From an optimization exercise on the open Yosys and OpenROAD flow, aimed at small area, a short achievable clock period and few clock cycles; shortcuts taken in it are not production practice.
At most, simulation tests tie the RTL to the original design; equivalence was not proved.
The series may have gaps, and a smaller design here may also do less where the tests do not look.
Function not checked in runs 2 and 3: the RTL went through the layout flow alone.

`flow/config.mk`:
```
export PLATFORM = sky130hd
export DESIGN_NAME = soma
export DESIGN_NICKNAME = soma
export VERILOG_FILES = /design/flow/design.v
export SDC_FILE = /design/flow/constraint.sdc
export NUM_CORES = 4
export LEC_CHECK = 0
export CAP_MARGIN = 20
export CORE_MARGIN = 2
export CORE_UTILIZATION = 40
export SLEW_MARGIN = 20
```
`flow/constraint.sdc`:
```
create_clock -name core_clock -period 8.0 [get_ports {clock}]
set_input_delay 1.6000 -clock core_clock [delete_from_list [all_inputs] [get_ports {clock}]]
set_output_delay 1.6000 -clock core_clock [all_outputs]
set_load 0.01 [all_outputs]
```
`flow/design.v`:
```
module soma
(
    input clock, reset, start, op,
    input [31:0] data_a, data_b,
    output [31:0] data_o,
    output busy, ready
);
    reg [31:0] data_o_reg;
    wire [31:0] result;
    soma_calc calc (.op(op), .a(data_a), .b(data_b), .o(result));
    always @(posedge clock or posedge reset) begin
        if (reset)
            data_o_reg <= 32'd0;
        else if (start)
            data_o_reg <= result;
    end
    assign data_o = data_o_reg;
    assign ready = 1'b1;
    assign busy = 1'b0;
endmodule
module soma_calc
(
    input op,
    input [31:0] a, b,
    output [31:0] o
);
    wire [7:0] ea = a[30:23], eb = b[30:23];
    wire sa = a[31], sb = b[31];
    wire [8:0] dab = {1'b0, ea} - {1'b0, eb};
    wire [7:0] dba = eb - ea;
    wire e_gt = ~dab[8] & (dab[7:0] != 8'd0);
    wire e_eq = (ea == eb);
    wire f_gt = a[22:0] > b[22:0];
    wire abig = e_gt | (e_eq & f_gt);
    wire [7:0] d = e_gt ? dab[7:0] : dba;
    wire addf = (op == (sa == sb));
    wire sub = ~addf;
    wire dD = (d >= 8'd233);           
    wire sel_a = abig ^ dD;            
    wire [23:0] P = sel_a ? {1'b1, a[22:0]} : {1'b1, b[22:0]};
    wire [23:0] Q = sel_a ? {1'b1, b[22:0]} : {1'b1, a[22:0]};
    wire [7:0] eP = sel_a ? ea : eb;
    wire [7:0] eS = abig ? eb : ea;
    wire [7:0] sh = sel_a ? dab[7:0] : dba;
    reg [23:0] mask;
    integer i;
    always @* begin
        for (i = 0; i < 24; i = i + 1)
            mask[i] = dD || (d <= 8'd104) || ({1'b0, d} + i < 9'd128);
    end
    wire [23:0] Pm = P & mask;
    wire zero_p = (Pm == 24'd0);
    wire [24:0] Qx = {Q, 1'b0};
    wire [24:0] Q_al = (sh > 8'd24) ? 25'd0 : (Qx >> sh);
    wire [24:0] lost = (sh > 8'd24) ? Qx : (Qx & ~({25{1'b1}} << sh));
    wire sticky = |lost;
    wire [25:0] X = sub ? ({1'b0, Pm, 1'b0} - {1'b0, Q_al} - {25'd0, sticky})
                        : ({1'b0, Pm, 1'b0} + {1'b0, Q_al});
    wire [24:0] H = X[25:1];
    reg [4:0] m;
    reg hz;
    always @* begin
        m = 5'd0; hz = 1'b1;
        for (i = 0; i < 25; i = i + 1)
            if (H[i]) begin m = i; hz = 1'b0; end
    end
    wire [24:0] Hn = H << (5'd24 - m);
    wire [22:0] frac_n = Hn[23:1];
    wire rnd = X[0] & (d > 8'd2) & ~dD;
    wire [22:0] frac_r = frac_n + {22'd0, rnd};
    wire [7:0] exp_n = hz ? eP - 8'd24 : eP + {3'd0, m} - 8'd23;
    reg [22:0] zs;
    always @* begin
        for (i = 0; i < 23; i = i + 1)
            zs[i] = (d <= 8'd129) && ((i == 0) || ({1'b0, d} <= 9'd104 + i));
    end
    wire spec = zero_p | (dD & sub);
    wire [22:0] frac_s = sub ? (dD ? 23'h7FFFFF : zs) : 23'd0;
    wire [7:0] exp_s = sub ? eS + 8'd104 : eS;
    wire sgn = (sa == sb) ? (op ? sa : (abig ? sa : ~sb))
                          : (op ? (abig ? sa : sb) : sa);
    assign o = {sgn, spec ? exp_s : exp_n, spec ? frac_s : frac_r};
endmodule
```
`flow/run.sh`:
```
#!/bin/bash
# synth_recipe.tcl (not shown) runs the flow's synth.tcl, then flattens the netlist and writes it again
# the make line also repeats each setting of config.mk as NAME=value (left out here)
make -C /OpenROAD-flow-scripts/flow DESIGN_CONFIG=/design/flow/config.mk WORK_HOME=/design/flow/orfs CLKGATE_MAP_FILE= SYNTH_SCRIPT=/design/flow/synth_recipe.tcl finish
```
run_1/clock_wires.png
Scale bar: 50 um.
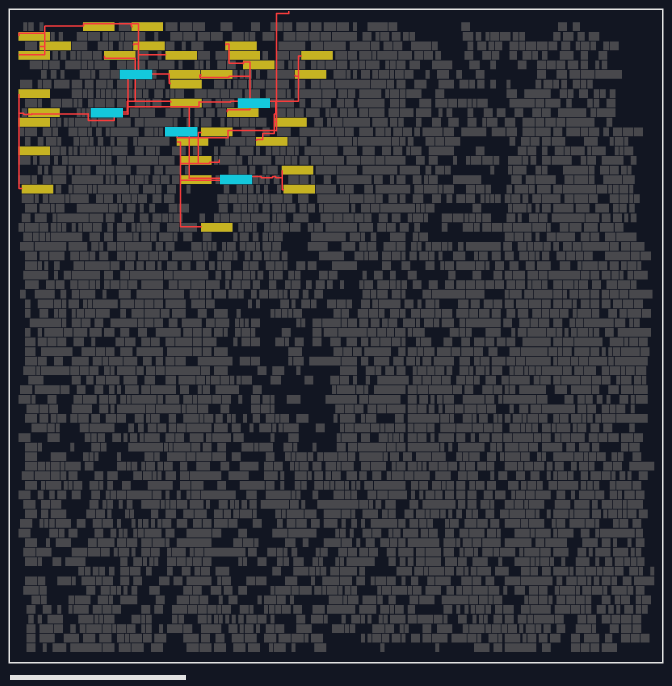
- flip-flops: yellow (count 32)
- clock-net drivers: cyan (count 5)
- clock wires: red (length 528 um)
- routed clock nets: 6

run_1/sizing.png
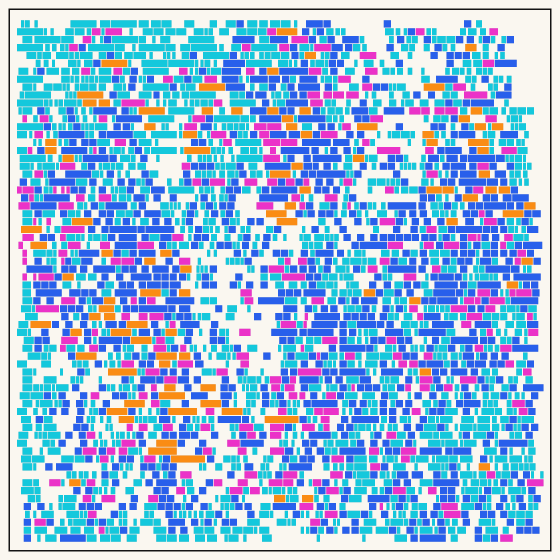
- x6 and larger: orange (cells 96; share 3.3%)
- x3 and x4: blue (cells 945; share 33%)
- x1 and smaller: cyan (cells 1562; share 54%)
- x2: magenta (cells 274; share 9.5%)

==> summary.txt, run 1 <==
- Status: finished with violations
- Violated checks: setup timing
- CTS Buf Count: 5
- CTS tree: built
- HP Start: data_o_reg[6]
- DR iter-0 viols: 1754
- Worst setup startpoint: data_a[23]
- Worst endpoint data arrival time: 12.01 ns
- Worst Hold Depth: 1
- WL/cell: 21.36 um
- Peak fanout along the critical path: 6
- Worst-path clk slew: 0.05 ns
- Placed Cells: 3187
- Syn_area_per_cell: 6.508 um^2
- Mapped Cells: 2028
- Critical Path Max Stage Delay: 0.58 ns
- Die height: 185.6 um
- Post-synthesis mux area share: 0.04541
- Met2 usage: 0.6646
- Top-Level Pins: 102
- CP delay by family, top: compound AO/OA/AOI/OAI gates
- Multi-input gate count: 1729
- Relative slew slack: 0.4141
- Critical path data required time: 8.14 ns
- Final-report hold violation count: 0
- Worst hold slack: 0.4801 ns
- Largest cell class: multi-input gates
- Setup slack after layout: -3.868 ns
- Placement Rows: 66
- Post-synth top area cell: ha_1
- Share of the synthesized area in the top cell type: 0.1214
- Die X: 185.6 um
- Initial DRT Pass Iterations: 8
- Global routing met1 resource utilization: 0.4965
- Initial Utilization: 0.4056
- Largest family of logic cells by synthesized area: compound AO/OA/AOI/OAI gates
- F_max: 84.26 MHz
- R2r startpoint: data_o_reg[21]
- Die Area: 0.03446 mm^2
- Count leader, synth: nor2_1
- CP bufs+invs: 13
- # Taps: 442
- # H-tree levels: 2
- Fraction of area in non-clock buffers: 0.3350
- Metal2 WL: 32640 um
- ClkCell Share: 0.006348
- Worst Hold End: data_o_reg[6]
- Area growth syn-to-layout: 82.20%
- Met3 usage: 0.03463
- Top cells by area, synth: ha_1 12%, a21oi_1 7.5%, nor2_1 6.8%, dfrtp_1 6.1%, nand2_1 5.7%
- Multi-input gate area: 0.01390 mm^2
- Synth Area in XOR/XNOR: 0.05110
- Routability cong.: 1.017
- GRT Resource Usage Total: 0.3908
- Final number of setup-violating endpoints: 31
- Adder-cell share of the synthesized area: 0.1289
- Capture point of the worst reg-to-reg path: data_o_reg[21]
- Area after DPL: 0.02050 mm^2
- Grt ovf: 0
- Most frequent cells in the layout: 775 x buf_4, 213 x nor2_1, 189 x nand2_1
- Number of flip-flops in the largest register: 32
- Cts repair resizes: 320
- Final core utilization: 0.7390
- Tcrit/Tclk final: 1.483
Testbench counts for the RTL of run 1, summed over its fixed seeds: cycles 3,208.
run_1/clock_nets.png
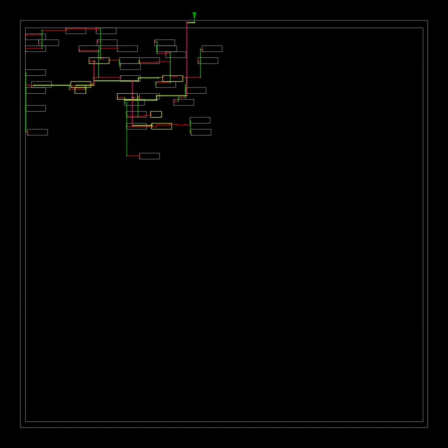
sequential cells: 32
CTS sink cnt: 32
clock buf count: 7
Worst-Skew Late Latency: 0.28 ns

## Run 2: what changed since run 1
==> flow/design.v (replaced) <==
module soma
(
    input clock, reset, start, op,
    input [31:0] data_a, data_b,
    output [31:0] data_o,
    output busy, ready
);
    reg [31:0] data_o_reg;
    wire [31:0] result;
    soma_calc calc (.op(op), .a(data_a), .b(data_b), .o(result));
    always @(posedge clock or posedge reset) begin
        if (reset)
            data_o_reg <= 32'd0;
        else if (start)
            data_o_reg <= result;
    end
    assign data_o = data_o_reg;
    assign ready = 1'b1;
    assign busy = 1'b0;
endmodule
module soma_tz23 (input [22:0] x, output reg [4:0] n);
    integer i;
    always @* begin
        n = 5'd23;
        for (i = 22; i >= 0; i = i - 1)
            if (x[i]) n = i;
    end
endmodule
module soma_lz23 (input [22:0] x, output reg [4:0] n);
    integer i;
    always @* begin
        n = 5'd23;
        for (i = 0; i < 23; i = i + 1)
            if (x[i]) n = 22 - i;
    end
endmodule
module soma_calc
(
    input op,
    input [31:0] a, b,
    output [31:0] o
);
    wire [7:0] ea = a[30:23], eb = b[30:23];
    wire sa = a[31], sb = b[31];
    wire [8:0] dab = {1'b0, ea} - {1'b0, eb};
    wire [7:0] dba = eb - ea;
    wire e_lt = dab[8];
    wire e_eq = (ea == eb);
    wire f_gt = a[22:0] > b[22:0];
    wire abig = ~e_lt & (~e_eq | f_gt);
    wire [7:0] d = e_lt ? dba : dab[7:0];
    wire sub = (op != (sa == sb));
    wire dD = (d >= 8'd233);
    wire sel_a = abig ^ dD;            
    wire [23:0] P = sel_a ? {1'b1, a[22:0]} : {1'b1, b[22:0]};
    wire [23:0] Q = sel_a ? {1'b1, b[22:0]} : {1'b1, a[22:0]};
    wire [7:0] eP = sel_a ? ea : eb;
    wire [7:0] eS = abig ? eb : ea;
    wire [7:0] sh = sel_a ? dab[7:0] : dba;
    wire [6:0] dn = ~d[6:0];           
    reg [23:0] mask;
    integer i;
    always @* begin
        for (i = 0; i < 24; i = i + 1)
            mask[i] = dD | (~d[7] & (dn >= i));
    end
    wire [23:0] Pm = P & mask;
    wire zero_p = ~|Pm;
    wire [4:0] tza, tzb;
    soma_tz23 tz_a (.x(a[22:0]), .n(tza));
    soma_tz23 tz_b (.x(b[22:0]), .n(tzb));
    wire [4:0] tzq = sel_a ? tzb : tza;
    wire sh_big = |sh[7:5];
    wire [24:0] Q_al = sh_big ? 25'd0 : ({Q, 1'b0} >> sh[4:0]);
    wire sticky = sh_big | ({3'd0, sh[4:0]} >= {3'd0, tzq} + 8'd2);
    wire [25:0] X = {1'b0, Pm, 1'b0} + ({1'b0, Q_al} ^ {26{sub}})
                    + {25'd0, sub & ~sticky};
    wire [24:0] H = X[25:1];
    wire rnd = X[0] & (d > 8'd2) & ~dD;
    wire [22:0] inc = (H[24] ? H[23:1] : H[22:0]) + {22'd0, rnd};
    wire [4:0] lz;
    soma_lz23 lzc (.x(H[22:0]), .n(lz));
    wire [21:0] nrm = H[21:0] << lz;
    wire top = H[24] | H[23];
    wire [22:0] frac_n = top ? inc : {nrm, rnd};
    wire [7:0] exp_n = top ? eP + {7'd0, H[24]} : eP - 8'd1 - {3'd0, lz};
    reg [22:0] zs;
    always @* begin
        zs[0] = (d <= 8'd129);
        for (i = 1; i < 23; i = i + 1)
            zs[i] = ({1'b0, d} <= 9'd104 + i);
    end
    wire spec = zero_p | (dD & sub);
    wire [22:0] frac_s = sub ? (dD ? 23'h7FFFFF : zs) : 23'd0;
    wire [7:0] exp_s = sub ? eS + 8'd104 : eS;
    wire sgn = (sa == sb) ? (op ? sa : (abig ? sa : ~sb))
                          : (op ? (abig ? sa : sb) : sa);
    assign o = {sgn, spec ? exp_s : exp_n, spec ? frac_s : frac_n};
endmodule
run_2/clock_nets.png
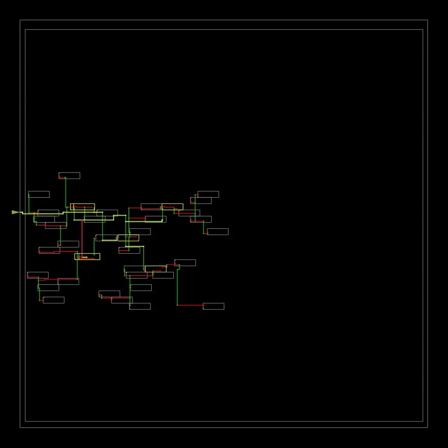
CTS Buf Count: 5
clock skew: 0 ns
clock buf count: 6

run_2/clock_wires.png
Scale bar: 50 um.
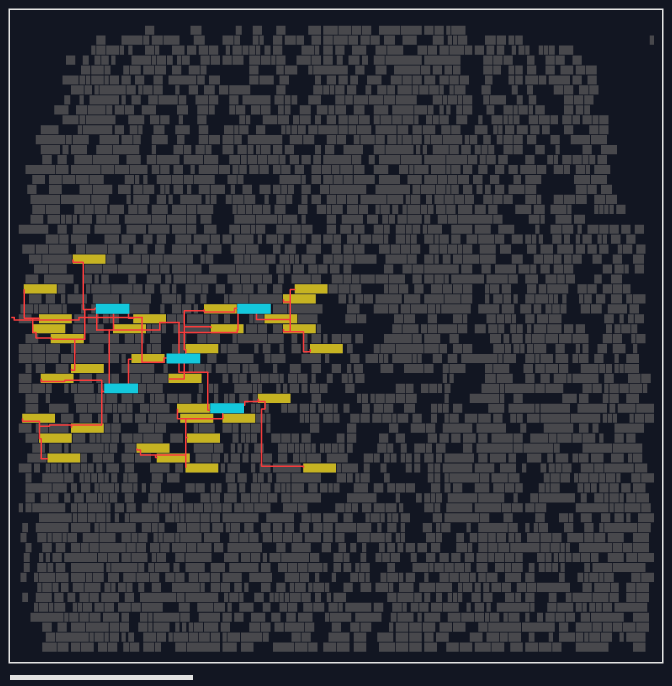
- clock wires: red (length 524 um)
- flip-flops: yellow (count 32)
- clock-net drivers: cyan (count 5)
- routed clock nets: 6

run_2/sizing.png
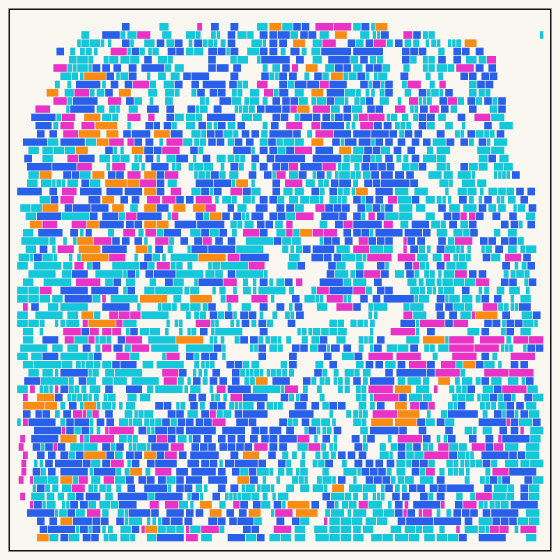
- x2: magenta (cells 235; share 9.7%)
- x6 and larger: orange (cells 82; share 3.4%)
- x1 and smaller: cyan (cells 1278; share 53%)
- x3 and x4: blue (cells 833; share 34%)

==> summary.txt, run 2 <==
- HP Start: data_o_reg[23]
- Worst-path clk slew: 0.05 ns
- Post-synth top area cell: ha_1
- Detailed Place HPWL: 48830 um
- Setup bufs post-CTS: 57
- Die Area: 0.03177 mm^2
- Placed Cells: 2718
- Area after DPL: 0.01844 mm^2
- Met3 usage: 0.06799
- GRT Resource Usage Total: 0.3819
- Synth warn: 4
- Tcrit/Tclk final: 1.214
- Simple-Gate Fraction of Synth Area: 0.2340
- R2r startpoint: data_o_reg[19]
- CTS tree: built
- Cts repair resizes: 253
- Filler-free cell count of the finished design: 2818
- Critical Path Max Stage Delay: 0.56 ns
- Violated checks: setup timing
- Largest family of logic cells by synthesized area: compound AO/OA/AOI/OAI gates
- Post-Route M1 WL: 26170 um
- Post-synthesis mux area share: 0.1353
- Count leader, synth: nor2_1
- Relative slew slack: 0.4652
- Worst-Skew Late Latency: 0.28 ns
- CP delay by family, top: compound AO/OA/AOI/OAI gates
- Worst setup startpoint: data_a[24]
- DR vias/cell: 6.198
- Worst endpoint data arrival time: 9.88 ns
- Multi-input gate area: 0.01265 mm^2
- Sequential cells: 32
- Die height: 178.3 um
- Share of the synthesized area in the top cell type: 0.08241
- Capture point of the worst reg-to-reg path: data_o_reg[19]
- CP max stage cell: a311oi_1
- Final core utilization: 0.7159
- Routability cong.: 1.019
- Largest cell class: multi-input gates
- Core outline area: 0.02980 mm^2
- Antenna cell count: 0
- Global routing met1 resource utilization: 0.5126
- Actual slew at the worst max-slew pin: 0.7798 ns
- Final number of setup-violating endpoints: 31
- Top cells by area, synth: ha_1 8.2%, mux2i_1 7.8%, dfrtp_1 6.6%, a21oi_1 5.2%, xnor2_1 5.1%
- CTS sink cnt: 32
- Dpl ws: -2.497 ns
- Met3 wire length: 6182 um
- Status: finished with violations
- DR iter-0 viols: 1701
- Mapped Cells: 1691
- # Taps: 390
- Filler cells: 2326
- Multi-input gate count: 1474
- Crit path depth: 42
- Largest net degree at the start of global routing: 44
- Adder-cell share of the synthesized area: 0.08901
- Area growth syn-to-layout: 75.64%
- Syn_area_per_cell: 7.182 um^2
- Grt ovf: 0
- Peak fanout along the critical path: 9
- Worst setup SP type: input pin
- Kind of critical path: in -> reg
- Met2 usage: 0.6190
- Worst Setup End Kind: flip-flop
- Critical path data required time: 8.17 ns
- Setup slack after layout: -1.709 ns
- Worst hold slack: 0.5204 ns
- WL/cell: 22.52 um
- Top-Level Pins: 102
- Fraction of area in non-clock buffers: 0.3253
- Initial Utilization: 0.4076
- Number of flip-flops in the largest register: 32
- Number of max-cap violations: 0
- # H-tree levels: 2
- CP bufs+invs: 9
- Most frequent cells in the layout: 665 x buf_4, 153 x nor2_1, 140 x nand2_1
- Placement Rows: 63
- Worst Hold Depth: 1
- F_max: 103.0 MHz
- Synth Cell Area: 0.01215 mm^2
- Initial antenna violation count: 0
- Synth Area in XOR/XNOR: 0.06851
- Metal2 WL: 28730 um
- Number of global-route vias before repair: 16950
- Die X: 178.3 um
- Post-route ant nets: 0
- Final-report hold violation count: 0
- Post-synth EDFFs: 0
- Layout cell share with drive strength beyond 1: 0.4736
- ClkCell Share: 0.006276
- Worst Hold End: data_o_reg[23]
- Initial DRT Pass Iterations: 6
## Run 3: what changed since run 2
--- a/flow/design.v
+++ b/flow/design.v
@@ -28,8 +28,8 @@
 endmodule
-module soma_lz23 (input [22:0] x, output reg [4:0] n);
+module soma_lz24 (input [23:0] x, output reg [4:0] n);
     integer i;
     always @* begin
-        n = 5'd23;
-        for (i = 0; i < 23; i = i + 1)
-            if (x[i]) n = 22 - i;
+        n = 5'd24;
+        for (i = 0; i < 24; i = i + 1)
+            if (x[i]) n = 23 - i;
     end
@@ -52,3 +52,6 @@
     wire sub = (op != (sa == sb));
-    wire dD = (d >= 8'd233);
+    wire dD = (d >= 8'd233);           
+    wire regB = ~dD & (d >= 8'd105);   
+    wire d1 = (d == 8'd1);
+    wire near = (sub & (e_eq | d1)) | regB;
     wire sel_a = abig ^ dD;            
@@ -64,6 +67,21 @@
         for (i = 0; i < 24; i = i + 1)
-            mask[i] = dD | (~d[7] & (dn >= i));
+            mask[i] = ~regB | (~d[7] & (dn >= i));
     end
     wire [23:0] Pm = P & mask;
-    wire zero_p = ~|Pm;
+    wire zero_p = regB & ~|Pm;
+    wire [24:0] Qn = e_eq ? {Q, 1'b0} : d1 ? {1'b0, Q} : {23'd0, sub, 1'b0};
+    wire [24:0] Xn = {Pm, 1'b0} - Qn;
+    wire [23:0] Hn = Xn[24:1];
+    wire [4:0] lz;
+    soma_lz24 lzc (.x(Hn), .n(lz));
+    wire sh_big = |sh[7:5];
+    wire [24:0] V = {Hn, 1'b0};
+    reg [24:0] Vr;
+    always @* begin
+        for (i = 0; i < 25; i = i + 1)
+            Vr[i] = V[24 - i];
+    end
+    wire [24:0] rin = near ? Vr : (sh_big ? 25'd0 : {Q, 1'b0});
+    wire [4:0] amt = near ? lz : sh[4:0];
+    wire [24:0] sout = rin >> amt;
     wire [4:0] tza, tzb;
@@ -72,6 +90,4 @@
     wire [4:0] tzq = sel_a ? tzb : tza;
-    wire sh_big = |sh[7:5];
-    wire [24:0] Q_al = sh_big ? 25'd0 : ({Q, 1'b0} >> sh[4:0]);
     wire sticky = sh_big | ({3'd0, sh[4:0]} >= {3'd0, tzq} + 8'd2);
-    wire [25:0] X = {1'b0, Pm, 1'b0} + ({1'b0, Q_al} ^ {26{sub}})
+    wire [25:0] X = {1'b0, P, 1'b0} + ({1'b0, sout} ^ {26{sub}})
                     + {25'd0, sub & ~sticky};
@@ -79,9 +95,12 @@
     wire rnd = X[0] & (d > 8'd2) & ~dD;
-    wire [22:0] inc = (H[24] ? H[23:1] : H[22:0]) + {22'd0, rnd};
-    wire [4:0] lz;
-    soma_lz23 lzc (.x(H[22:0]), .n(lz));
-    wire [21:0] nrm = H[21:0] << lz;
-    wire top = H[24] | H[23];
-    wire [22:0] frac_n = top ? inc : {nrm, rnd};
-    wire [7:0] exp_n = top ? eP + {7'd0, H[24]} : eP - 8'd1 - {3'd0, lz};
+    wire [22:0] fpre = H[24] ? H[23:1] : H[23] ? H[22:0] : {H[21:0], 1'b0};
+    wire [22:0] frac_f = fpre + {22'd0, rnd};
+    wire [7:0] exp_f = H[24] ? eP + 8'd1 : H[23] ? eP : eP - 8'd1;
+    reg [22:0] frac_n;
+    always @* begin
+        for (i = 0; i < 23; i = i + 1)
+            frac_n[i] = sout[23 - i];
+        frac_n[0] = frac_n[0] | (regB & sub);
+    end
+    wire [7:0] exp_n = eP - {3'd0, lz};
     reg [22:0] zs;
@@ -97,3 +116,4 @@
                           : (op ? (abig ? sa : sb) : sa);
-    assign o = {sgn, spec ? exp_s : exp_n, spec ? frac_s : frac_n};
+    assign o = {sgn, spec ? exp_s : near ? exp_n : exp_f,
+                     spec ? frac_s : near ? frac_n : frac_f};
 endmodule
run_3/m2.png
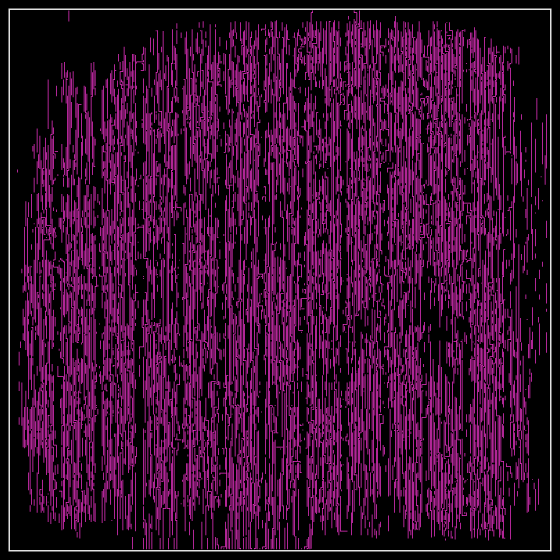
- wire length on this layer: 31.7 mm
- main direction: vertical
- nets with wire on the layer: 2569
- share of all routed wire: 45%

run_3/pinout.png
Scale bar: 50 um. Pins as bars across the die edge, other pins in grey.
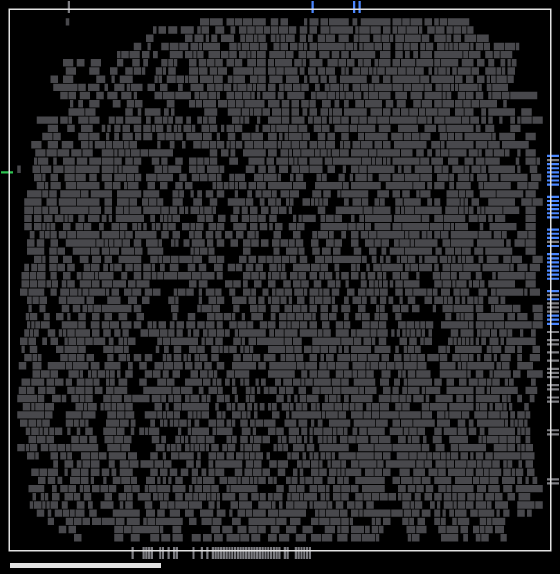
- ready: green (pins 1; direction output; edge west)
- data_o: blue (pins 32; direction output; edge 29 east, 3 north)

run_3/sizing.png
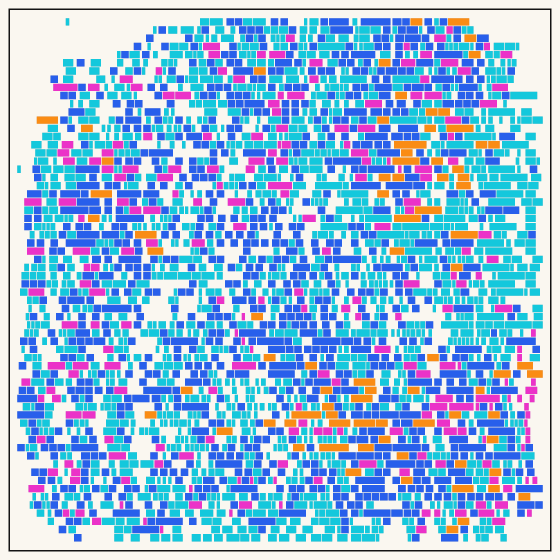
- x2: magenta (cells 223; share 8.2%)
- x1 and smaller: cyan (cells 1452; share 54%)
- x3 and x4: blue (cells 955; share 35%)
- x6 and larger: orange (cells 79; share 2.9%)

==> summary.txt, run 3 <==
- Met3 wire length: 6989 um
- Placed Cells: 2971
- ClkCell Share: 0.008115
- Filler cells: 2363
- Post-synth top area cell: ha_1
- CP max stage cell: xnor2_1
- Largest family of logic cells by synthesized area: compound AO/OA/AOI/OAI gates
- Grt ovf: 0
- Sequential cells: 32
- Setup slack after layout: -5.236 ns
- Number of global-route vias before repair: 18090
- Initial DRT Pass Iterations: 6
- Clock buf count: 7
- Violated checks: setup timing
- CP delay by family, top: compound AO/OA/AOI/OAI gates
- Die Area: 0.03218 mm^2
- Simple-Gate Fraction of Synth Area: 0.2612
- Met2 usage: 0.6754
- DR vias/cell: 6.132
- Die height: 179.4 um
- Fraction of area in non-clock buffers: 0.3447
- Antenna cell count: 0
- Met3 usage: 0.07046
- Worst-Skew Late Latency: 0.28 ns
- Most frequent cells in the layout: 796 x buf_4, 174 x nor2_1, 164 x nand2_1
- Post-Route M1 WL: 26360 um
- Area growth syn-to-layout: 82.96%
- Relative slew slack: 0.3610
- Worst Setup End Kind: flip-flop
- Tcrit/Tclk final: 1.654
- F_max: 75.55 MHz
- WL/cell: 22.59 um
- # Taps: 396
- Post-synthesis mux area share: 0.08562
- Crit path depth: 56
- R2r startpoint: data_o_reg[20]
- Setup bufs post-CTS: 90
- Worst Hold Depth: 1
- Number of max-cap violations: 0
- Routability cong.: 1.047
- Top cells by area, synth: ha_1 10%, a21oi_1 7.8%, dfrtp_1 6.5%, nor2_1 5.9%, xnor2_1 5.8%
- Count leader, synth: nor2_1
- Layout cell share with drive strength beyond 1: 0.4640
- Worst-path clk slew: 0.06 ns
- # H-tree levels: 2
- Die X: 179.4 um
- Multi-input gate area: 0.01289 mm^2
- Worst Hold End: data_o_reg[0]
- Synth Area in XOR/XNOR: 0.08176
- Final core utilization: 0.7398
- Peak fanout along the critical path: 7
- Filler-free cell count of the finished design: 3105
- HP Start: data_o_reg[0]
- Worst setup startpoint: data_b[26]
- Final number of setup-violating endpoints: 31
- Capture point of the worst reg-to-reg path: data_o_reg[20]
- Cts repair resizes: 373
- Worst setup SP type: input pin
- CTS Buf Count: 5
- Largest net degree at the start of global routing: 45
- Initial antenna violation count: 1
- Top-Level Pins: 102
- Mapped Cells: 1836
- Share of the synthesized area in the top cell type: 0.1037
- CTS sink cnt: 32
- Final-report hold violation count: 0
- Post-route ant nets: 0
- Largest cell class: multi-input gates
- Adder-cell share of the synthesized area: 0.1119
- Synth Cell Area: 0.01230 mm^2
- Status: finished with violations
## Run 4: files that changed since run 3, shown whole
==> flow/design.v <==
module soma
(
    input clock, reset, start, op,
    input [31:0] data_a, data_b,
    output [31:0] data_o,
    output busy, ready
);
    wire [23:0] pa_d;
    wire [24:0] qa_d;
    wire sub_d, ci_d, rc_d, rb_d, far_d, sgn_d;
    wire [7:0] e_d;
    soma_pre pre (.op(op), .a(data_a), .b(data_b), .pa(pa_d), .qa(qa_d),
                  .sub(sub_d), .ci(ci_d), .rc(rc_d), .rb(rb_d), .far(far_d),
                  .e(e_d), .sgn(sgn_d));
    reg [23:0] pa_q;
    reg [24:0] qa_q;
    reg sub_q, ci_q, rc_q, rb_q, far_q, sgn_q;
    reg [7:0] e_q;
    always @(posedge clock or posedge reset) begin
        if (reset) begin
            pa_q <= 24'd0;
            qa_q <= 25'd0;
            sub_q <= 1'b0;
            ci_q <= 1'b0;
            rc_q <= 1'b0;
            rb_q <= 1'b0;
            far_q <= 1'b0;
            e_q <= 8'd0;
            sgn_q <= 1'b0;
        end else if (start) begin
            pa_q <= pa_d;
            qa_q <= qa_d;
            sub_q <= sub_d;
            ci_q <= ci_d;
            rc_q <= rc_d;
            rb_q <= rb_d;
            far_q <= far_d;
            e_q <= e_d;
            sgn_q <= sgn_d;
        end
    end
    soma_post post (.pa(pa_q), .qa(qa_q), .sub(sub_q), .ci(ci_q), .rc(rc_q),
                    .rb(rb_q), .far(far_q), .e(e_q), .sgn(sgn_q), .o(data_o));
    assign ready = 1'b1;
    assign busy = 1'b0;
endmodule
module soma_pre
(
    input op,
    input [31:0] a, b,
    output [23:0] pa,
    output [24:0] qa,
    output sub, ci, rc, rb, far,
    output [7:0] e,
    output sgn
);
    wire [7:0] ea = a[30:23], eb = b[30:23];
    wire sa = a[31], sb = b[31];
    wire [7:0] dab = ea - eb;
    wire [7:0] dba = eb - ea;
    wire e_lt = ea < eb;
    wire e_eq = (ea == eb);
    wire f_gt = a[22:0] > b[22:0];
    wire abig = ~e_lt & (~e_eq | f_gt);
    wire [7:0] d = e_lt ? dba : dab;
    assign sub = (op != (sa == sb));
    wire dD = ({1'b0, ea} >= {1'b0, eb} + 9'd233) | ({1'b0, eb} >= {1'b0, ea} + 9'd233);
    wire regB = ~dD & (d >= 8'd105);   
    wire d1 = (d == 8'd1);
    wire near = (sub & (e_eq | d1)) | regB;
    wire sel_a = abig ^ dD;            
    wire [23:0] P = sel_a ? {1'b1, a[22:0]} : {1'b1, b[22:0]};
    wire [23:0] Q = sel_a ? {1'b1, b[22:0]} : {1'b1, a[22:0]};
    wire [7:0] sh = sel_a ? dab : dba;
    wire [6:0] dn = ~d[6:0];           
    reg [23:0] mask;
    integer i;
    always @* begin
        for (i = 0; i < 24; i = i + 1)
            mask[i] = ~regB | (~d[7] & (dn >= i));
    end
    wire [23:0] Pm = P & mask;
    wire zero_p = regB & ~|Pm;
    wire sh_big = |sh[7:5];
    wire [24:0] rin = sh_big ? 25'd0 : {Q, 1'b0};
    wire [24:0] s16 = sh[4] ? {16'd0, rin[24:16]} : rin;
    wire [24:0] s8 = sh[3] ? {8'd0, s16[24:8]} : s16;
    wire [24:0] s4 = sh[2] ? {4'd0, s8[24:4]} : s8;
    wire [24:0] s2 = sh[1] ? {2'd0, s4[24:2]} : s4;
    wire [24:0] sout = sh[0] ? {1'd0, s2[24:1]} : s2;
    wire sticky = sh_big | (sh[4] & |rin[15:0]) | (sh[3] & |s16[7:0])
                | (sh[2] & |s8[3:0]) | (sh[1] & |s4[1:0]) | (sh[0] & s2[0]);
    wire [24:0] Qn = e_eq ? {Q, 1'b0} : d1 ? {1'b0, Q} : {23'd0, sub, 1'b0};
    wire [24:0] Xn = {Pm, 1'b0} - Qn;
    reg [22:0] zs;
    always @* begin
        zs[0] = (d <= 8'd129);
        for (i = 1; i < 23; i = i + 1)
            zs[i] = ({1'b0, d} <= 9'd104 + i);
    end
    wire spec = zero_p | (dD & sub);
    wire [22:0] frac_s = sub ? (dD ? 23'h7FFFFF : zs) : 23'd0;
    wire [7:0] ea24 = ea - 8'd24, eb24 = eb - 8'd24;
    wire [7:0] ea80 = ea + 8'd80, eb80 = eb + 8'd80;
    wire [7:0] eP24 = sel_a ? ea24 : eb24;
    wire [7:0] es24 = sub ? (e_lt ? ea80 : eb80) : (e_lt ? ea24 : eb24);
    assign pa = spec ? {1'b1, frac_s} : near ? Xn[24:1] : Pm;
    assign qa = sout;
    assign ci = sub & ~sticky;
    assign rc = (d > 8'd2) & ~dD;
    assign rb = regB & sub & ~spec;
    assign far = ~(near | spec);
    assign e = spec ? es24 : eP24;
    assign sgn = (sa == sb) ? (op ? sa : (abig ? sa : ~sb))
                            : (op ? (abig ? sa : sb) : sa);
endmodule
module soma_post
(
    input [23:0] pa,
    input [24:0] qa,
    input sub, ci, rc, rb, far,
    input [7:0] e,
    input sgn,
    output [31:0] o
);
    wire [25:0] X;
    soma_ks26 adder (.x({1'b0, pa, 1'b0}), .y({1'b0, qa} ^ {26{sub}}), .ci(ci), .s(X));
    wire [24:0] H = X[25:1];
    wire [22:0] fpre = H[24] ? H[23:1] : H[23] ? H[22:0] : {H[21:0], 1'b0};
    wire [22:0] frac_f = fpre + {22'd0, X[0] & rc};
    wire [7:0] e23 = e + 8'd23, e24 = e + 8'd24, e25 = e + 8'd25;
    wire [7:0] exp_f = H[24] ? e25 : H[23] ? e24 : e23;
    wire [4:0] lz;                     
    soma_lz32 lzc (.x({pa, 8'h80}), .n(lz));
    wire [23:0] sp = pa << lz;
    wire [22:0] frac_n = {sp[22:1], sp[0] | rb};
    wire [7:0] exp_n = e24 - {3'd0, lz};
    assign o = {sgn, far ? exp_f : exp_n, far ? frac_f : frac_n};
endmodule
module soma_lz32 (input [31:0] x, output [4:0] n);
    wire [15:0] v1;
    wire [15:0] z1;
    genvar i;
    generate
        for (i = 0; i < 16; i = i + 1) begin : l1
            assign v1[i] = x[2*i+1] | x[2*i];
            assign z1[i] = ~x[2*i+1];
        end
    endgenerate
    wire [7:0] v2;
    wire [15:0] z2;
    generate
        for (i = 0; i < 8; i = i + 1) begin : l2
            assign v2[i] = v1[2*i+1] | v1[2*i];
            assign z2[2*i+1] = ~v1[2*i+1];
            assign z2[2*i] = v1[2*i+1] ? z1[2*i+1] : z1[2*i];
        end
    endgenerate
    wire [3:0] v3;
    wire [11:0] z3;
    generate
        for (i = 0; i < 4; i = i + 1) begin : l3
            assign v3[i] = v2[2*i+1] | v2[2*i];
            assign z3[3*i+2] = ~v2[2*i+1];
            assign z3[3*i+1:3*i] = v2[2*i+1] ? z2[4*i+3:4*i+2] : z2[4*i+1:4*i];
        end
    endgenerate
    wire [1:0] v4;
    wire [7:0] z4;
    generate
        for (i = 0; i < 2; i = i + 1) begin : l4
            assign v4[i] = v3[2*i+1] | v3[2*i];
            assign z4[4*i+3] = ~v3[2*i+1];
            assign z4[4*i+2:4*i] = v3[2*i+1] ? z3[6*i+5:6*i+3] : z3[6*i+2:6*i];
        end
    endgenerate
    assign n = {~v4[1], v4[1] ? z4[7:4] : z4[3:0]};
endmodule
module soma_ks26 (input [25:0] x, y, input ci, output [25:0] s);
    wire [25:0] p = x ^ y;
    wire [25:0] g0 = x & y;
    wire [25:0] G0 = {g0[25:1], g0[0] | (p[0] & ci)};
    wire [25:0] P0 = p;
    wire [25:0] G1, P1, G2, P2, G3, P3, G4, P4, G5, P5;
    genvar i;
    generate
        for (i = 0; i < 26; i = i + 1) begin : k1
            if (i >= 1) begin
                assign G1[i] = G0[i] | (P0[i] & G0[i-1]);
                assign P1[i] = P0[i] & P0[i-1];
            end else begin
                assign G1[i] = G0[i]; assign P1[i] = P0[i];
            end
            if (i >= 2) begin
                assign G2[i] = G1[i] | (P1[i] & G1[i-2]);
                assign P2[i] = P1[i] & P1[i-2];
            end else begin
                assign G2[i] = G1[i]; assign P2[i] = P1[i];
            end
            if (i >= 4) begin
                assign G3[i] = G2[i] | (P2[i] & G2[i-4]);
                assign P3[i] = P2[i] & P2[i-4];
            end else begin
                assign G3[i] = G2[i]; assign P3[i] = P2[i];
            end
            if (i >= 8) begin
                assign G4[i] = G3[i] | (P3[i] & G3[i-8]);
                assign P4[i] = P3[i] & P3[i-8];
            end else begin
                assign G4[i] = G3[i]; assign P4[i] = P3[i];
            end
            if (i >= 16) begin
                assign G5[i] = G4[i] | (P4[i] & G4[i-16]);
            end else begin
                assign G5[i] = G4[i];
            end
        end
    endgenerate
    assign s = p ^ {G5[24:0], ci};
endmodule
==> summary.txt, run 4 <==
- Crit path depth: 23
- Worst-Skew Late Latency: 0.34 ns
- Met3 wire length: 3793 um
- Synth Cell Area: 0.01414 mm^2
- Worst setup SP type: flip-flop
- CTS tree: built
- Area growth syn-to-layout: 16.93%
- DR vias/cell: 6.206
- Metal2 WL: 24020 um
- Worst Hold End: e_q[7]
- F_max: 132.4 MHz
- Met3 usage: 0.02960
- Placed Cells: 2556
- Layout cell share with drive strength beyond 1: 0.08975
- Largest net degree at the start of global routing: 90
- Worst r2r path cells: 3
- Post-route ant nets: 0
- Multi-input gate area: 0.01182 mm^2
- Share of the synthesized area in the top cell type: 0.1115
- Cts repair resizes: 0
- Top cells by area, synth: dfrtp_1 11%, ha_1 11%, mux2i_1 7.5%, a21oi_1 5.8%, nand2_1 5.2%
- Capture point of the worst reg-to-reg path: far_q
- Core outline area: 0.03471 mm^2
- Mapped Cells: 1993
- Worst endpoint data arrival time: 5.95 ns
- Actual slew at the worst max-slew pin: 1.013 ns
- Initial antenna violation count: 0
- Synth warn: 2
- WL/cell: 21.80 um
- Final core utilization: 0.4763
- Dpl ws: -0.02879 ns
- Setup bufs post-CTS: 0
- GRT Resource Usage Total: 0.3036
- Placement Rows: 68
- Hold crit path type: reg -> reg
- Initial Utilization: 0.4074
- Global routing met1 resource utilization: 0.4385
- Post-synth EDFFs: 0
- Kind of critical path: reg -> out
- Area after DPL: 0.01618 mm^2
- Largest buffer count on any clock path: 2
- Detailed Place HPWL: 46140 um
- CTS sink cnt: 63
- Setup slack after layout: 0.4450 ns
- Worst hold slack: 0.5363 ns
- Post-synth top area cell: dfrtp_1
- Die Area: 0.03687 mm^2
- R2r startpoint: far_q
- ClkCell Share: 0.01952
- Die height: 192.0 um
- CP bufs+invs: 3
- Most frequent cells in the layout: 194 x nand2_1, 190 x nor2_1, 161 x a21oi_1
- Tcrit/Tclk final: 0.9444
- Relative slew slack: 0.3184
- Number of flip-flops in the largest register: 25
- Top-Level Pins: 102
- Count leader, synth: nand2_1
- Synth cell count leaders: 195 x nand2_1, 190 x nor2_1, 163 x a21oi_1, 144 x o21ai_0, 120 x ha_1
- Worst Hold Depth: 2
- Worst-path clk slew: 0.05 ns
- Final Cell Area: 0.01653 mm^2
- Met2 usage: 0.4693
- Clock skew: 0 ns
- Clock buf count: 9
- Routability cong.: 1.070
- Synth Area in XOR/XNOR: 0.07804
- Post-Route M1 WL: 26230 um
- CP delay by family, top: compound AO/OA/AOI/OAI gates
- Simple-Gate Fraction of Synth Area: 0.2247
- Multi-input gate count: 1728
- Filler cells: 3619
- TNS Setup: 0 ns
- CP max stage cell: clkdlybuf4s50_1
- Final number of setup-violating endpoints: 0
- Sequential cells: 63
- Critical path data required time: 6.40 ns
- Final-report hold violation count: 0
- Largest family of logic cells by synthesized area: compound AO/OA/AOI/OAI gates
- Number of global-route vias before repair: 15010
- Number of max-cap violations: 0
- Syn_area_per_cell: 7.095 um^2
- Status: complete, no violations
- Fraction of area in non-clock buffers: 0.1149
- Adder-cell share of the synthesized area: 0.1133
- Die X: 192.0 um
- Ys async rst share: 1.000
- Antenna cell count: 0
- Worst setup startpoint: sub_q
- HP Start: e_q[7]
- Critical Path Max Stage Delay: 0.56 ns
- Mapped Nets: 2186
- Initial DRT Pass Iterations: 6
- Grt ovf: 0
- DR iter-0 viols: 1631
- Worst Setup End Kind: primary output
- Filler-free cell count of the finished design: 2572
Testbench counts for the RTL of run 4, summed over its fixed seeds: cycles 3,208.
run_4/ff_map.png
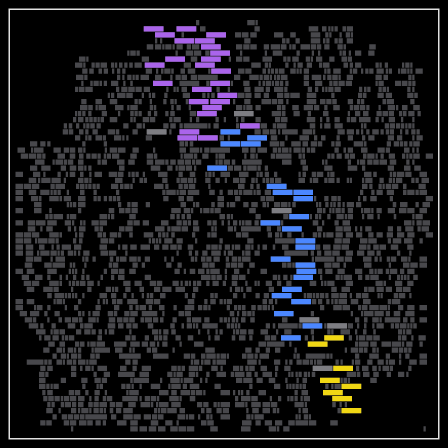
- pa_q: blue (flops 24)
- qa_q: purple (flops 25; where north)
- e_q: yellow (flops 8; where south-east)
- not coloured: 6

run_4/pinout.png
Scale bar: 50 um. Pins as bars across the die edge, other pins in grey.
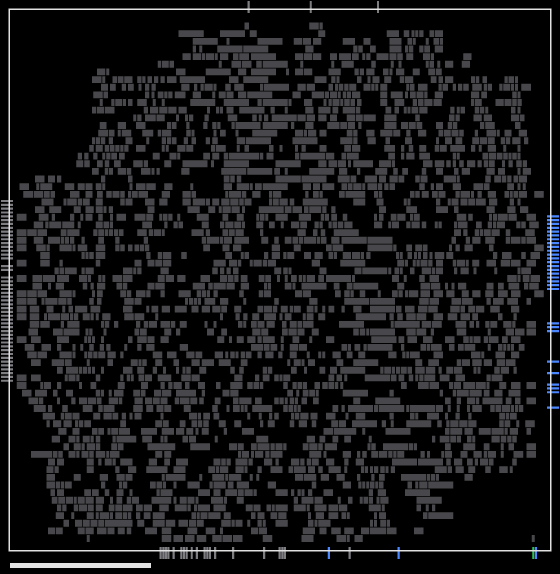
- ready: green (pins 1; direction output; edge south)
- data_o: blue (pins 32; direction output; edge 29 east, 3 south)
- all pins by edge: 46 west, 29 east, 24 south, 3 north

run_4/m2.png
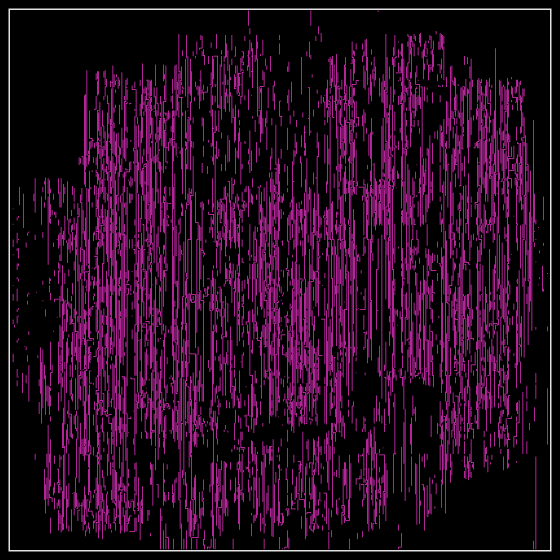
- share of all routed wire: 43%
- nets with wire on the layer: 1877
- wire length on this layer: 24.0 mm
- main direction: vertical
- longest straight run: 77.0 um

==> run 5: a larger rewrite; changed files in full <==
removed: flow/run.sh
==> flow/design.v <==
module soma
(
    input clock, reset, start, op,
    input [31:0] data_a, data_b,
    output [31:0] data_o,
    output busy, ready
);
    wire [24:0] v_d;
    wire rnd_d, sgn_d;
    wire [7:0] e_d;
    soma_add add (.op(op), .a(data_a), .b(data_b),
                  .v(v_d), .rnd(rnd_d), .e(e_d), .sgn(sgn_d));
    reg [24:0] v_q;
    reg rnd_q, sgn_q;
    reg [7:0] e_q;
    always @(posedge clock or posedge reset) begin
        if (reset) begin
            v_q <= 25'd0;
            rnd_q <= 1'b0;
            e_q <= 8'd0;
            sgn_q <= 1'b0;
        end else if (start) begin
            v_q <= v_d;
            rnd_q <= rnd_d;
            e_q <= e_d;
            sgn_q <= sgn_d;
        end
    end
    soma_norm norm (.v(v_q), .rnd(rnd_q), .e(e_q), .sgn(sgn_q), .o(data_o));
    assign ready = 1'b1;
    assign busy = 1'b0;
endmodule
module soma_add
(
    input op,
    input [31:0] a, b,
    output [24:0] v,
    output rnd,
    output [7:0] e,
    output sgn
);
    wire [7:0] ea = a[30:23], eb = b[30:23];
    wire sa = a[31], sb = b[31];
    wire [8:0] dab = {1'b0, ea} - {1'b0, eb};
    wire [7:0] dba = eb - ea;
    wire e_lt = ea < eb;
    wire e_eq = (ea == eb);
    wire f_gt = a[22:0] > b[22:0];
    wire abig = ~e_lt & (~e_eq | f_gt);
    wire [7:0] d = e_lt ? dba : dab[7:0];
    wire sub = (op != (sa == sb));
    wire dD = ({1'b0, ea} >= {1'b0, eb} + 9'd233) | ({1'b0, eb} >= {1'b0, ea} + 9'd233);
    wire regB = ~dD & (d >= 8'd105);   
    wire sel_x = ~e_lt ^ dD;
    wire sel_a = e_eq ? f_gt : sel_x;
    wire [23:0] P = sel_a ? {1'b1, a[22:0]} : {1'b1, b[22:0]};
    wire [23:0] Qx = sel_x ? {1'b1, b[22:0]} : {1'b1, a[22:0]};
    wire [23:0] Q0 = f_gt ? {1'b1, b[22:0]} : {1'b1, a[22:0]};
    wire [7:0] eP = sel_x ? ea : eb;
    wire [7:0] eS = e_lt ? ea : eb;
    wire [7:0] sh = sel_x ? dab[7:0] : dba;
    wire [6:0] dn = ~d[6:0];           
    reg [23:0] mask;
    integer i;
    always @* begin
        for (i = 0; i < 24; i = i + 1)
            mask[i] = ~regB | (~d[7] & (dn >= i));
    end
    wire [23:0] Pm = P & mask;
    wire zero_p = regB & ~|Pm;
    reg [22:0] zs;
    always @* begin
        zs[0] = (d <= 8'd129);
        for (i = 1; i < 23; i = i + 1)
            zs[i] = ({1'b0, d} <= 9'd104 + i);
    end
    wire spec = zero_p | (dD & sub);
    wire [22:0] frac_s = sub ? (dD ? 23'h7FFFFF : zs) : 23'd0;
    wire [7:0] exp_s = sub ? eS + 8'd104 : eS;
    wire sh_big = |sh[7:5];
    wire [24:0] rin = (sh_big | (dD & sub)) ? 25'd0 : {Qx, 1'b0};
    wire [24:0] s16 = sh[4] ? {16'd0, rin[24:16]} : rin;
    wire [24:0] s8 = sh[3] ? {8'd0, s16[24:8]} : s16;
    wire [24:0] s4 = sh[2] ? {4'd0, s8[24:4]} : s8;
    wire [24:0] s2 = sh[1] ? {2'd0, s4[24:2]} : s4;
    wire [24:0] s1 = sh[0] ? {1'd0, s2[24:1]} : s2;
    wire [24:0] sout = e_eq ? {Q0, 1'b0} : s1;
    wire sticky = sh_big | (sh[4] & |rin[15:0]) | (sh[3] & |s16[7:0])
                | (sh[2] & |s8[3:0]) | (sh[1] & |s4[1:0]) | (sh[0] & s2[0]);
    wire [25:0] X;
    soma_ks26 adder (.x({1'b0, spec ? {1'b1, frac_s} : Pm, 1'b0}),
                     .y({1'b0, sout} ^ {26{sub}}),
                     .ci(sub & (spec | ~sticky)), .s(X));
    assign v = X[25:1];
    assign rnd = ~spec & X[0] & (d > 8'd2) & ~dD;
    assign e = (spec ? exp_s : eP) - 8'd24;
    assign sgn = (sa == sb) ? (op ? sa : (abig ? sa : ~sb))
                            : (op ? (abig ? sa : sb) : sa);
endmodule
module soma_norm
(
    input [24:0] v,
    input rnd,
    input [7:0] e,
    input sgn,
    output [31:0] o
);
    wire [4:0] lz;                     
    soma_lz32 lzc (.x({v, 7'h40}), .n(lz));
    wire [24:0] sv = v << lz;
    wire [22:0] frac = sv[23:1] + {22'd0, rnd};
    wire [4:0] p1 = 5'd25 - lz;
    wire [7:0] ex = e + {3'd0, p1};
    assign o = {sgn, ex, frac};
endmodule
module soma_lz32 (input [31:0] x, output [4:0] n);
    wire [15:0] v1;
    wire [15:0] z1;
    genvar i;
    generate
        for (i = 0; i < 16; i = i + 1) begin : l1
            assign v1[i] = x[2*i+1] | x[2*i];
            assign z1[i] = ~x[2*i+1];
        end
    endgenerate
    wire [7:0] v2;
    wire [15:0] z2;
    generate
        for (i = 0; i < 8; i = i + 1) begin : l2
            assign v2[i] = v1[2*i+1] | v1[2*i];
            assign z2[2*i+1] = ~v1[2*i+1];
            assign z2[2*i] = v1[2*i+1] ? z1[2*i+1] : z1[2*i];
        end
    endgenerate
    wire [3:0] v3;
    wire [11:0] z3;
    generate
        for (i = 0; i < 4; i = i + 1) begin : l3
            assign v3[i] = v2[2*i+1] | v2[2*i];
            assign z3[3*i+2] = ~v2[2*i+1];
            assign z3[3*i+1:3*i] = v2[2*i+1] ? z2[4*i+3:4*i+2] : z2[4*i+1:4*i];
        end
    endgenerate
    wire [1:0] v4;
    wire [7:0] z4;
    generate
        for (i = 0; i < 2; i = i + 1) begin : l4
            assign v4[i] = v3[2*i+1] | v3[2*i];
            assign z4[4*i+3] = ~v3[2*i+1];
            assign z4[4*i+2:4*i] = v3[2*i+1] ? z3[6*i+5:6*i+3] : z3[6*i+2:6*i];
        end
    endgenerate
    assign n = {~v4[1], v4[1] ? z4[7:4] : z4[3:0]};
endmodule
module soma_ks26 (input [25:0] x, y, input ci, output [25:0] s);
    wire [25:0] p = x ^ y;
    wire [25:0] g0 = x & y;
    wire [25:0] G0 = {g0[25:1], g0[0] | (p[0] & ci)};
    wire [25:0] P0 = p;
    wire [25:0] G1, P1, G2, P2, G3, P3, G4, P4, G5, P5;
    genvar i;
    generate
        for (i = 0; i < 26; i = i + 1) begin : k1
            if (i >= 1) begin
                assign G1[i] = G0[i] | (P0[i] & G0[i-1]);
                assign P1[i] = P0[i] & P0[i-1];
            end else begin
                assign G1[i] = G0[i]; assign P1[i] = P0[i];
            end
            if (i >= 2) begin
                assign G2[i] = G1[i] | (P1[i] & G1[i-2]);
                assign P2[i] = P1[i] & P1[i-2];
            end else begin
                assign G2[i] = G1[i]; assign P2[i] = P1[i];
            end
            if (i >= 4) begin
                assign G3[i] = G2[i] | (P2[i] & G2[i-4]);
                assign P3[i] = P2[i] & P2[i-4];
            end else begin
                assign G3[i] = G2[i]; assign P3[i] = P2[i];
            end
            if (i >= 8) begin
                assign G4[i] = G3[i] | (P3[i] & G3[i-8]);
                assign P4[i] = P3[i] & P3[i-8];
            end else begin
                assign G4[i] = G3[i]; assign P4[i] = P3[i];
            end
            if (i >= 16) begin
                assign G5[i] = G4[i] | (P4[i] & G4[i-16]);
            end else begin
                assign G5[i] = G4[i];
            end
        end
    endgenerate
    assign s = p ^ {G5[24:0], ci};
endmodule
==> flow/flow/run.sh <==
#!/bin/bash
set -euo pipefail
bash standard.sh ADDER_MAP_FILE= "BUFFER_PORTS_ARGS=-buffer_cell sky130_fd_sc_hd__buf_2" finish > make.log 2>&1
==> flow/standard.sh <==
#!/bin/bash
# synth_recipe.tcl (not shown) runs the flow's synth.tcl, then flattens the netlist and writes it again
# the make line also repeats each setting of config.mk as NAME=value (left out here)
make -C /OpenROAD-flow-scripts/flow DESIGN_CONFIG=/design/flow/config.mk WORK_HOME=/design/flow/orfs CLKGATE_MAP_FILE= SYNTH_SCRIPT=/design/flow/synth_recipe.tcl "${@:-finish}"
==> flow/config.mk <==
export PLATFORM = sky130hd
export DESIGN_NAME = soma
export DESIGN_NICKNAME = soma
export VERILOG_FILES = /design/flow/design.v
export SDC_FILE = /design/flow/constraint.sdc
export NUM_CORES = 4
export LEC_CHECK = 0
export ABC_AREA = 1
export CAP_MARGIN = 20
export CORE_MARGIN = 2
export CORE_UTILIZATION = 40
export SLEW_MARGIN = 20
run_5/m2.png
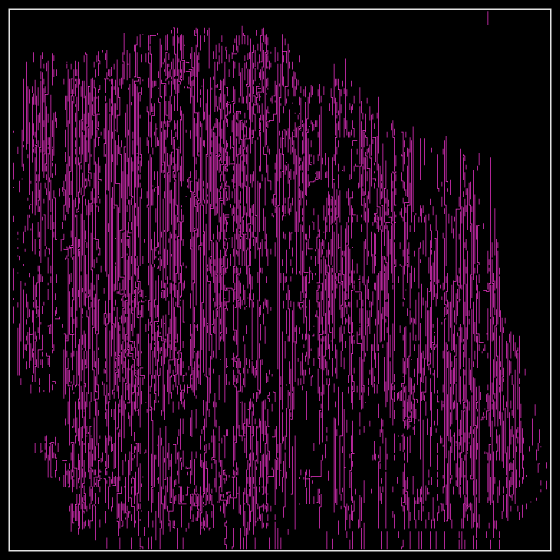
- nets with wire on the layer: 1924
- longest straight run: 89.1 um
- main direction: vertical
- wire length on this layer: 19700 um
- share of all routed wire: 46%

run_5/clock_wires.png
Scale bar: 50 um.
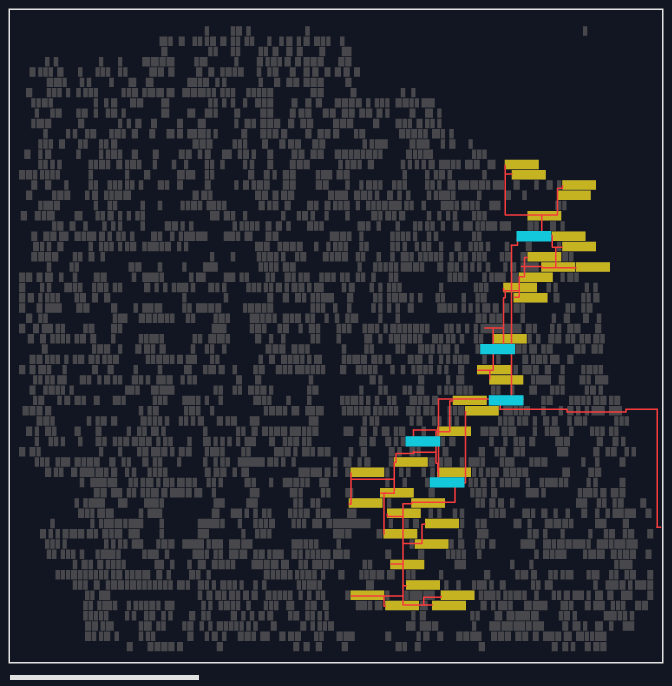
- clock-net drivers: cyan (count 5)
- flip-flops: yellow (count 35)
- clock wires: red (length 518 um)
- routed clock nets: 6

==> summary.txt, run 5 <==
- Status: complete, no violations
- Met3 usage: 0.02748
- DR vias/cell: 5.503
- Top cells by area, synth: nand2_1 28%, nand3_1 15%, inv_1 7.8%, dfrtp_1 7.7%, o21ai_0 6.2%
- Worst Setup End Kind: primary output
- Adder-cell share of the synthesized area: 0
- CTS sink cnt: 35
- Synth Area in XOR/XNOR: 0.03609
- Final-report hold violation count: 0
- Largest net degree at the start of global routing: 59
- Critical Path Max Stage Delay: 0.47 ns
- R2r startpoint: v_q[3]
- Core outline area: 0.02793 mm^2
- Kind of critical path: reg -> out
- Worst setup SP type: flip-flop
- HP Start: sgn_q
- Filler-free cell count of the finished design: 2707
- Die X: 172.9 um
- Clock buf count: 6
- Syn_area_per_cell: 4.966 um^2
- Mapped Nets: 2365
- Die height: 172.9 um
- Metal2 WL: 19720 um
- Capture point of the worst reg-to-reg path: v_q[3]
- WL/cell: 15.88 um
- F_max: 137.4 MHz
- ClkCell Share: 0.01427
- Synth cell count leaders: 840 x nand2_1, 353 x nand3_1, 236 x inv_1, 165 x nor2_1, 141 x o21ai_0
- Antenna cell count: 0
- Detailed Place HPWL: 35930 um
- Routability cong.: 1.003
- Fraction of area in non-clock buffers: 0.04929
- Area after DPL: 0.01201 mm^2
- Number of flip-flops in the largest register: 25
- Post-Route M1 WL: 19140 um
- Actual slew at the worst max-slew pin: 0.8993 ns
- Synth warn: 2
- Largest family of logic cells by synthesized area: simple AND/OR/NAND/NOR gates
- Met3 wire length: 2922 um
- Placed Cells: 2699
- Critical path data required time: 6.40 ns
- Area growth syn-to-layout: 6.823%
- Sequential cells: 35
- Final Cell Area: 0.01218 mm^2
- Setup slack after layout: 0.7202 ns
- Multi-input gate area: 0.008981 mm^2
- Crit path depth: 30
- CTS Buf Count: 5
- Synth Cell Area: 0.01141 mm^2
- Final core utilization: 0.4362
- Layout cell share with drive strength beyond 1: 0.1202
- CP bufs+invs: 3
- Placement Rows: 61
- # H-tree levels: 2
- Initial DRT Pass Iterations: 6
- Grt ovf: 0
- Clock skew: 0 ns
- Setup bufs post-CTS: 0
- Largest buffer count on any clock path: 2
- Largest cell class: multi-input gates
- Post-route ant nets: 0
- Global routing met1 resource utilization: 0.3693
- Dpl ws: 0.6228 ns
- Top-Level Pins: 102
- CP max stage cell: nand2_2
- Worst-Skew Late Latency: 0.28 ns
- TNS Setup: 0 ns
- Tcrit/Tclk final: 0.9100
- Filler cells: 3290
- Relative slew slack: 0.3998
- CP delay by family, top: simple AND/OR/NAND/NOR gates
- Count leader, synth: nand2_1
- Worst hold slack: 0.4943 ns
- Number of max-cap violations: 0
- CTS tree: built
- GRT Resource Usage Total: 0.2748
- Mapped Cells: 2297
- Die Area: 0.02988 mm^2
- Post-synth EDFFs: 0
- Worst-path clk slew: 0.06 ns
- Final number of setup-violating endpoints: 0
- Share of the synthesized area in the top cell type: 0.2764
Testbench counts for the RTL of run 5, summed over its fixed seeds: cycles 3,208.
run_5/ff_map.png
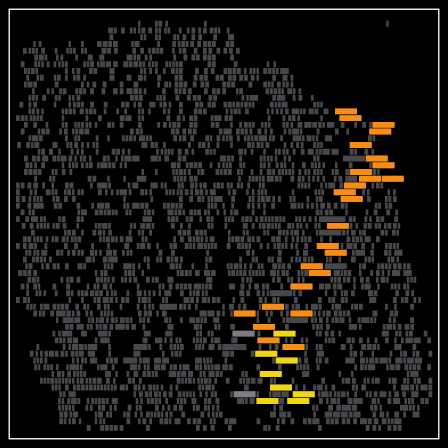
- v_q: orange (flops 25)
- e_q: yellow (flops 8)
- not coloured: 2

## Run 6: what changed since run 5
--- a/flow/design.v
+++ b/flow/design.v
@@ -53,10 +53,10 @@
     wire regB = ~dD & (d >= 8'd105);   
-    wire sel_x = ~e_lt ^ dD;
-    wire sel_a = e_eq ? f_gt : sel_x;
+    wire sel_a = e_eq ? f_gt : ~e_lt ^ dD;
     wire [23:0] P = sel_a ? {1'b1, a[22:0]} : {1'b1, b[22:0]};
-    wire [23:0] Qx = sel_x ? {1'b1, b[22:0]} : {1'b1, a[22:0]};
-    wire [23:0] Q0 = f_gt ? {1'b1, b[22:0]} : {1'b1, a[22:0]};
-    wire [7:0] eP = sel_x ? ea : eb;
+    wire [23:0] ai = {1'b1, a[22:0]} ^ {24{sub}};
+    wire [23:0] bi = {1'b1, b[22:0]} ^ {24{sub}};
+    wire [23:0] Qi = sel_a ? bi : ai;
+    wire [7:0] eP = sel_a ? ea : eb;
     wire [7:0] eS = e_lt ? ea : eb;
-    wire [7:0] sh = sel_x ? dab[7:0] : dba;
+    wire [7:0] sh = sel_a ? dab[7:0] : dba;
     wire [6:0] dn = ~d[6:0];           
@@ -80,15 +80,15 @@
     wire sh_big = |sh[7:5];
-    wire [24:0] rin = (sh_big | (dD & sub)) ? 25'd0 : {Qx, 1'b0};
-    wire [24:0] s16 = sh[4] ? {16'd0, rin[24:16]} : rin;
-    wire [24:0] s8 = sh[3] ? {8'd0, s16[24:8]} : s16;
-    wire [24:0] s4 = sh[2] ? {4'd0, s8[24:4]} : s8;
-    wire [24:0] s2 = sh[1] ? {2'd0, s4[24:2]} : s4;
-    wire [24:0] s1 = sh[0] ? {1'd0, s2[24:1]} : s2;
-    wire [24:0] sout = e_eq ? {Q0, 1'b0} : s1;
-    wire sticky = sh_big | (sh[4] & |rin[15:0]) | (sh[3] & |s16[7:0])
-                | (sh[2] & |s8[3:0]) | (sh[1] & |s4[1:0]) | (sh[0] & s2[0]);
+    wire [24:0] fill = {25{sub}};
+    wire [24:0] rin = (sh_big | (dD & sub)) ? fill : {Qi, sub};
+    wire [24:0] s16 = sh[4] ? {fill[15:0], rin[24:16]} : rin;
+    wire [24:0] s8 = sh[3] ? {fill[7:0], s16[24:8]} : s16;
+    wire [24:0] s4 = sh[2] ? {fill[3:0], s8[24:4]} : s8;
+    wire [24:0] s2 = sh[1] ? {fill[1:0], s4[24:2]} : s4;
+    wire [24:0] sout = sh[0] ? {fill[0], s2[24:1]} : s2;
+    wire allone = ~sh_big & (~sh[4] | &rin[15:0]) & (~sh[3] | &s16[7:0])
+                & (~sh[2] | &s8[3:0]) & (~sh[1] | &s4[1:0]) & (~sh[0] | s2[0]);
     wire [25:0] X;
     soma_ks26 adder (.x({1'b0, spec ? {1'b1, frac_s} : Pm, 1'b0}),
-                     .y({1'b0, sout} ^ {26{sub}}),
-                     .ci(sub & (spec | ~sticky)), .s(X));
+                     .y({sub, sout}),
+                     .ci(sub & (spec | allone)), .s(X));
     assign v = X[25:1];
@@ -110,3 +110,4 @@
     wire [24:0] sv = v << lz;
-    wire [22:0] frac = sv[23:1] + {22'd0, rnd};
+    wire [22:0] inc = (v[24] ? v[23:1] : v[22:0]) + {22'd0, rnd};
+    wire [22:0] frac = (v[24] | v[23]) ? inc : {sv[23:2], rnd};
     wire [4:0] p1 = 5'd25 - lz;
--- a/flow/config.mk
+++ b/flow/config.mk
@@ -11,2 +11,3 @@
 export CORE_UTILIZATION = 40
+export SETUP_SLACK_MARGIN = 2.0
 export SLEW_MARGIN = 20
==> summary.txt, run 6 <==
- CTS Buf Count: 5
- Fraction of area in non-clock buffers: 0.1155
- Relative slew slack: 0.3693
- Core outline area: 0.02863 mm^2
- CP max stage cell: dfrtp_2
- Post-synth EDFFs: 0
- R2r startpoint: v_q[24]
- Critical path data required time: 6.40 ns
- Critical Path Max Stage Delay: 0.44 ns
- Filler-free cell count of the finished design: 2897
- Post-synthesis mux area share: 0.001726
- Area after DPL: 0.01221 mm^2
- Worst setup startpoint: v_q[24]
- Top-Level Pins: 102
- Setup bufs post-CTS: 32
- Sequential cells: 35
- Tcrit/Tclk final: 0.7368
- Synth Cell Area: 0.01160 mm^2
- CP delay by family, top: simple AND/OR/NAND/NOR gates
- Initial DRT Pass Iterations: 5
- # Taps: 384
- Initial antenna violation count: 0
- Post-route ant nets: 0
- Crit path depth: 38
- Routability cong.: 1.002
- Die X: 174.3 um
- Status: complete, no violations
- Syn_area_per_cell: 4.899 um^2
- Final Cell Area: 0.01489 mm^2
- Dpl ws: 0.7800 ns
- Met3 usage: 0.02231
- Kind of critical path: reg -> out
- Worst-Skew Late Latency: 0.29 ns
- Initial Utilization: 0.4053
- Worst Setup End Kind: primary output
- Worst endpoint data arrival time: 4.29 ns
- CP bufs+invs: 12
- Peak fanout along the critical path: 8
- Placement Rows: 62
- Share of the synthesized area in the top cell type: 0.2854
- Worst Hold End: sgn_q
- Filler cells: 3059
- Top cells by area, synth: nand2_1 29%, nand3_1 16%, inv_1 8.3%, dfrtp_1 7.5%, o21ai_0 6.4%
- Simple-Gate Fraction of Synth Area: 0.5944
- Actual slew at the worst max-slew pin: 0.9402 ns
- Mapped Nets: 2436
- Adder-cell share of the synthesized area: 0
- CTS tree: built
- Die Area: 0.03038 mm^2
- Antenna cell count: 0
- Multi-input gate area: 0.01036 mm^2
- DR iter-0 viols: 1649
- Synth cell count leaders: 882 x nand2_1, 373 x nand3_1, 256 x inv_1, 192 x nor2_1, 148 x o21ai_0
- Largest buffer count on any clock path: 2
- Worst setup SP type: flip-flop
- Worst r2r path cells: 3
Testbench counts for the RTL of run 6, summed over its fixed seeds: cycles 3,208.
run_6/m2.png
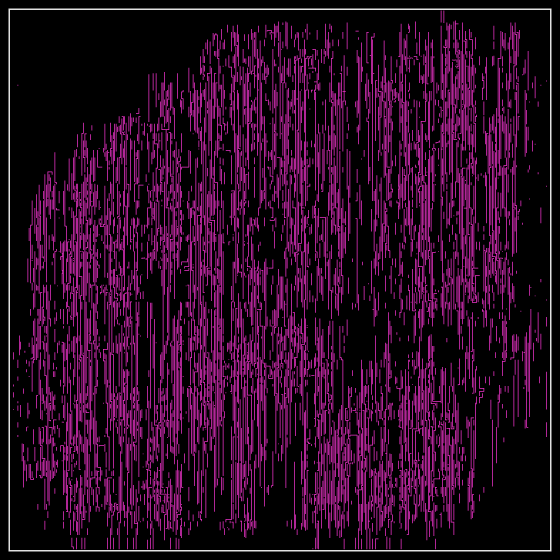
- longest straight run: 73.9 um
- main direction: vertical
- share of all routed wire: 45%

run_6/pinout.png
Scale bar: 50 um. Pins as bars across the die edge, other pins in grey.
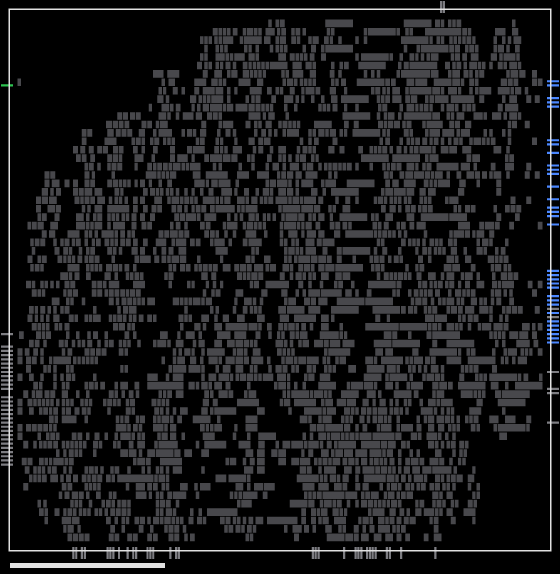
- data_o: blue (pins 32; direction output; edge east)
- ready: green (pins 1; direction output; edge west)

run_6/ff_map.png
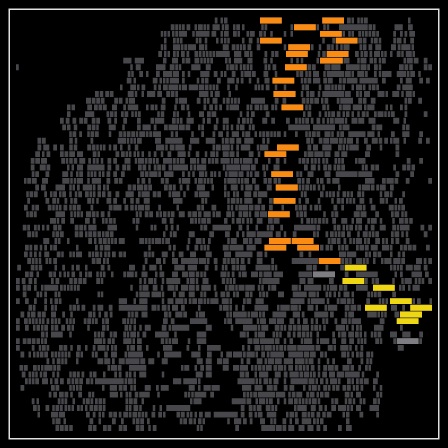
- e_q: yellow (flops 8)
- v_q: orange (flops 25)
- not coloured: 2

## Run 7: what changed since run 6
--- a/flow/design.v
+++ b/flow/design.v
@@ -45,3 +45,3 @@
     wire [7:0] dba = eb - ea;
-    wire e_lt = ea < eb;
+    wire e_lt = dab[8];
     wire e_eq = (ea == eb);
@@ -51,3 +51,3 @@
     wire sub = (op != (sa == sb));
-    wire dD = ({1'b0, ea} >= {1'b0, eb} + 9'd233) | ({1'b0, eb} >= {1'b0, ea} + 9'd233);
+    wire dD = e_lt ? (dba >= 8'd233) : (dab[7:0] >= 8'd233);
     wire regB = ~dD & (d >= 8'd105);   
@@ -157,41 +157,23 @@
     wire [25:0] p = x ^ y;
-    wire [25:0] g0 = x & y;
-    wire [25:0] G0 = {g0[25:1], g0[0] | (p[0] & ci)};
-    wire [25:0] P0 = p;
-    wire [25:0] G1, P1, G2, P2, G3, P3, G4, P4, G5, P5;
-    genvar i;
-    generate
-        for (i = 0; i < 26; i = i + 1) begin : k1
-            if (i >= 1) begin
-                assign G1[i] = G0[i] | (P0[i] & G0[i-1]);
-                assign P1[i] = P0[i] & P0[i-1];
-            end else begin
-                assign G1[i] = G0[i]; assign P1[i] = P0[i];
-            end
-            if (i >= 2) begin
-                assign G2[i] = G1[i] | (P1[i] & G1[i-2]);
-                assign P2[i] = P1[i] & P1[i-2];
-            end else begin
-                assign G2[i] = G1[i]; assign P2[i] = P1[i];
-            end
-            if (i >= 4) begin
-                assign G3[i] = G2[i] | (P2[i] & G2[i-4]);
-                assign P3[i] = P2[i] & P2[i-4];
-            end else begin
-                assign G3[i] = G2[i]; assign P3[i] = P2[i];
-            end
-            if (i >= 8) begin
-                assign G4[i] = G3[i] | (P3[i] & G3[i-8]);
-                assign P4[i] = P3[i] & P3[i-8];
-            end else begin
-                assign G4[i] = G3[i]; assign P4[i] = P3[i];
-            end
-            if (i >= 16) begin
-                assign G5[i] = G4[i] | (P4[i] & G4[i-16]);
-            end else begin
-                assign G5[i] = G4[i];
+    wire [25:0] g = x & y;
+    reg [25:0] G [0:5];
+    reg [25:0] Pp [0:5];
+    integer k, i, j;
+    always @* begin
+        G[0] = {g[25:1], g[0] | (p[0] & ci)};
+        Pp[0] = p;
+        for (k = 1; k <= 5; k = k + 1) begin
+            for (i = 0; i < 26; i = i + 1) begin
+                j = ((i >> (k - 1)) << (k - 1)) - 1;
+                if (((i >> (k - 1)) & 1) == 1) begin
+                    G[k][i] = G[k-1][i] | (Pp[k-1][i] & G[k-1][j]);
+                    Pp[k][i] = Pp[k-1][i] & Pp[k-1][j];
+                end else begin
+                    G[k][i] = G[k-1][i];
+                    Pp[k][i] = Pp[k-1][i];
+                end
             end
         end
-    endgenerate
-    assign s = p ^ {G5[24:0], ci};
+    end
+    assign s = p ^ {G[5][24:0], ci};
 endmodule
--- a/flow/config.mk
+++ b/flow/config.mk
@@ -11,3 +11,3 @@
 export CORE_UTILIZATION = 40
-export SETUP_SLACK_MARGIN = 2.0
+export SETUP_SLACK_MARGIN = 1.4
 export SLEW_MARGIN = 20
run_7/pinout.png
Scale bar: 50 um. Pins as bars across the die edge, other pins in grey.
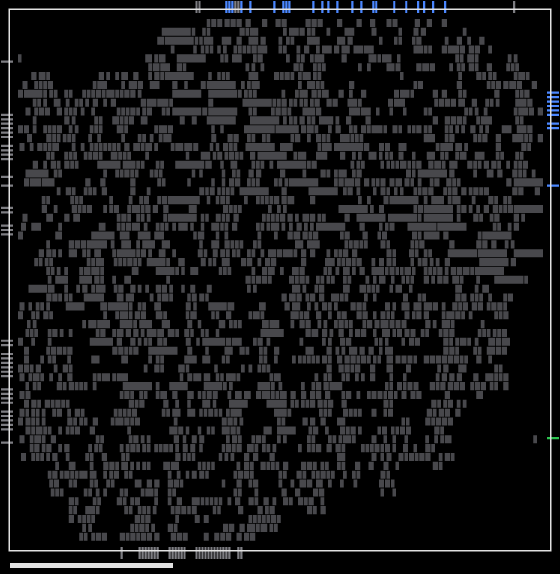
- data_o: blue (pins 32; direction output; edge 23 north, 9 east)
- ready: green (pins 1; direction output; edge east)
- all pins by edge: 36 west, 28 north, 28 south, 10 east

run_7/clock_nets.png
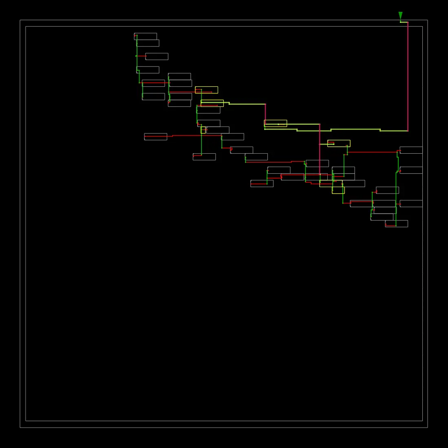
sequential cells: 35
CTS sink cnt: 35

run_7/clock_wires.png
Scale bar: 50 um.
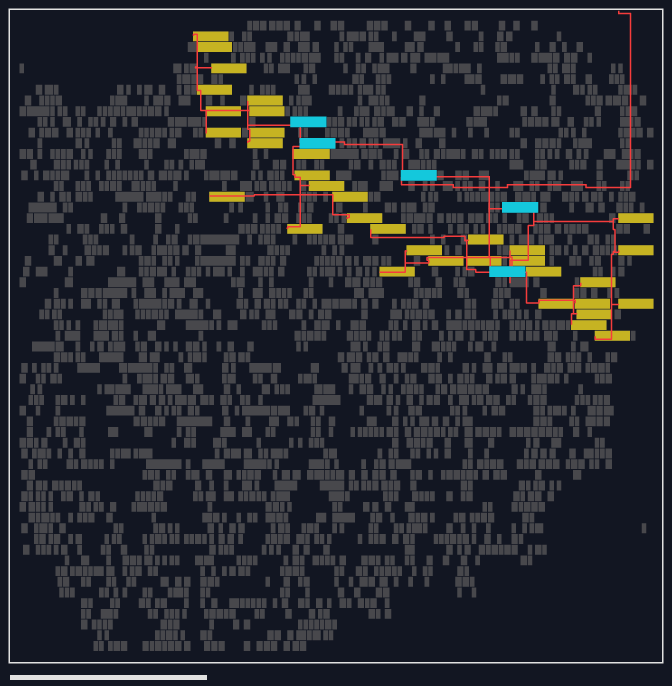
- clock wires: red (length 580 um)
- clock-net drivers: cyan (count 5)
- flip-flops: yellow (count 35)
- routed clock nets: 6

==> summary.txt, run 7 <==
- Peak fanout along the critical path: 26
- Worst r2r path cells: 3
- Filler-free cell count of the finished design: 2503
- Post-synth EDFFs: 0
- Number of global-route vias before repair: 12270
- CP delay by family, top: simple AND/OR/NAND/NOR gates
- Worst-Skew Late Latency: 0.28 ns
- Synth Cell Area: 0.01047 mm^2
- Antenna cell count: 0
- R2r startpoint: v_q[24]
- Capture point of the worst reg-to-reg path: v_q[24]
- Post-Route M1 WL: 18410 um
- Worst Hold End: e_q[4]
- Core outline area: 0.02591 mm^2
- Initial Utilization: 0.4042
- Critical path data required time: 6.40 ns
- Crit path depth: 25
- Mapped Cells: 2121
- Die height: 165.8 um
- Final Cell Area: 0.01163 mm^2
- Final-report hold violation count: 0
- Met2 usage: 0.4406
- CP bufs+invs: 9
- Global routing met1 resource utilization: 0.3909
- Metal2 WL: 17520 um
- Worst Setup End Kind: primary output
- DR iter-0 viols: 1371
- Area after DPL: 0.01102 mm^2
- Worst hold slack: 0.4921 ns
- Die X: 165.8 um
- Synth Area in XOR/XNOR: 0.01338
- Syn_area_per_cell: 4.938 um^2
- Grt ovf: 0
- DR vias/cell: 5.510
- Actual slew at the worst max-slew pin: 0.9513 ns
- Top-Level Pins: 102
- Die Area: 0.02749 mm^2
- CTS Buf Count: 5
- Setup slack after layout: 1.795 ns
- Clock skew: 0 ns
- Post-route ant nets: 0
- Worst setup startpoint: v_q[24]
- Post-synthesis mux area share: 0.004778
- Status: complete, no violations
- Tcrit/Tclk final: 0.7756
- TNS Setup: 0 ns
- Number of max-cap violations: 0
- Final number of setup-violating endpoints: 0
- Cts repair resizes: 4
- Met3 usage: 0.03980
- Simple-Gate Fraction of Synth Area: 0.5812
- Hold crit path type: reg -> reg
- Layout cell share with drive strength beyond 1: 0.1241
- Post-synth top area cell: nand2_1
- Kind of critical path: reg -> out
- Number of flip-flops in the largest register: 25
- Dpl ws: 0.8226 ns
- GRT Resource Usage Total: 0.2740
- Clock buf count: 6
- Placed Cells: 2476
Testbench counts for the RTL of run 7, summed over its fixed seeds: cycles 3,208.
## Run 8: what changed since run 7
--- a/flow/config.mk
+++ b/flow/config.mk
@@ -11,3 +11,3 @@
 export CORE_UTILIZATION = 40
-export SETUP_SLACK_MARGIN = 1.4
+export SETUP_SLACK_MARGIN = 2.0
 export SLEW_MARGIN = 20
==> summary.txt, run 8 <==
- Crit path depth: 26
- Ys async rst share: 1.000
- Worst setup SP type: flip-flop
- Synth Cell Area: 0.01047 mm^2
- Top cells by area, synth: nand2_1 29%, nand3_1 16%, dfrtp_1 8.4%, inv_1 7.1%, o21ai_0 6.6%
- Die X: 165.8 um
- Most frequent cells in the layout: 709 x nand2_1, 314 x nand3_1, 186 x inv_1
- Critical Path Max Stage Delay: 0.43 ns
- Grt ovf: 0
- Critical path data required time: 6.40 ns
- Placed Cells: 2476
- R2r startpoint: v_q[24]
- Die Area: 0.02749 mm^2
- Initial Utilization: 0.4042
- TNS Setup: 0 ns
- Metal2 WL: 19630 um
- Setup bufs post-CTS: 20
- Final number of setup-violating endpoints: 0
- # H-tree levels: 2
- Post-Route M1 WL: 19170 um
- Cts repair resizes: 52
- DR vias/cell: 5.609
- Largest cell class: multi-input gates
- DR iter-0 viols: 1383
- Kind of critical path: reg -> out
- Largest family of logic cells by synthesized area: simple AND/OR/NAND/NOR gates
- CTS Buf Count: 5
- Post-synthesis mux area share: 0.004778
- Met3 usage: 0.04171
- Peak fanout along the critical path: 26
- Final core utilization: 0.5326
- Post-synth top area cell: nand2_1
- Worst endpoint data arrival time: 4.37 ns
- Synth Area in XOR/XNOR: 0.01338
- Area growth syn-to-layout: 31.75%
- Worst-Skew Late Latency: 0.28 ns
- Worst-path clk slew: 0.05 ns
- Setup slack after layout: 2.028 ns
- Final-report hold violation count: 0
- CTS sink cnt: 35
- Initial antenna violation count: 0
- Worst Hold Depth: 2
- Capture point of the worst reg-to-reg path: v_q[24]
- Met2 usage: 0.4581
- Worst r2r path cells: 4
- Layout cell share with drive strength beyond 1: 0.2486
- Clock buf count: 6
- Post-route ant nets: 0
- Fraction of area in non-clock buffers: 0.1482
- Worst Hold End: e_q[4]
- Number of flip-flops in the largest register: 25
- Largest buffer count on any clock path: 2
- Post-synth EDFFs: 0
- Clock skew: 0 ns
- Relative slew slack: 0.3516
- Met3 wire length: 3646 um
- Final Cell Area: 0.01380 mm^2
- Count leader, synth: nand2_1
- Syn_area_per_cell: 4.938 um^2
- Number of global-route vias before repair: 12570
- Multi-input gate count: 1759
- # Taps: 335
- Core outline area: 0.02591 mm^2
- Root buffer cell: clkbuf_16
- Dpl ws: 0.8226 ns
- Mapped Cells: 2121
- Sequential cells: 35
- Status: complete, no violations
- Die height: 165.8 um
- HP Start: e_q[4]
- Filler-free cell count of the finished design: 2616
- Filler cells: 2709
- WL/cell: 16.77 um
- Largest net degree at the start of global routing: 56
- CP max stage cell: dfrtp_2
- Worst Setup End Kind: primary output
- CTS tree: built
- Adder-cell share of the synthesized area: 0
- F_max: 167.5 MHz
- Worst setup startpoint: v_q[24]
- Share of the synthesized area in the top cell type: 0.2896
- Detailed Place HPWL: 31240 um
- Number of max-cap violations: 0
- Actual slew at the worst max-slew pin: 0.9604 ns
- Antenna cell count: 0
- Tcrit/Tclk final: 0.7465
- ClkCell Share: 0.01043
- Top-Level Pins: 102
- Global routing met1 resource utilization: 0.4003
- Worst hold slack: 0.4909 ns
- Hold crit path type: reg -> reg
run_8/clock_nets.png
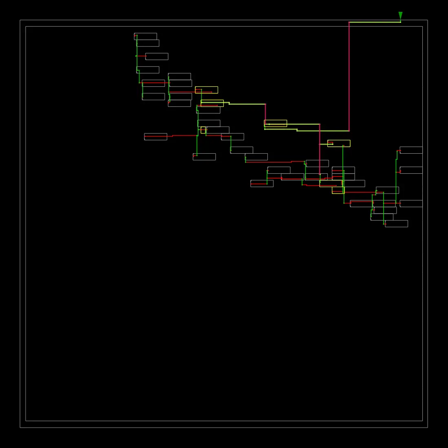

run_8/clock_wires.png
Scale bar: 50 um.
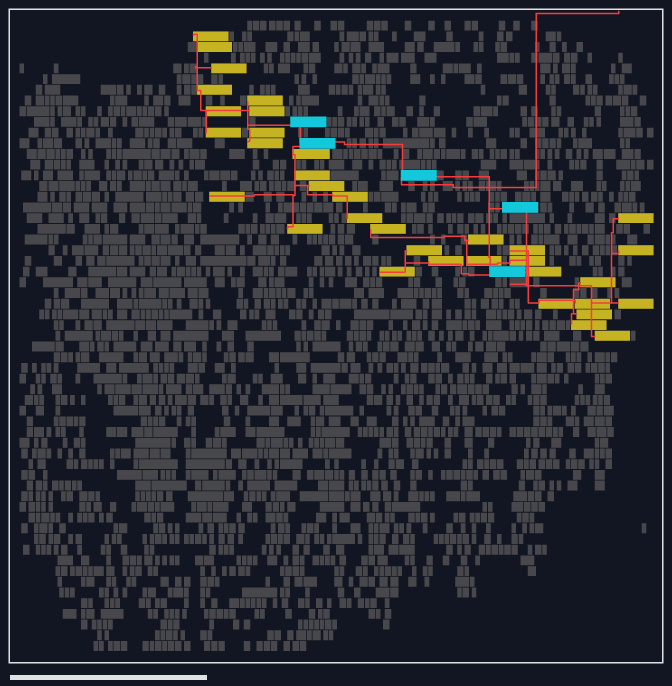
- flip-flops: yellow (count 35)
- clock wires: red (length 583 um)
- clock-net drivers: cyan (count 5)
- routed clock nets: 6

run_8/ff_map.png
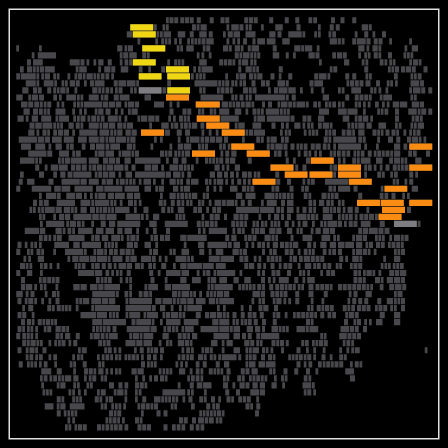
- v_q: orange (flops 25)
- e_q: yellow (flops 8)

## Run 9: what changed since run 8
--- a/flow/config.mk
+++ b/flow/config.mk
@@ -11,3 +11,3 @@
 export CORE_UTILIZATION = 40
-export SETUP_SLACK_MARGIN = 2.0
+export SETUP_SLACK_MARGIN = 1.7
 export SLEW_MARGIN = 20
run_9/ff_map.png
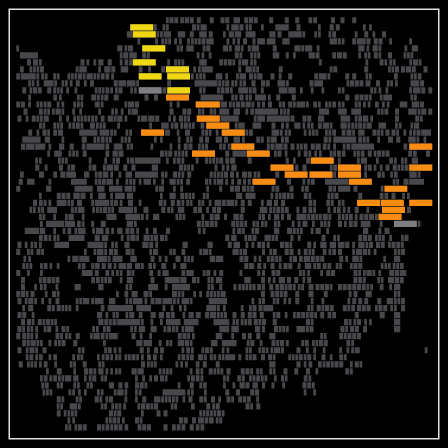
- e_q: yellow (flops 8)
- v_q: orange (flops 25)

run_9/clock_nets.png
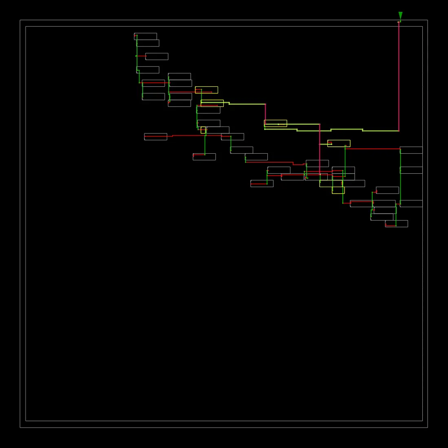

run_9/clock_wires.png
Scale bar: 50 um.
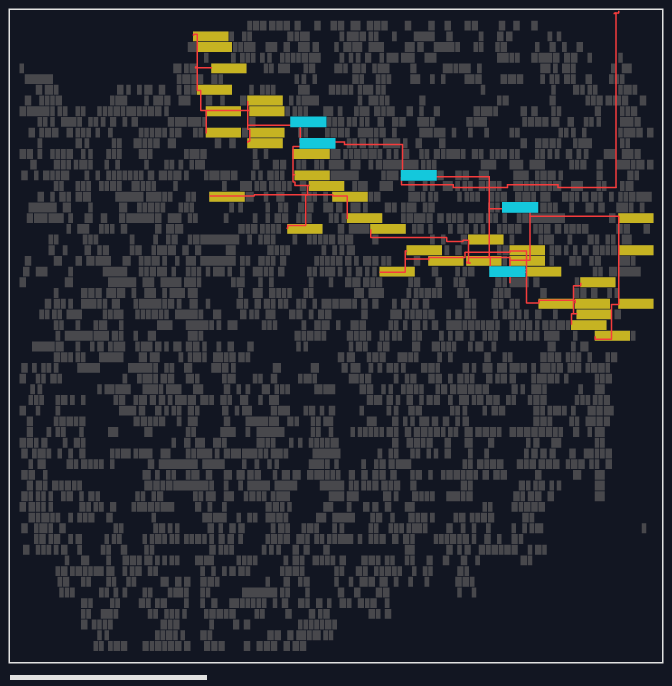
- clock wires: red (length 575 um)
- clock-net drivers: cyan (count 5)
- flip-flops: yellow (count 35)
- routed clock nets: 6

==> summary.txt, run 9 <==
- Global routing met1 resource utilization: 0.3912
- DR vias/cell: 5.538
- Sequential cells: 35
- Syn_area_per_cell: 4.938 um^2
- Capture point of the worst reg-to-reg path: v_q[24]
- Adder-cell share of the synthesized area: 0
- Share of the synthesized area in the top cell type: 0.2896
- Worst setup startpoint: v_q[24]
- Top-Level Pins: 102
- Worst-Skew Late Latency: 0.28 ns
- Final number of setup-violating endpoints: 0
- Critical Path Max Stage Delay: 0.71 ns
- Worst endpoint data arrival time: 4.53 ns
- GRT Resource Usage Total: 0.2764
- Worst-path clk slew: 0.05 ns
- Crit path depth: 20
- Multi-input gate area: 0.008626 mm^2
- Final core utilization: 0.4693
- Worst Setup End Kind: primary output
- Initial Utilization: 0.4042
- DR iter-0 viols: 1470
- Layout cell share with drive strength beyond 1: 0.1577
- Number of global-route vias before repair: 12330
- Metal2 WL: 17990 um
- Hold crit path type: reg -> reg
- Count leader, synth: nand2_1
- Relative slew slack: 0.3654
- Area growth syn-to-layout: 16.09%
- Kind of critical path: reg -> out
- Worst Hold End: e_q[4]
- CTS Buf Count: 5
- Number of flip-flops in the largest register: 25
- Final Cell Area: 0.01216 mm^2
- Number of max-cap violations: 0
- CTS tree: built
- Post-route ant nets: 0
- WL/cell: 16.07 um
- Die Area: 0.02749 mm^2
- Detailed Place HPWL: 31240 um
- Mapped Cells: 2121
- Largest cell class: multi-input gates
- Filler-free cell count of the finished design: 2535
- CP max stage cell: a2111oi_0
- Worst r2r path cells: 4
- Area after DPL: 0.01102 mm^2
- Initial antenna violation count: 0
- Post-synth top area cell: nand2_1
- Clock buf count: 6
- F_max: 163.1 MHz
- CTS sink cnt: 35
- Filler cells: 2891
- HP Start: e_q[4]
- Most frequent cells in the layout: 785 x nand2_1, 333 x nand3_1, 192 x inv_1
- Initial DRT Pass Iterations: 6
- TNS Setup: 0 ns
- Status: complete, no violations
- Final-report hold violation count: 0
- Worst Hold Depth: 2
- ClkCell Share: 0.01183
- Met2 usage: 0.4461
- CP bufs+invs: 8
- Grt ovf: 0
- Tcrit/Tclk final: 0.7665
- # Taps: 335
- Routability cong.: 0.9959
- Synth Area in XOR/XNOR: 0.01338
## Run 10: what changed since run 9
--- a/flow/config.mk
+++ b/flow/config.mk
@@ -11,3 +11,3 @@
 export CORE_UTILIZATION = 40
-export SETUP_SLACK_MARGIN = 1.7
+export SETUP_SLACK_MARGIN = 1.0
 export SLEW_MARGIN = 20
run_10/clock_nets.png
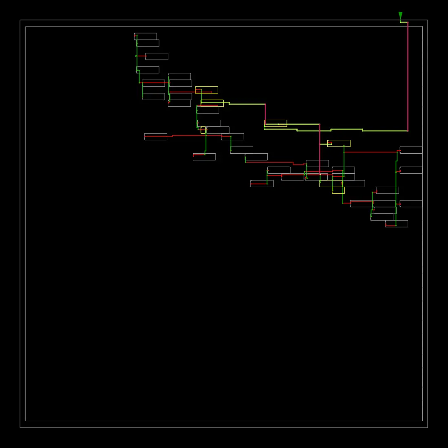

run_10/ff_map.png
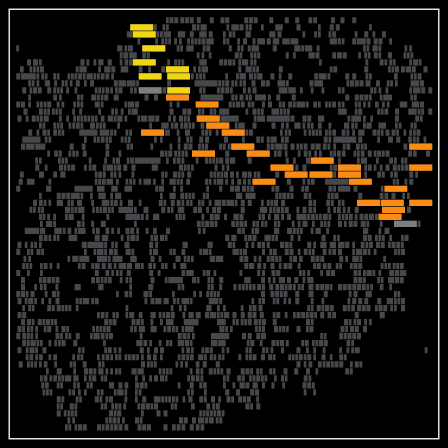
- e_q: yellow (flops 8)
- v_q: orange (flops 25)
- not coloured: 2

==> summary.txt, run 10 <==
- Status: complete, no violations
- Die X: 165.8 um
- Final Cell Area: 0.01128 mm^2
- Share of the synthesized area in the top cell type: 0.2896
- Die height: 165.8 um
- Worst-Skew Late Latency: 0.28 ns
- Setup slack after layout: 1.436 ns
- Syn_area_per_cell: 4.938 um^2
- WL/cell: 15.54 um
- Filler-free cell count of the finished design: 2486
- Routability cong.: 0.9959
- Worst Hold End: e_q[4]
- Crit path depth: 25
- Initial antenna violation count: 0
- Initial DRT Pass Iterations: 7
- Capture point of the worst reg-to-reg path: v_q[24]
- Worst-path clk slew: 0.05 ns
- Adder-cell share of the synthesized area: 0
- Placement Rows: 59
- GRT Resource Usage Total: 0.2734
- Final number of setup-violating endpoints: 0
- Core outline area: 0.02591 mm^2
- # H-tree levels: 2
- Post-synth top area cell: nand2_1
- Worst endpoint data arrival time: 4.96 ns
- Relative slew slack: 0.3011
- Fraction of area in non-clock buffers: 0.05954
- CP delay by family, top: simple AND/OR/NAND/NOR gates
- DR iter-0 viols: 1258
- Ys async rst share: 1.000
- Synth Cell Area: 0.01047 mm^2
- Critical Path Max Stage Delay: 0.43 ns
- Multi-input gate count: 1754
- Post-synthesis mux area share: 0.004778
- Count leader, synth: nand2_1
- Largest family of logic cells by synthesized area: simple AND/OR/NAND/NOR gates
- Critical path data required time: 6.40 ns
- Post-Route M1 WL: 18050 um
- Grt ovf: 0
- Cts repair resizes: 2
- Top cells by area, synth: nand2_1 29%, nand3_1 16%, dfrtp_1 8.4%, inv_1 7.1%, o21ai_0 6.6%
- CP bufs+invs: 9
- Mapped Nets: 2189
- Number of max-cap violations: 0
- Multi-input gate area: 0.008270 mm^2
- Die Area: 0.02749 mm^2
- Synth warn: 5
- Met3 wire length: 2853 um
- Detailed Place HPWL: 31240 um
- Largest cell class: multi-input gates
- Layout cell share with drive strength beyond 1: 0.1116
- HP Start: e_q[4]
- Worst r2r path cells: 3
- Kind of critical path: reg -> out
- Global routing met1 resource utilization: 0.3905
- CP max stage cell: dfrtp_1
- Hold crit path type: reg -> reg
- Synth Area in XOR/XNOR: 0.01338
- Sequential cells: 35
- ClkCell Share: 0.01275
- Dpl ws: 0.8226 ns
- # Taps: 335
- DR vias/cell: 5.467
- Largest buffer count on any clock path: 2
- Largest net degree at the start of global routing: 83
- Root buffer cell: clkbuf_16
- Met2 usage: 0.4389
- Worst setup SP type: flip-flop
- Area after DPL: 0.01102 mm^2
- Worst hold slack: 0.4903 ns
- CTS Buf Count: 5
- Number of global-route vias before repair: 12270
- Initial Utilization: 0.4042
- Tcrit/Tclk final: 0.8205
- Clock buf count: 6
- Setup bufs post-CTS: 0
- TNS Setup: 0 ns
- CTS tree: built
- F_max: 152.3 MHz
- Most frequent cells in the layout: 805 x nand2_1, 339 x nand3_1, 198 x inv_1
- Simple-Gate Fraction of Synth Area: 0.5812
- Worst Setup End Kind: primary output
- Met3 usage: 0.03932
run_10/clock_wires.png
Scale bar: 50 um.
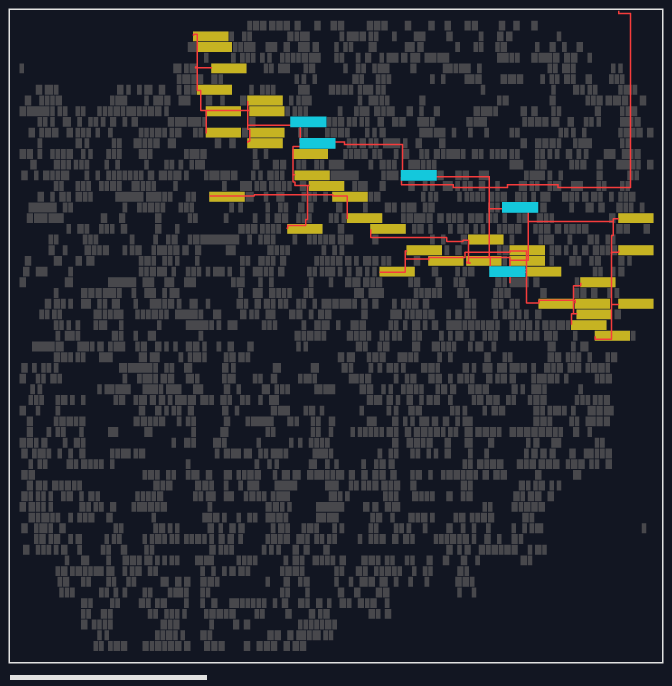
- clock wires: red (length 582 um)
- flip-flops: yellow (count 35)
- clock-net drivers: cyan (count 5)
- routed clock nets: 6

## Run 11: what changed since run 10
--- a/flow/config.mk
+++ b/flow/config.mk
@@ -10,4 +10,4 @@
 export CORE_MARGIN = 2
-export CORE_UTILIZATION = 40
-export SETUP_SLACK_MARGIN = 1.0
+export CORE_UTILIZATION = 55
+export SETUP_SLACK_MARGIN = 1.4
 export SLEW_MARGIN = 20
run_11/clock_nets.png
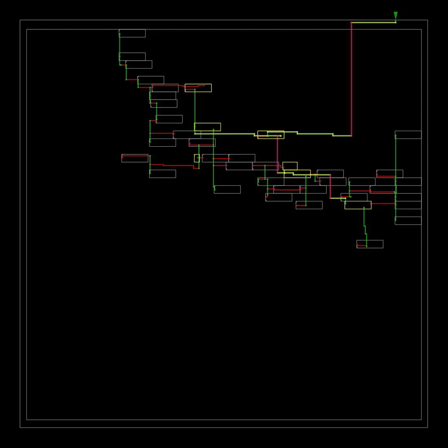

run_11/ff_map.png
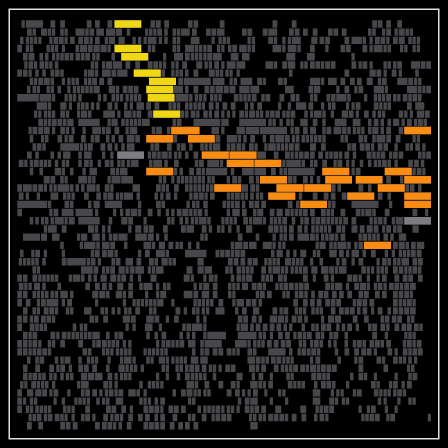
- v_q: orange (flops 25)
- e_q: yellow (flops 8)
- not coloured: 2

run_11/clock_wires.png
Scale bar: 50 um.
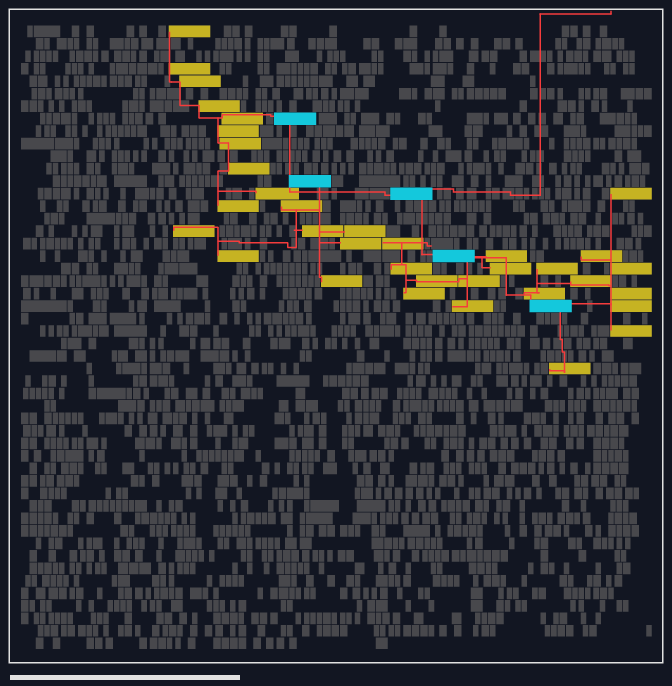
- clock wires: red (length 507 um)
- clock-net drivers: cyan (count 5)
- flip-flops: yellow (count 35)
- routed clock nets: 6

==> summary.txt, run 11 <==
- Simple-Gate Fraction of Synth Area: 0.5812
- Worst setup SP type: flip-flop
- Critical Path Max Stage Delay: 0.44 ns
- Relative slew slack: 0.2001
- Largest net degree at the start of global routing: 56
- Post-synthesis mux area share: 0.004778
- Actual slew at the worst max-slew pin: 1.185 ns
- Placement Rows: 50
- Multi-input gate count: 1755
- Detailed Place HPWL: 29620 um
- Status: complete, no violations
- Number of global-route vias before repair: 12080
- Number of max-cap violations: 0
- Cts repair resizes: 9
- Filler-free cell count of the finished design: 2400
- Ys async rst share: 1.000
- Mapped Cells: 2121
- HP Start: e_q[3]
- Top cells by area, synth: nand2_1 29%, nand3_1 16%, dfrtp_1 8.4%, inv_1 7.1%, o21ai_0 6.6%
- Worst Setup End Kind: primary output
- Dpl ws: 1.031 ns
- Metal2 WL: 16510 um
- CTS Buf Count: 5
- CP bufs+invs: 16
- Die height: 142.0 um
- Area after DPL: 0.01089 mm^2
- Met3 usage: 0.07032
- Post-Route M1 WL: 16170 um
- CP delay by family, top: simple AND/OR/NAND/NOR gates
- Count leader, synth: nand2_1
- Worst endpoint data arrival time: 4.57 ns
- Capture point of the worst reg-to-reg path: v_q[24]
- Most frequent cells in the layout: 803 x nand2_1, 339 x nand3_1, 197 x inv_1
- Placed Cells: 2375
- Die Area: 0.02016 mm^2
- Initial antenna violation count: 0
- Adder-cell share of the synthesized area: 0
- DR vias/cell: 5.791
- Post-route ant nets: 0
- Critical path data required time: 6.40 ns
- # H-tree levels: 2
- WL/cell: 15.48 um
- Crit path depth: 41
- ClkCell Share: 0.01265
- Met2 usage: 0.5812
- Largest buffer count on any clock path: 2
- Met3 wire length: 3775 um
- Setup bufs post-CTS: 0
- Synth Area in XOR/XNOR: 0.01338
- Share of the synthesized area in the top cell type: 0.2896
- GRT Resource Usage Total: 0.3601
- Tcrit/Tclk final: 0.7708
- Top-Level Pins: 102
- Final-report hold violation count: 0
- # Taps: 234
- Global routing met1 resource utilization: 0.5031
- Largest cell class: multi-input gates
- Initial DRT Pass Iterations: 8
- Worst hold slack: 0.4975 ns
- Post-synth top area cell: nand2_1
- Synth Cell Area: 0.01047 mm^2
- Multi-input gate area: 0.008363 mm^2
- Peak fanout along the critical path: 24
- Antenna cell count: 0
- Worst Hold End: e_q[3]
- Layout cell share with drive strength beyond 1: 0.1237
- Largest family of logic cells by synthesized area: simple AND/OR/NAND/NOR gates
- Synth cell count leaders: 808 x nand2_1, 340 x nand3_1, 199 x inv_1, 154 x nor2_1, 139 x o21ai_0
- Routability cong.: 0.9996
- Number of flip-flops in the largest register: 25
- Kind of critical path: reg -> out
- Clock buf count: 6
- Area growth syn-to-layout: 8.613%
- Final core utilization: 0.6082
- Final number of setup-violating endpoints: 0
- Root buffer cell: clkbuf_16
## Run 12: what changed since run 11
--- a/flow/config.mk
+++ b/flow/config.mk
@@ -11,2 +11,3 @@
 export CORE_UTILIZATION = 55
+export GPL_TIMING_DRIVEN = 0
 export SETUP_SLACK_MARGIN = 1.4
run_12/pinout.png
Scale bar: 50 um. Pins as bars across the die edge, other pins in grey.
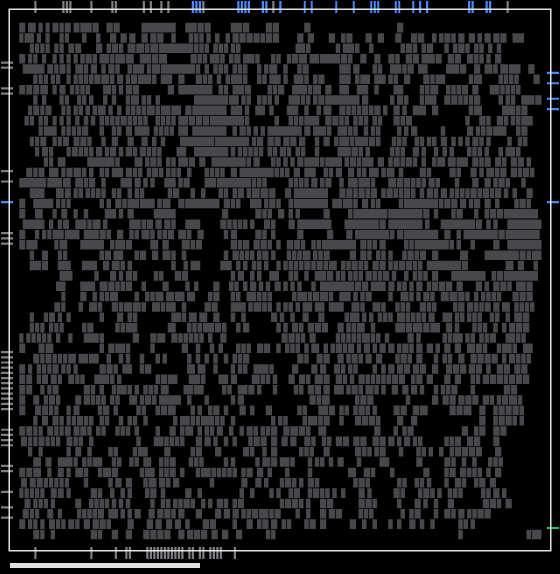
- ready: green (pins 1; direction output; edge east)
- data_o: blue (pins 32; direction output; edge 26 north, 5 east, 1 west)

run_12/clock_wires.png
Scale bar: 50 um.
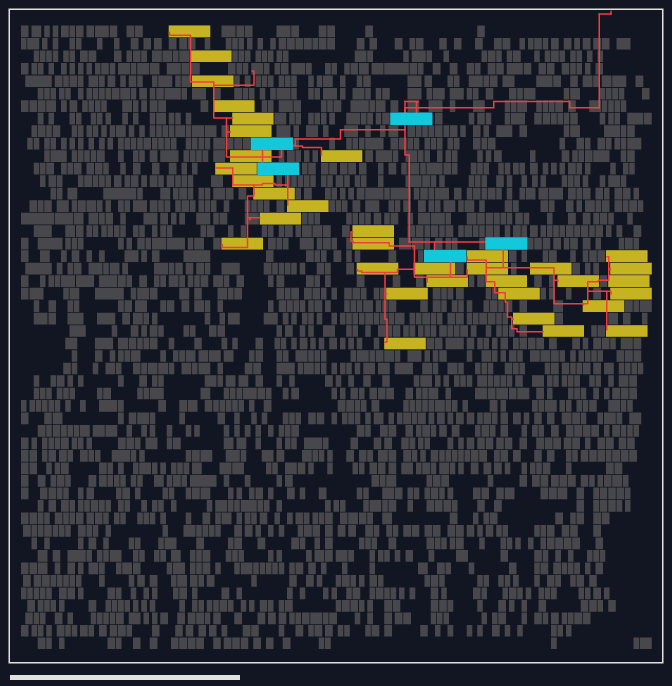
- flip-flops: yellow (count 35)
- clock wires: red (length 484 um)
- clock-net drivers: cyan (count 5)
- routed clock nets: 6

run_12/clock_nets.png
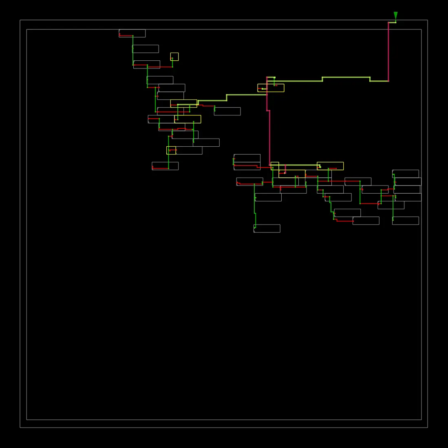
clock buf count: 5

==> summary.txt, run 12 <==
- Syn_area_per_cell: 4.938 um^2
- Final-report hold violation count: 0
- Post-synth top area cell: nand2_1
- # H-tree levels: 2
- Antenna cell count: 0
- Simple-Gate Fraction of Synth Area: 0.5812
- CTS sink cnt: 35
- Worst Hold Depth: 2
- Synth Cell Area: 0.01047 mm^2
- Final Cell Area: 0.01151 mm^2
- # Taps: 234
- Status: complete, no violations
- Hold crit path type: reg -> reg
- Filler cells: 2035
- R2r startpoint: v_q[24]
- Worst setup SP type: flip-flop
- Worst setup startpoint: v_q[24]
- Worst-Skew Late Latency: 0.28 ns
- Number of global-route vias before repair: 12820
- Worst endpoint data arrival time: 4.64 ns
- Final number of setup-violating endpoints: 0
- Area after DPL: 0.01126 mm^2
- Grt ovf: 0
- Worst hold slack: 0.4933 ns
- Worst Setup End Kind: primary output
- CTS Buf Count: 5
- Actual slew at the worst max-slew pin: 0.7587 ns
- ClkCell Share: 0.01293
- Mapped Nets: 2189
- Initial antenna violation count: 0
- Placement Rows: 50
- Critical Path Max Stage Delay: 0.42 ns
- Root buffer cell: clkbuf_16
- CP bufs+invs: 8
- Area growth syn-to-layout: 9.939%
- Metal2 WL: 17740 um
- Detailed Place HPWL: 33120 um
- Post-synthesis mux area share: 0.004778
- Largest net degree at the start of global routing: 36
- Largest cell class: multi-input gates
- Layout cell share with drive strength beyond 1: 0.1267
- Fraction of area in non-clock buffers: 0.09171
- Tcrit/Tclk final: 0.7800
- Adder-cell share of the synthesized area: 0
- DR iter-0 viols: 1887
- HP Start: e_q[3]
- Post-route ant nets: 0
- Synth Area in XOR/XNOR: 0.01338
- Synth cell count leaders: 808 x nand2_1, 340 x nand3_1, 199 x inv_1, 154 x nor2_1, 139 x o21ai_0
- Routability cong.: 1.024
- Relative slew slack: 0.4942
- Sequential cells: 35
- Share of the synthesized area in the top cell type: 0.2896
- Largest family of logic cells by synthesized area: simple AND/OR/NAND/NOR gates
- Dpl ws: 1.461 ns
## Run 13: what changed since run 12
--- a/flow/config.mk
+++ b/flow/config.mk
@@ -10,3 +10,3 @@
 export CORE_MARGIN = 2
-export CORE_UTILIZATION = 55
+export CORE_UTILIZATION = 40
 export GPL_TIMING_DRIVEN = 0
==> summary.txt, run 13 <==
- Status: complete, no violations
- Multi-input gate area: 0.008245 mm^2
- # Taps: 335
- Synth warn: 5
- CP bufs+invs: 6
- Detailed Place HPWL: 35720 um
- Die height: 165.8 um
- Grt ovf: 0
- Final-report hold violation count: 0
- Number of max-cap violations: 0
- Met3 usage: 0.03718
- Worst Hold Depth: 2
- Hold crit path type: reg -> reg
- Filler cells: 3010
- Die X: 165.8 um
- F_max: 163.1 MHz
- Filler-free cell count of the finished design: 2563
- Top-Level Pins: 102
- # H-tree levels: 2
- Critical Path Max Stage Delay: 0.44 ns
- CTS Buf Count: 5
- Number of flip-flops in the largest register: 25
- Final core utilization: 0.4483
- Worst-Skew Late Latency: 0.28 ns
- Final number of setup-violating endpoints: 0
- Met2 usage: 0.4860
- Most frequent cells in the layout: 807 x nand2_1, 340 x nand3_1, 198 x inv_1
- Synth cell count leaders: 808 x nand2_1, 340 x nand3_1, 199 x inv_1, 154 x nor2_1, 139 x o21ai_0
- Setup slack after layout: 1.869 ns
- Mapped Nets: 2189
- Post-synthesis mux area share: 0.004778
- Synth Area in XOR/XNOR: 0.01338
- Relative slew slack: 0.4985
- Top cells by area, synth: nand2_1 29%, nand3_1 16%, dfrtp_1 8.4%, inv_1 7.1%, o21ai_0 6.6%
- Simple-Gate Fraction of Synth Area: 0.5812
- Antenna cell count: 0
- DR iter-0 viols: 1384
- Tcrit/Tclk final: 0.7664
- Post-Route M1 WL: 19450 um
- Placement Rows: 59
- CTS tree: built
- WL/cell: 16.50 um
- Worst endpoint data arrival time: 4.53 ns
- Worst r2r path cells: 7
- Actual slew at the worst max-slew pin: 0.7406 ns
- Post-synth EDFFs: 0
- Largest cell class: multi-input gates
- TNS Setup: 0 ns
- Peak fanout along the critical path: 10
- Die Area: 0.02749 mm^2
- Worst Setup End Kind: primary output
- Critical path data required time: 6.40 ns
- Metal2 WL: 18710 um
- Number of global-route vias before repair: 12950
- CP max stage cell: dfrtp_2
- Worst Hold End: e_q[3]
- Clock skew: 0 ns
- Syn_area_per_cell: 4.938 um^2
- Initial Utilization: 0.4042
- Worst setup SP type: flip-flop
- Capture point of the worst reg-to-reg path: v_q[24]
- Fraction of area in non-clock buffers: 0.08897
- Adder-cell share of the synthesized area: 0
- Largest family of logic cells by synthesized area: simple AND/OR/NAND/NOR gates
- Global routing met1 resource utilization: 0.4285
- Dpl ws: 1.327 ns
- GRT Resource Usage Total: 0.3000
- Initial antenna violation count: 1
- Crit path depth: 18
- Placed Cells: 2554
- CTS sink cnt: 35
- Post-synth top area cell: nand2_1
- Routability cong.: 0.9823
- Global-route wire length before repair: 67830 um
- ClkCell Share: 0.01239
- Synth Cell Area: 0.01047 mm^2
- Ys async rst share: 1.000
- Layout cell share with drive strength beyond 1: 0.1252
- Cts repair resizes: 3
- CP delay by family, top: simple AND/OR/NAND/NOR gates
- Initial DRT Pass Iterations: 7
- Setup bufs post-CTS: 0
- Share of the synthesized area in the top cell type: 0.2896
- Area growth syn-to-layout: 10.91%
- Synth Register Bits: 35
- Mapped Cells: 2121
- R2r startpoint: v_q[24]
- Worst hold slack: 0.4967 ns
- Kind of critical path: reg -> out
- Area after DPL: 0.01138 mm^2
- Largest net degree at the start of global routing: 36
- Netlist cell types: 62
- Worst-path clk slew: 0.05 ns
- DR vias/cell: 5.534
run_13/ff_map.png
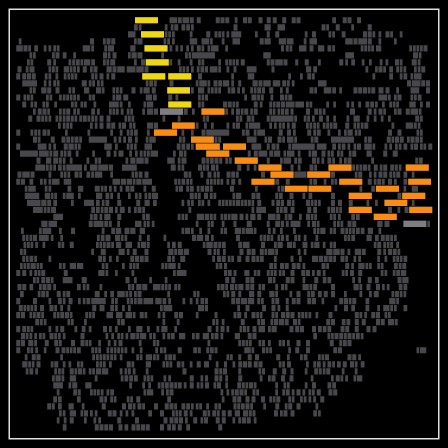
- e_q: yellow (flops 8)
- v_q: orange (flops 25)

run_13/clock_nets.png
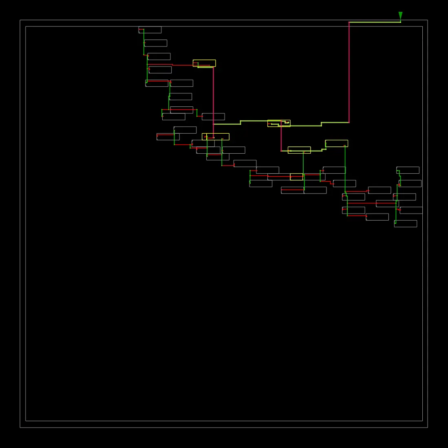
clock buf count: 6

run_13/clock_wires.png
Scale bar: 50 um.
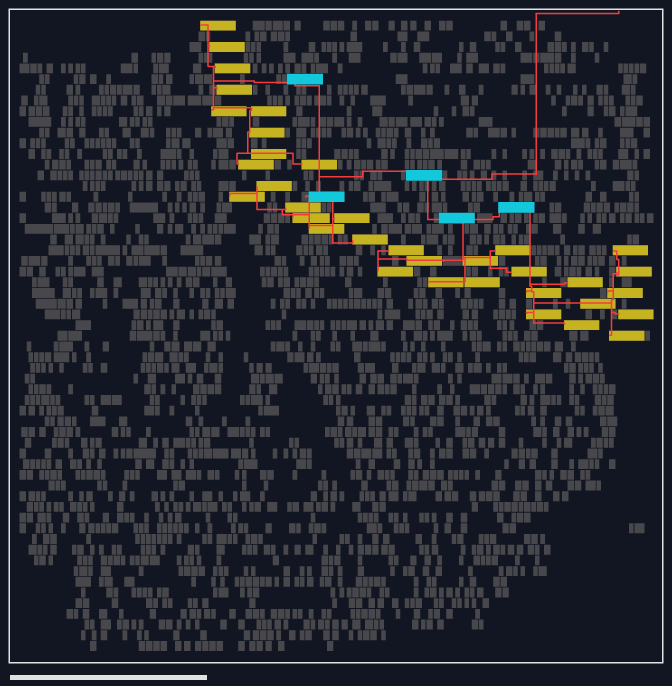
- flip-flops: yellow (count 35)
- clock wires: red (length 546 um)
- clock-net drivers: cyan (count 5)
- routed clock nets: 6

run_13/pinout.png
Scale bar: 50 um. Pins as bars across the die edge, other pins in grey.
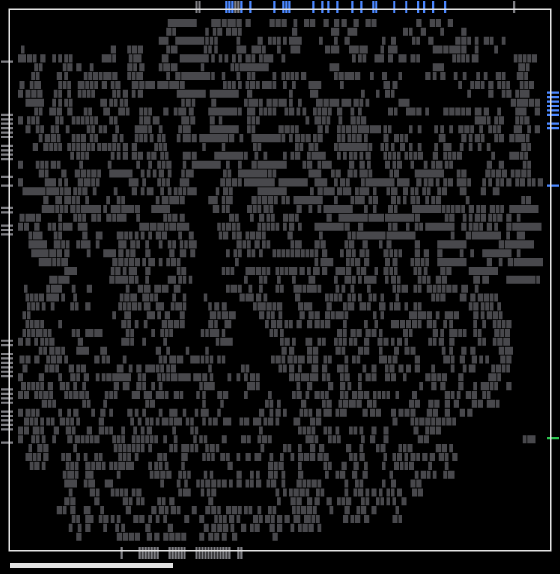

## Run 14: what changed since run 13
--- a/flow/config.mk
+++ b/flow/config.mk
@@ -10,5 +10,4 @@
 export CORE_MARGIN = 2
-export CORE_UTILIZATION = 40
-export GPL_TIMING_DRIVEN = 0
-export SETUP_SLACK_MARGIN = 1.4
+export CORE_UTILIZATION = 55
+export SETUP_SLACK_MARGIN = 1.2
 export SLEW_MARGIN = 20
run_14/pinout.png
Scale bar: 50 um. Pins as bars across the die edge, other pins in grey.
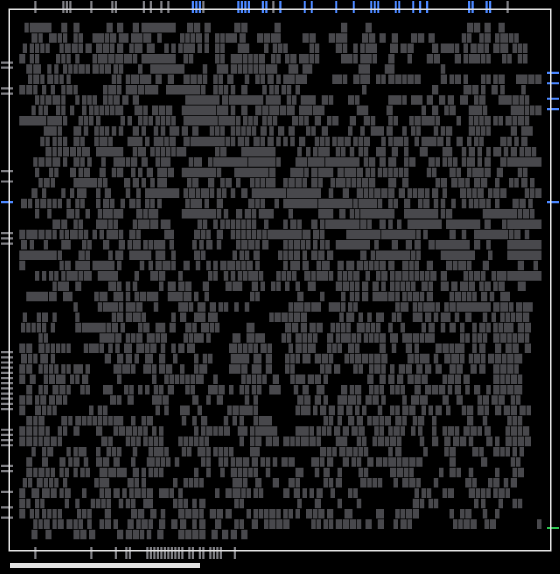
- ready: green (pins 1; direction output; edge east)
- data_o: blue (pins 32; direction output; edge 26 north, 5 east, 1 west)

run_14/clock_wires.png
Scale bar: 50 um.
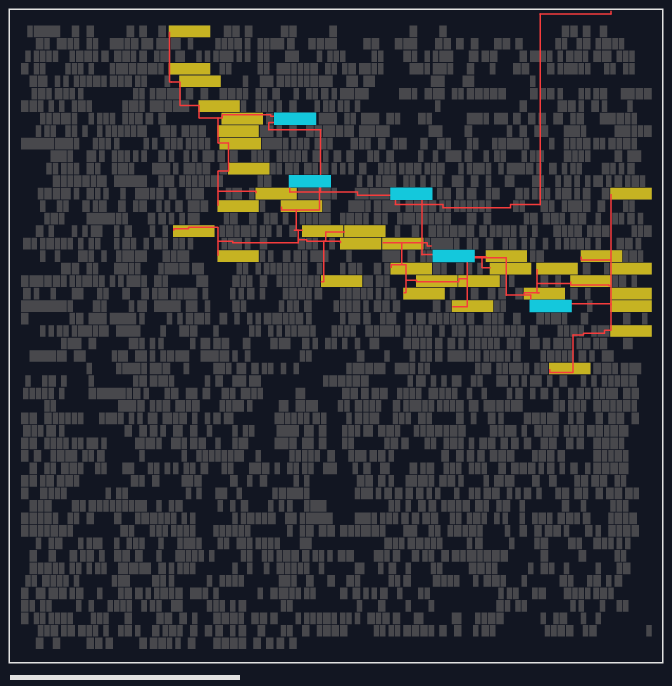
- clock wires: red (length 524 um)
- flip-flops: yellow (count 35)
- clock-net drivers: cyan (count 5)
- routed clock nets: 6

==> summary.txt, run 14 <==
- WL/cell: 15.48 um
- Filler cells: 2049
- CP max stage cell: o21ai_1
- # H-tree levels: 2
- Final core utilization: 0.5993
- Root buffer cell: clkbuf_16
- Worst-path clk slew: 0.05 ns
- Most frequent cells in the layout: 804 x nand2_1, 339 x nand3_1, 198 x inv_1
- Share of the synthesized area in the top cell type: 0.2896
- Layout cell share with drive strength beyond 1: 0.1160
- Placement Rows: 50
- Post-route ant nets: 0
- Crit path depth: 37
- Worst hold slack: 0.4973 ns
- Initial antenna violation count: 0
- Actual slew at the worst max-slew pin: 1.063 ns
- Tcrit/Tclk final: 0.7983
- Metal2 WL: 16390 um
- Critical Path Max Stage Delay: 0.50 ns
- Routability cong.: 0.9996
- Final-report hold violation count: 0
- Setup bufs post-CTS: 0
- HP Start: e_q[3]
- Synth cell count leaders: 808 x nand2_1, 340 x nand3_1, 199 x inv_1, 154 x nor2_1, 139 x o21ai_0
- DR vias/cell: 5.814
- Count leader, synth: nand2_1
- Ys async rst share: 1.000
- Worst Setup End Kind: flip-flop
- Kind of critical path: in -> reg
- Largest buffer count on any clock path: 2
- Worst Hold Depth: 2
- Die Area: 0.02016 mm^2
- GRT Resource Usage Total: 0.3593
- Multi-input gate count: 1754
- Clock skew: 0 ns
- Worst-Skew Late Latency: 0.28 ns
- Die height: 142.0 um
- Mapped Nets: 2189
- Netlist cell types: 62
- Status: complete, no violations
- F_max: 156.6 MHz
- Largest cell class: multi-input gates
- # Taps: 234
- Grt ovf: 0
- Final Cell Area: 0.01121 mm^2
- Clock buf count: 6
- Antenna cell count: 0
- Met2 usage: 0.5779
- Post-Route M1 WL: 16250 um
- Setup slack after layout: 1.614 ns
- CP delay by family, top: simple AND/OR/NAND/NOR gates
run_14/ff_map.png
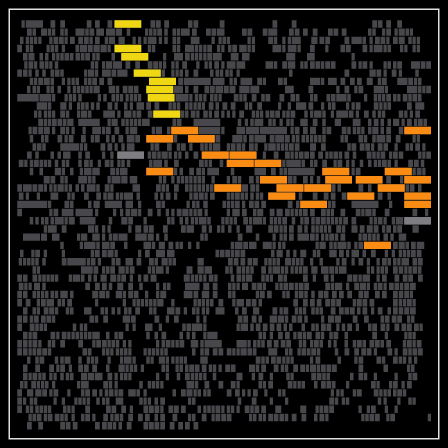
- v_q: orange (flops 25)
- e_q: yellow (flops 8)
- not coloured: 2


==> notes/layouts.md <==
Pictures saved along the way, in no particular order.

Clock distribution.
Scale bar: 50 um.
image #1
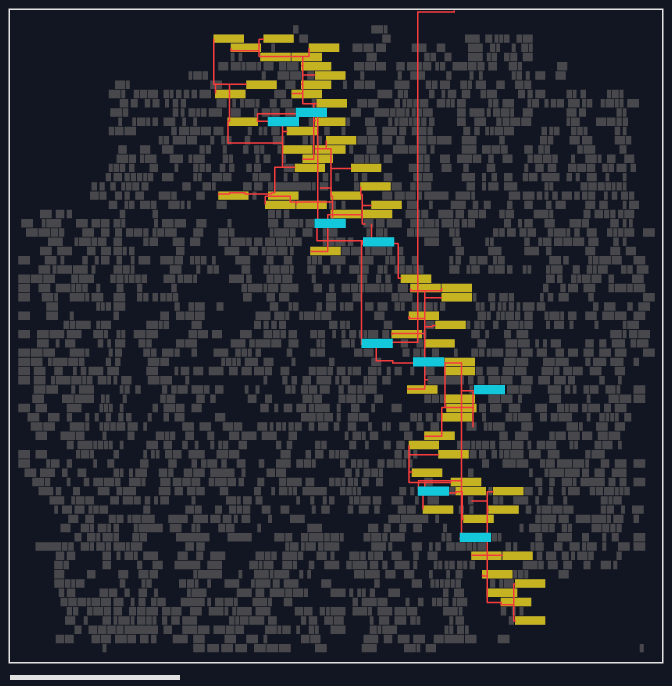
image #2
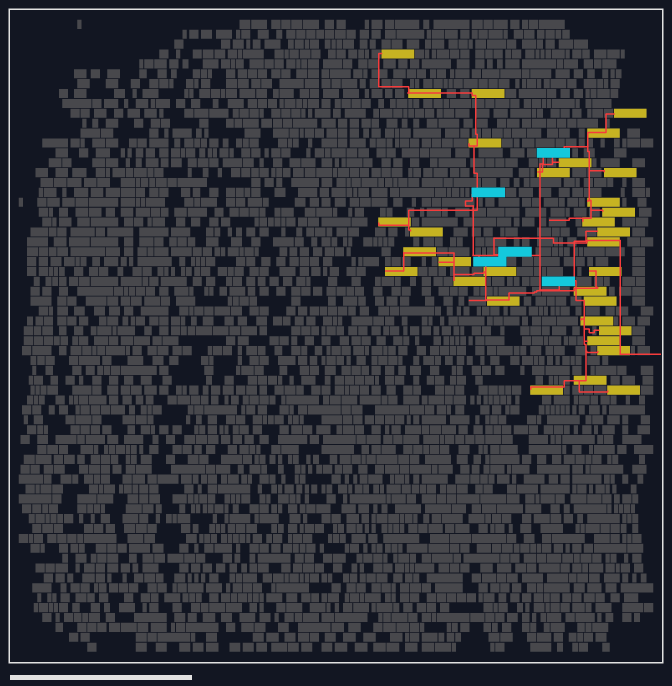
image #3
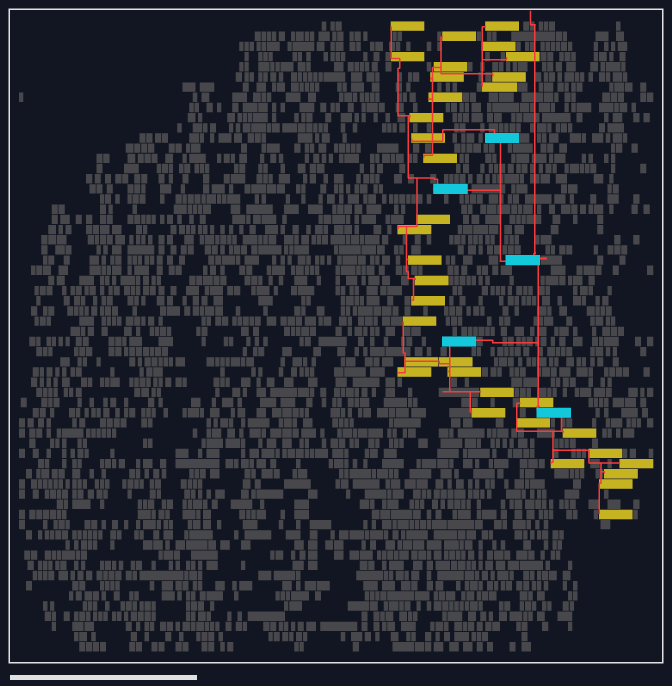
Of these, most sequential cells: image #1
For run 6, see image #3.
For run 3, see image #2.
For run 4, see image #1.

Key to image #3:
- clock wires: red (length 568 um)
- flip-flops: yellow (count 35)
- clock-net drivers: cyan (count 5)
- routed clock nets: 6


==> layout pictures side by side <==
Ports around the boundary.
Scale bar: 50 um. Pins as bars across the die edge, other pins in grey.
picture 1
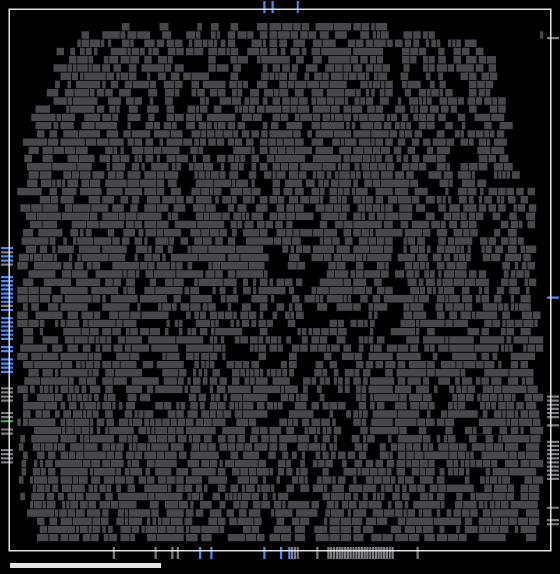
picture 2
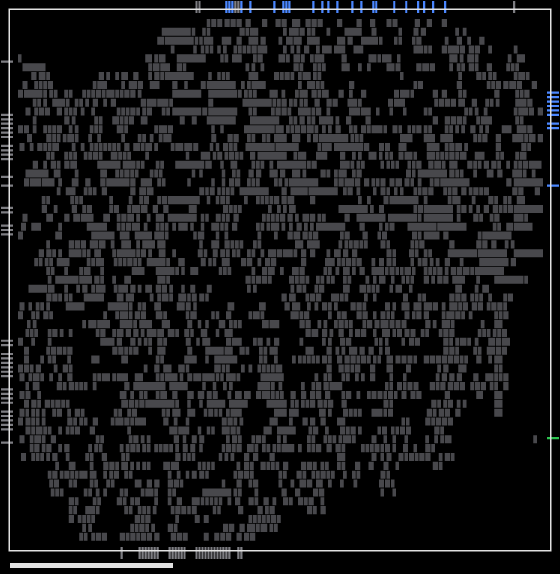
picture 3
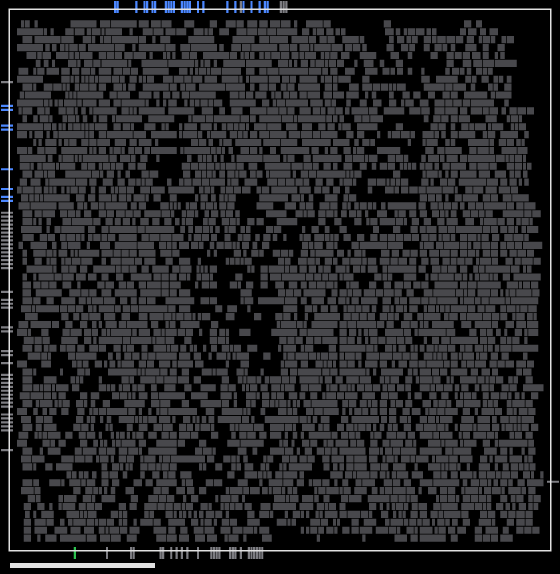
picture 4
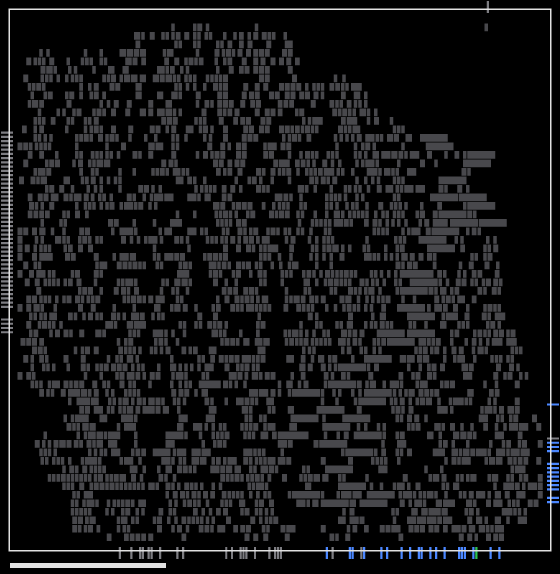
picture 5
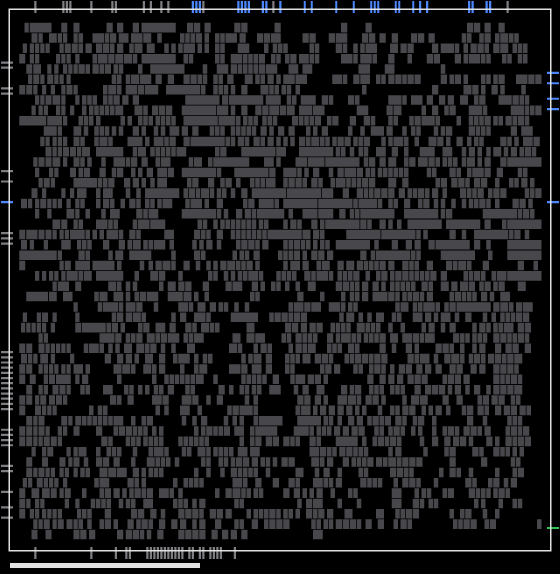
- smallest die: picture 5
Run 9 is picture 2.
Run 1 is picture 3.
Run 5 is picture 4.
Run 11 is picture 5.
Run 2 is picture 1.

Key to picture 4:
- ready: green (pins 1; direction output; edge south)
- data_o: blue (pins 32; direction output; edge 19 south, 13 east)

-- what the ideal ports hide --
In the flow no input, the clock included, has a driving cell. The finished layouts below were timed again as built, in two steps. Step 1, drivers: a clkbuf_16 drives clock and a buf_2 each remaining input, both assumed. Step 2 adds t to the input delays and takes it off the output delays; t is the mean of the earliest and latest rising clock arrival at the registers after step 1. Input paths then give back, and output paths get back, about the clock's delay inside the block. Three values: ideal ports, drivers, drivers and shift; two values: the first two.
| run | t, ns | setup WS [ns] | worst setup path after step 2 | slew at the worst register clock pin (ns) | pins driven straight from the clock port |
|---|---|---|---|---|---|
| run 1 | 0.311 | -3.868 / -3.879 / -4.190 | input to register | 0.05 / 0.05 | 1 |
| run 2 | 0.311 | -1.709 / -1.721 / -2.033 | input to register | 0.05 / 0.05 | 1 |
| run 3 | 0.322 | -5.236 / -5.220 / -5.542 | input to register | 0.06 / 0.06 | 1 |
| run 4 | 0.380 | 0.445 / 0.401 / 0.119 | input to register | 0.06 / 0.06 | 1 |
| run 5 | 0.315 | 0.720 / 0.686 / 0.462 | input to register | 0.06 / 0.06 | 1 |
| run 6 | 0.328 | 2.106 / 2.068 / 1.833 | input to register | 0.06 / 0.06 | 1 |
| run 7 | 0.323 | 1.795 / 1.753 / 1.620 | input to register | 0.06 / 0.06 | 1 |
| run 8 | 0.321 | 2.028 / 1.989 / 1.784 | input to register | 0.06 / 0.06 | 1 |
| run 9 | 0.321 | 1.868 / 1.827 / 1.665 | input to register | 0.06 / 0.06 | 1 |
| run 10 | 0.322 | 1.436 / 1.394 / 1.163 | input to register | 0.06 / 0.06 | 1 |
| run 11 | 0.314 | 1.834 / 1.795 / 1.595 | input to register | 0.05 / 0.05 | 1 |
| run 12 | 0.322 | 1.760 / 1.723 / 1.525 | input to register | 0.06 / 0.06 | 1 |
| run 13 | 0.320 | 1.869 / 1.829 / 1.573 | input to register | 0.05 / 0.05 | 1 |
| run 14 | 0.317 | 1.614 / 1.612 / 1.312 | input to register | 0.05 / 0.05 | 1 |
For run 4, which loses most, drivers alone change the setup slack by -0.044 ns; drivers and shift together by -0.326 ns.
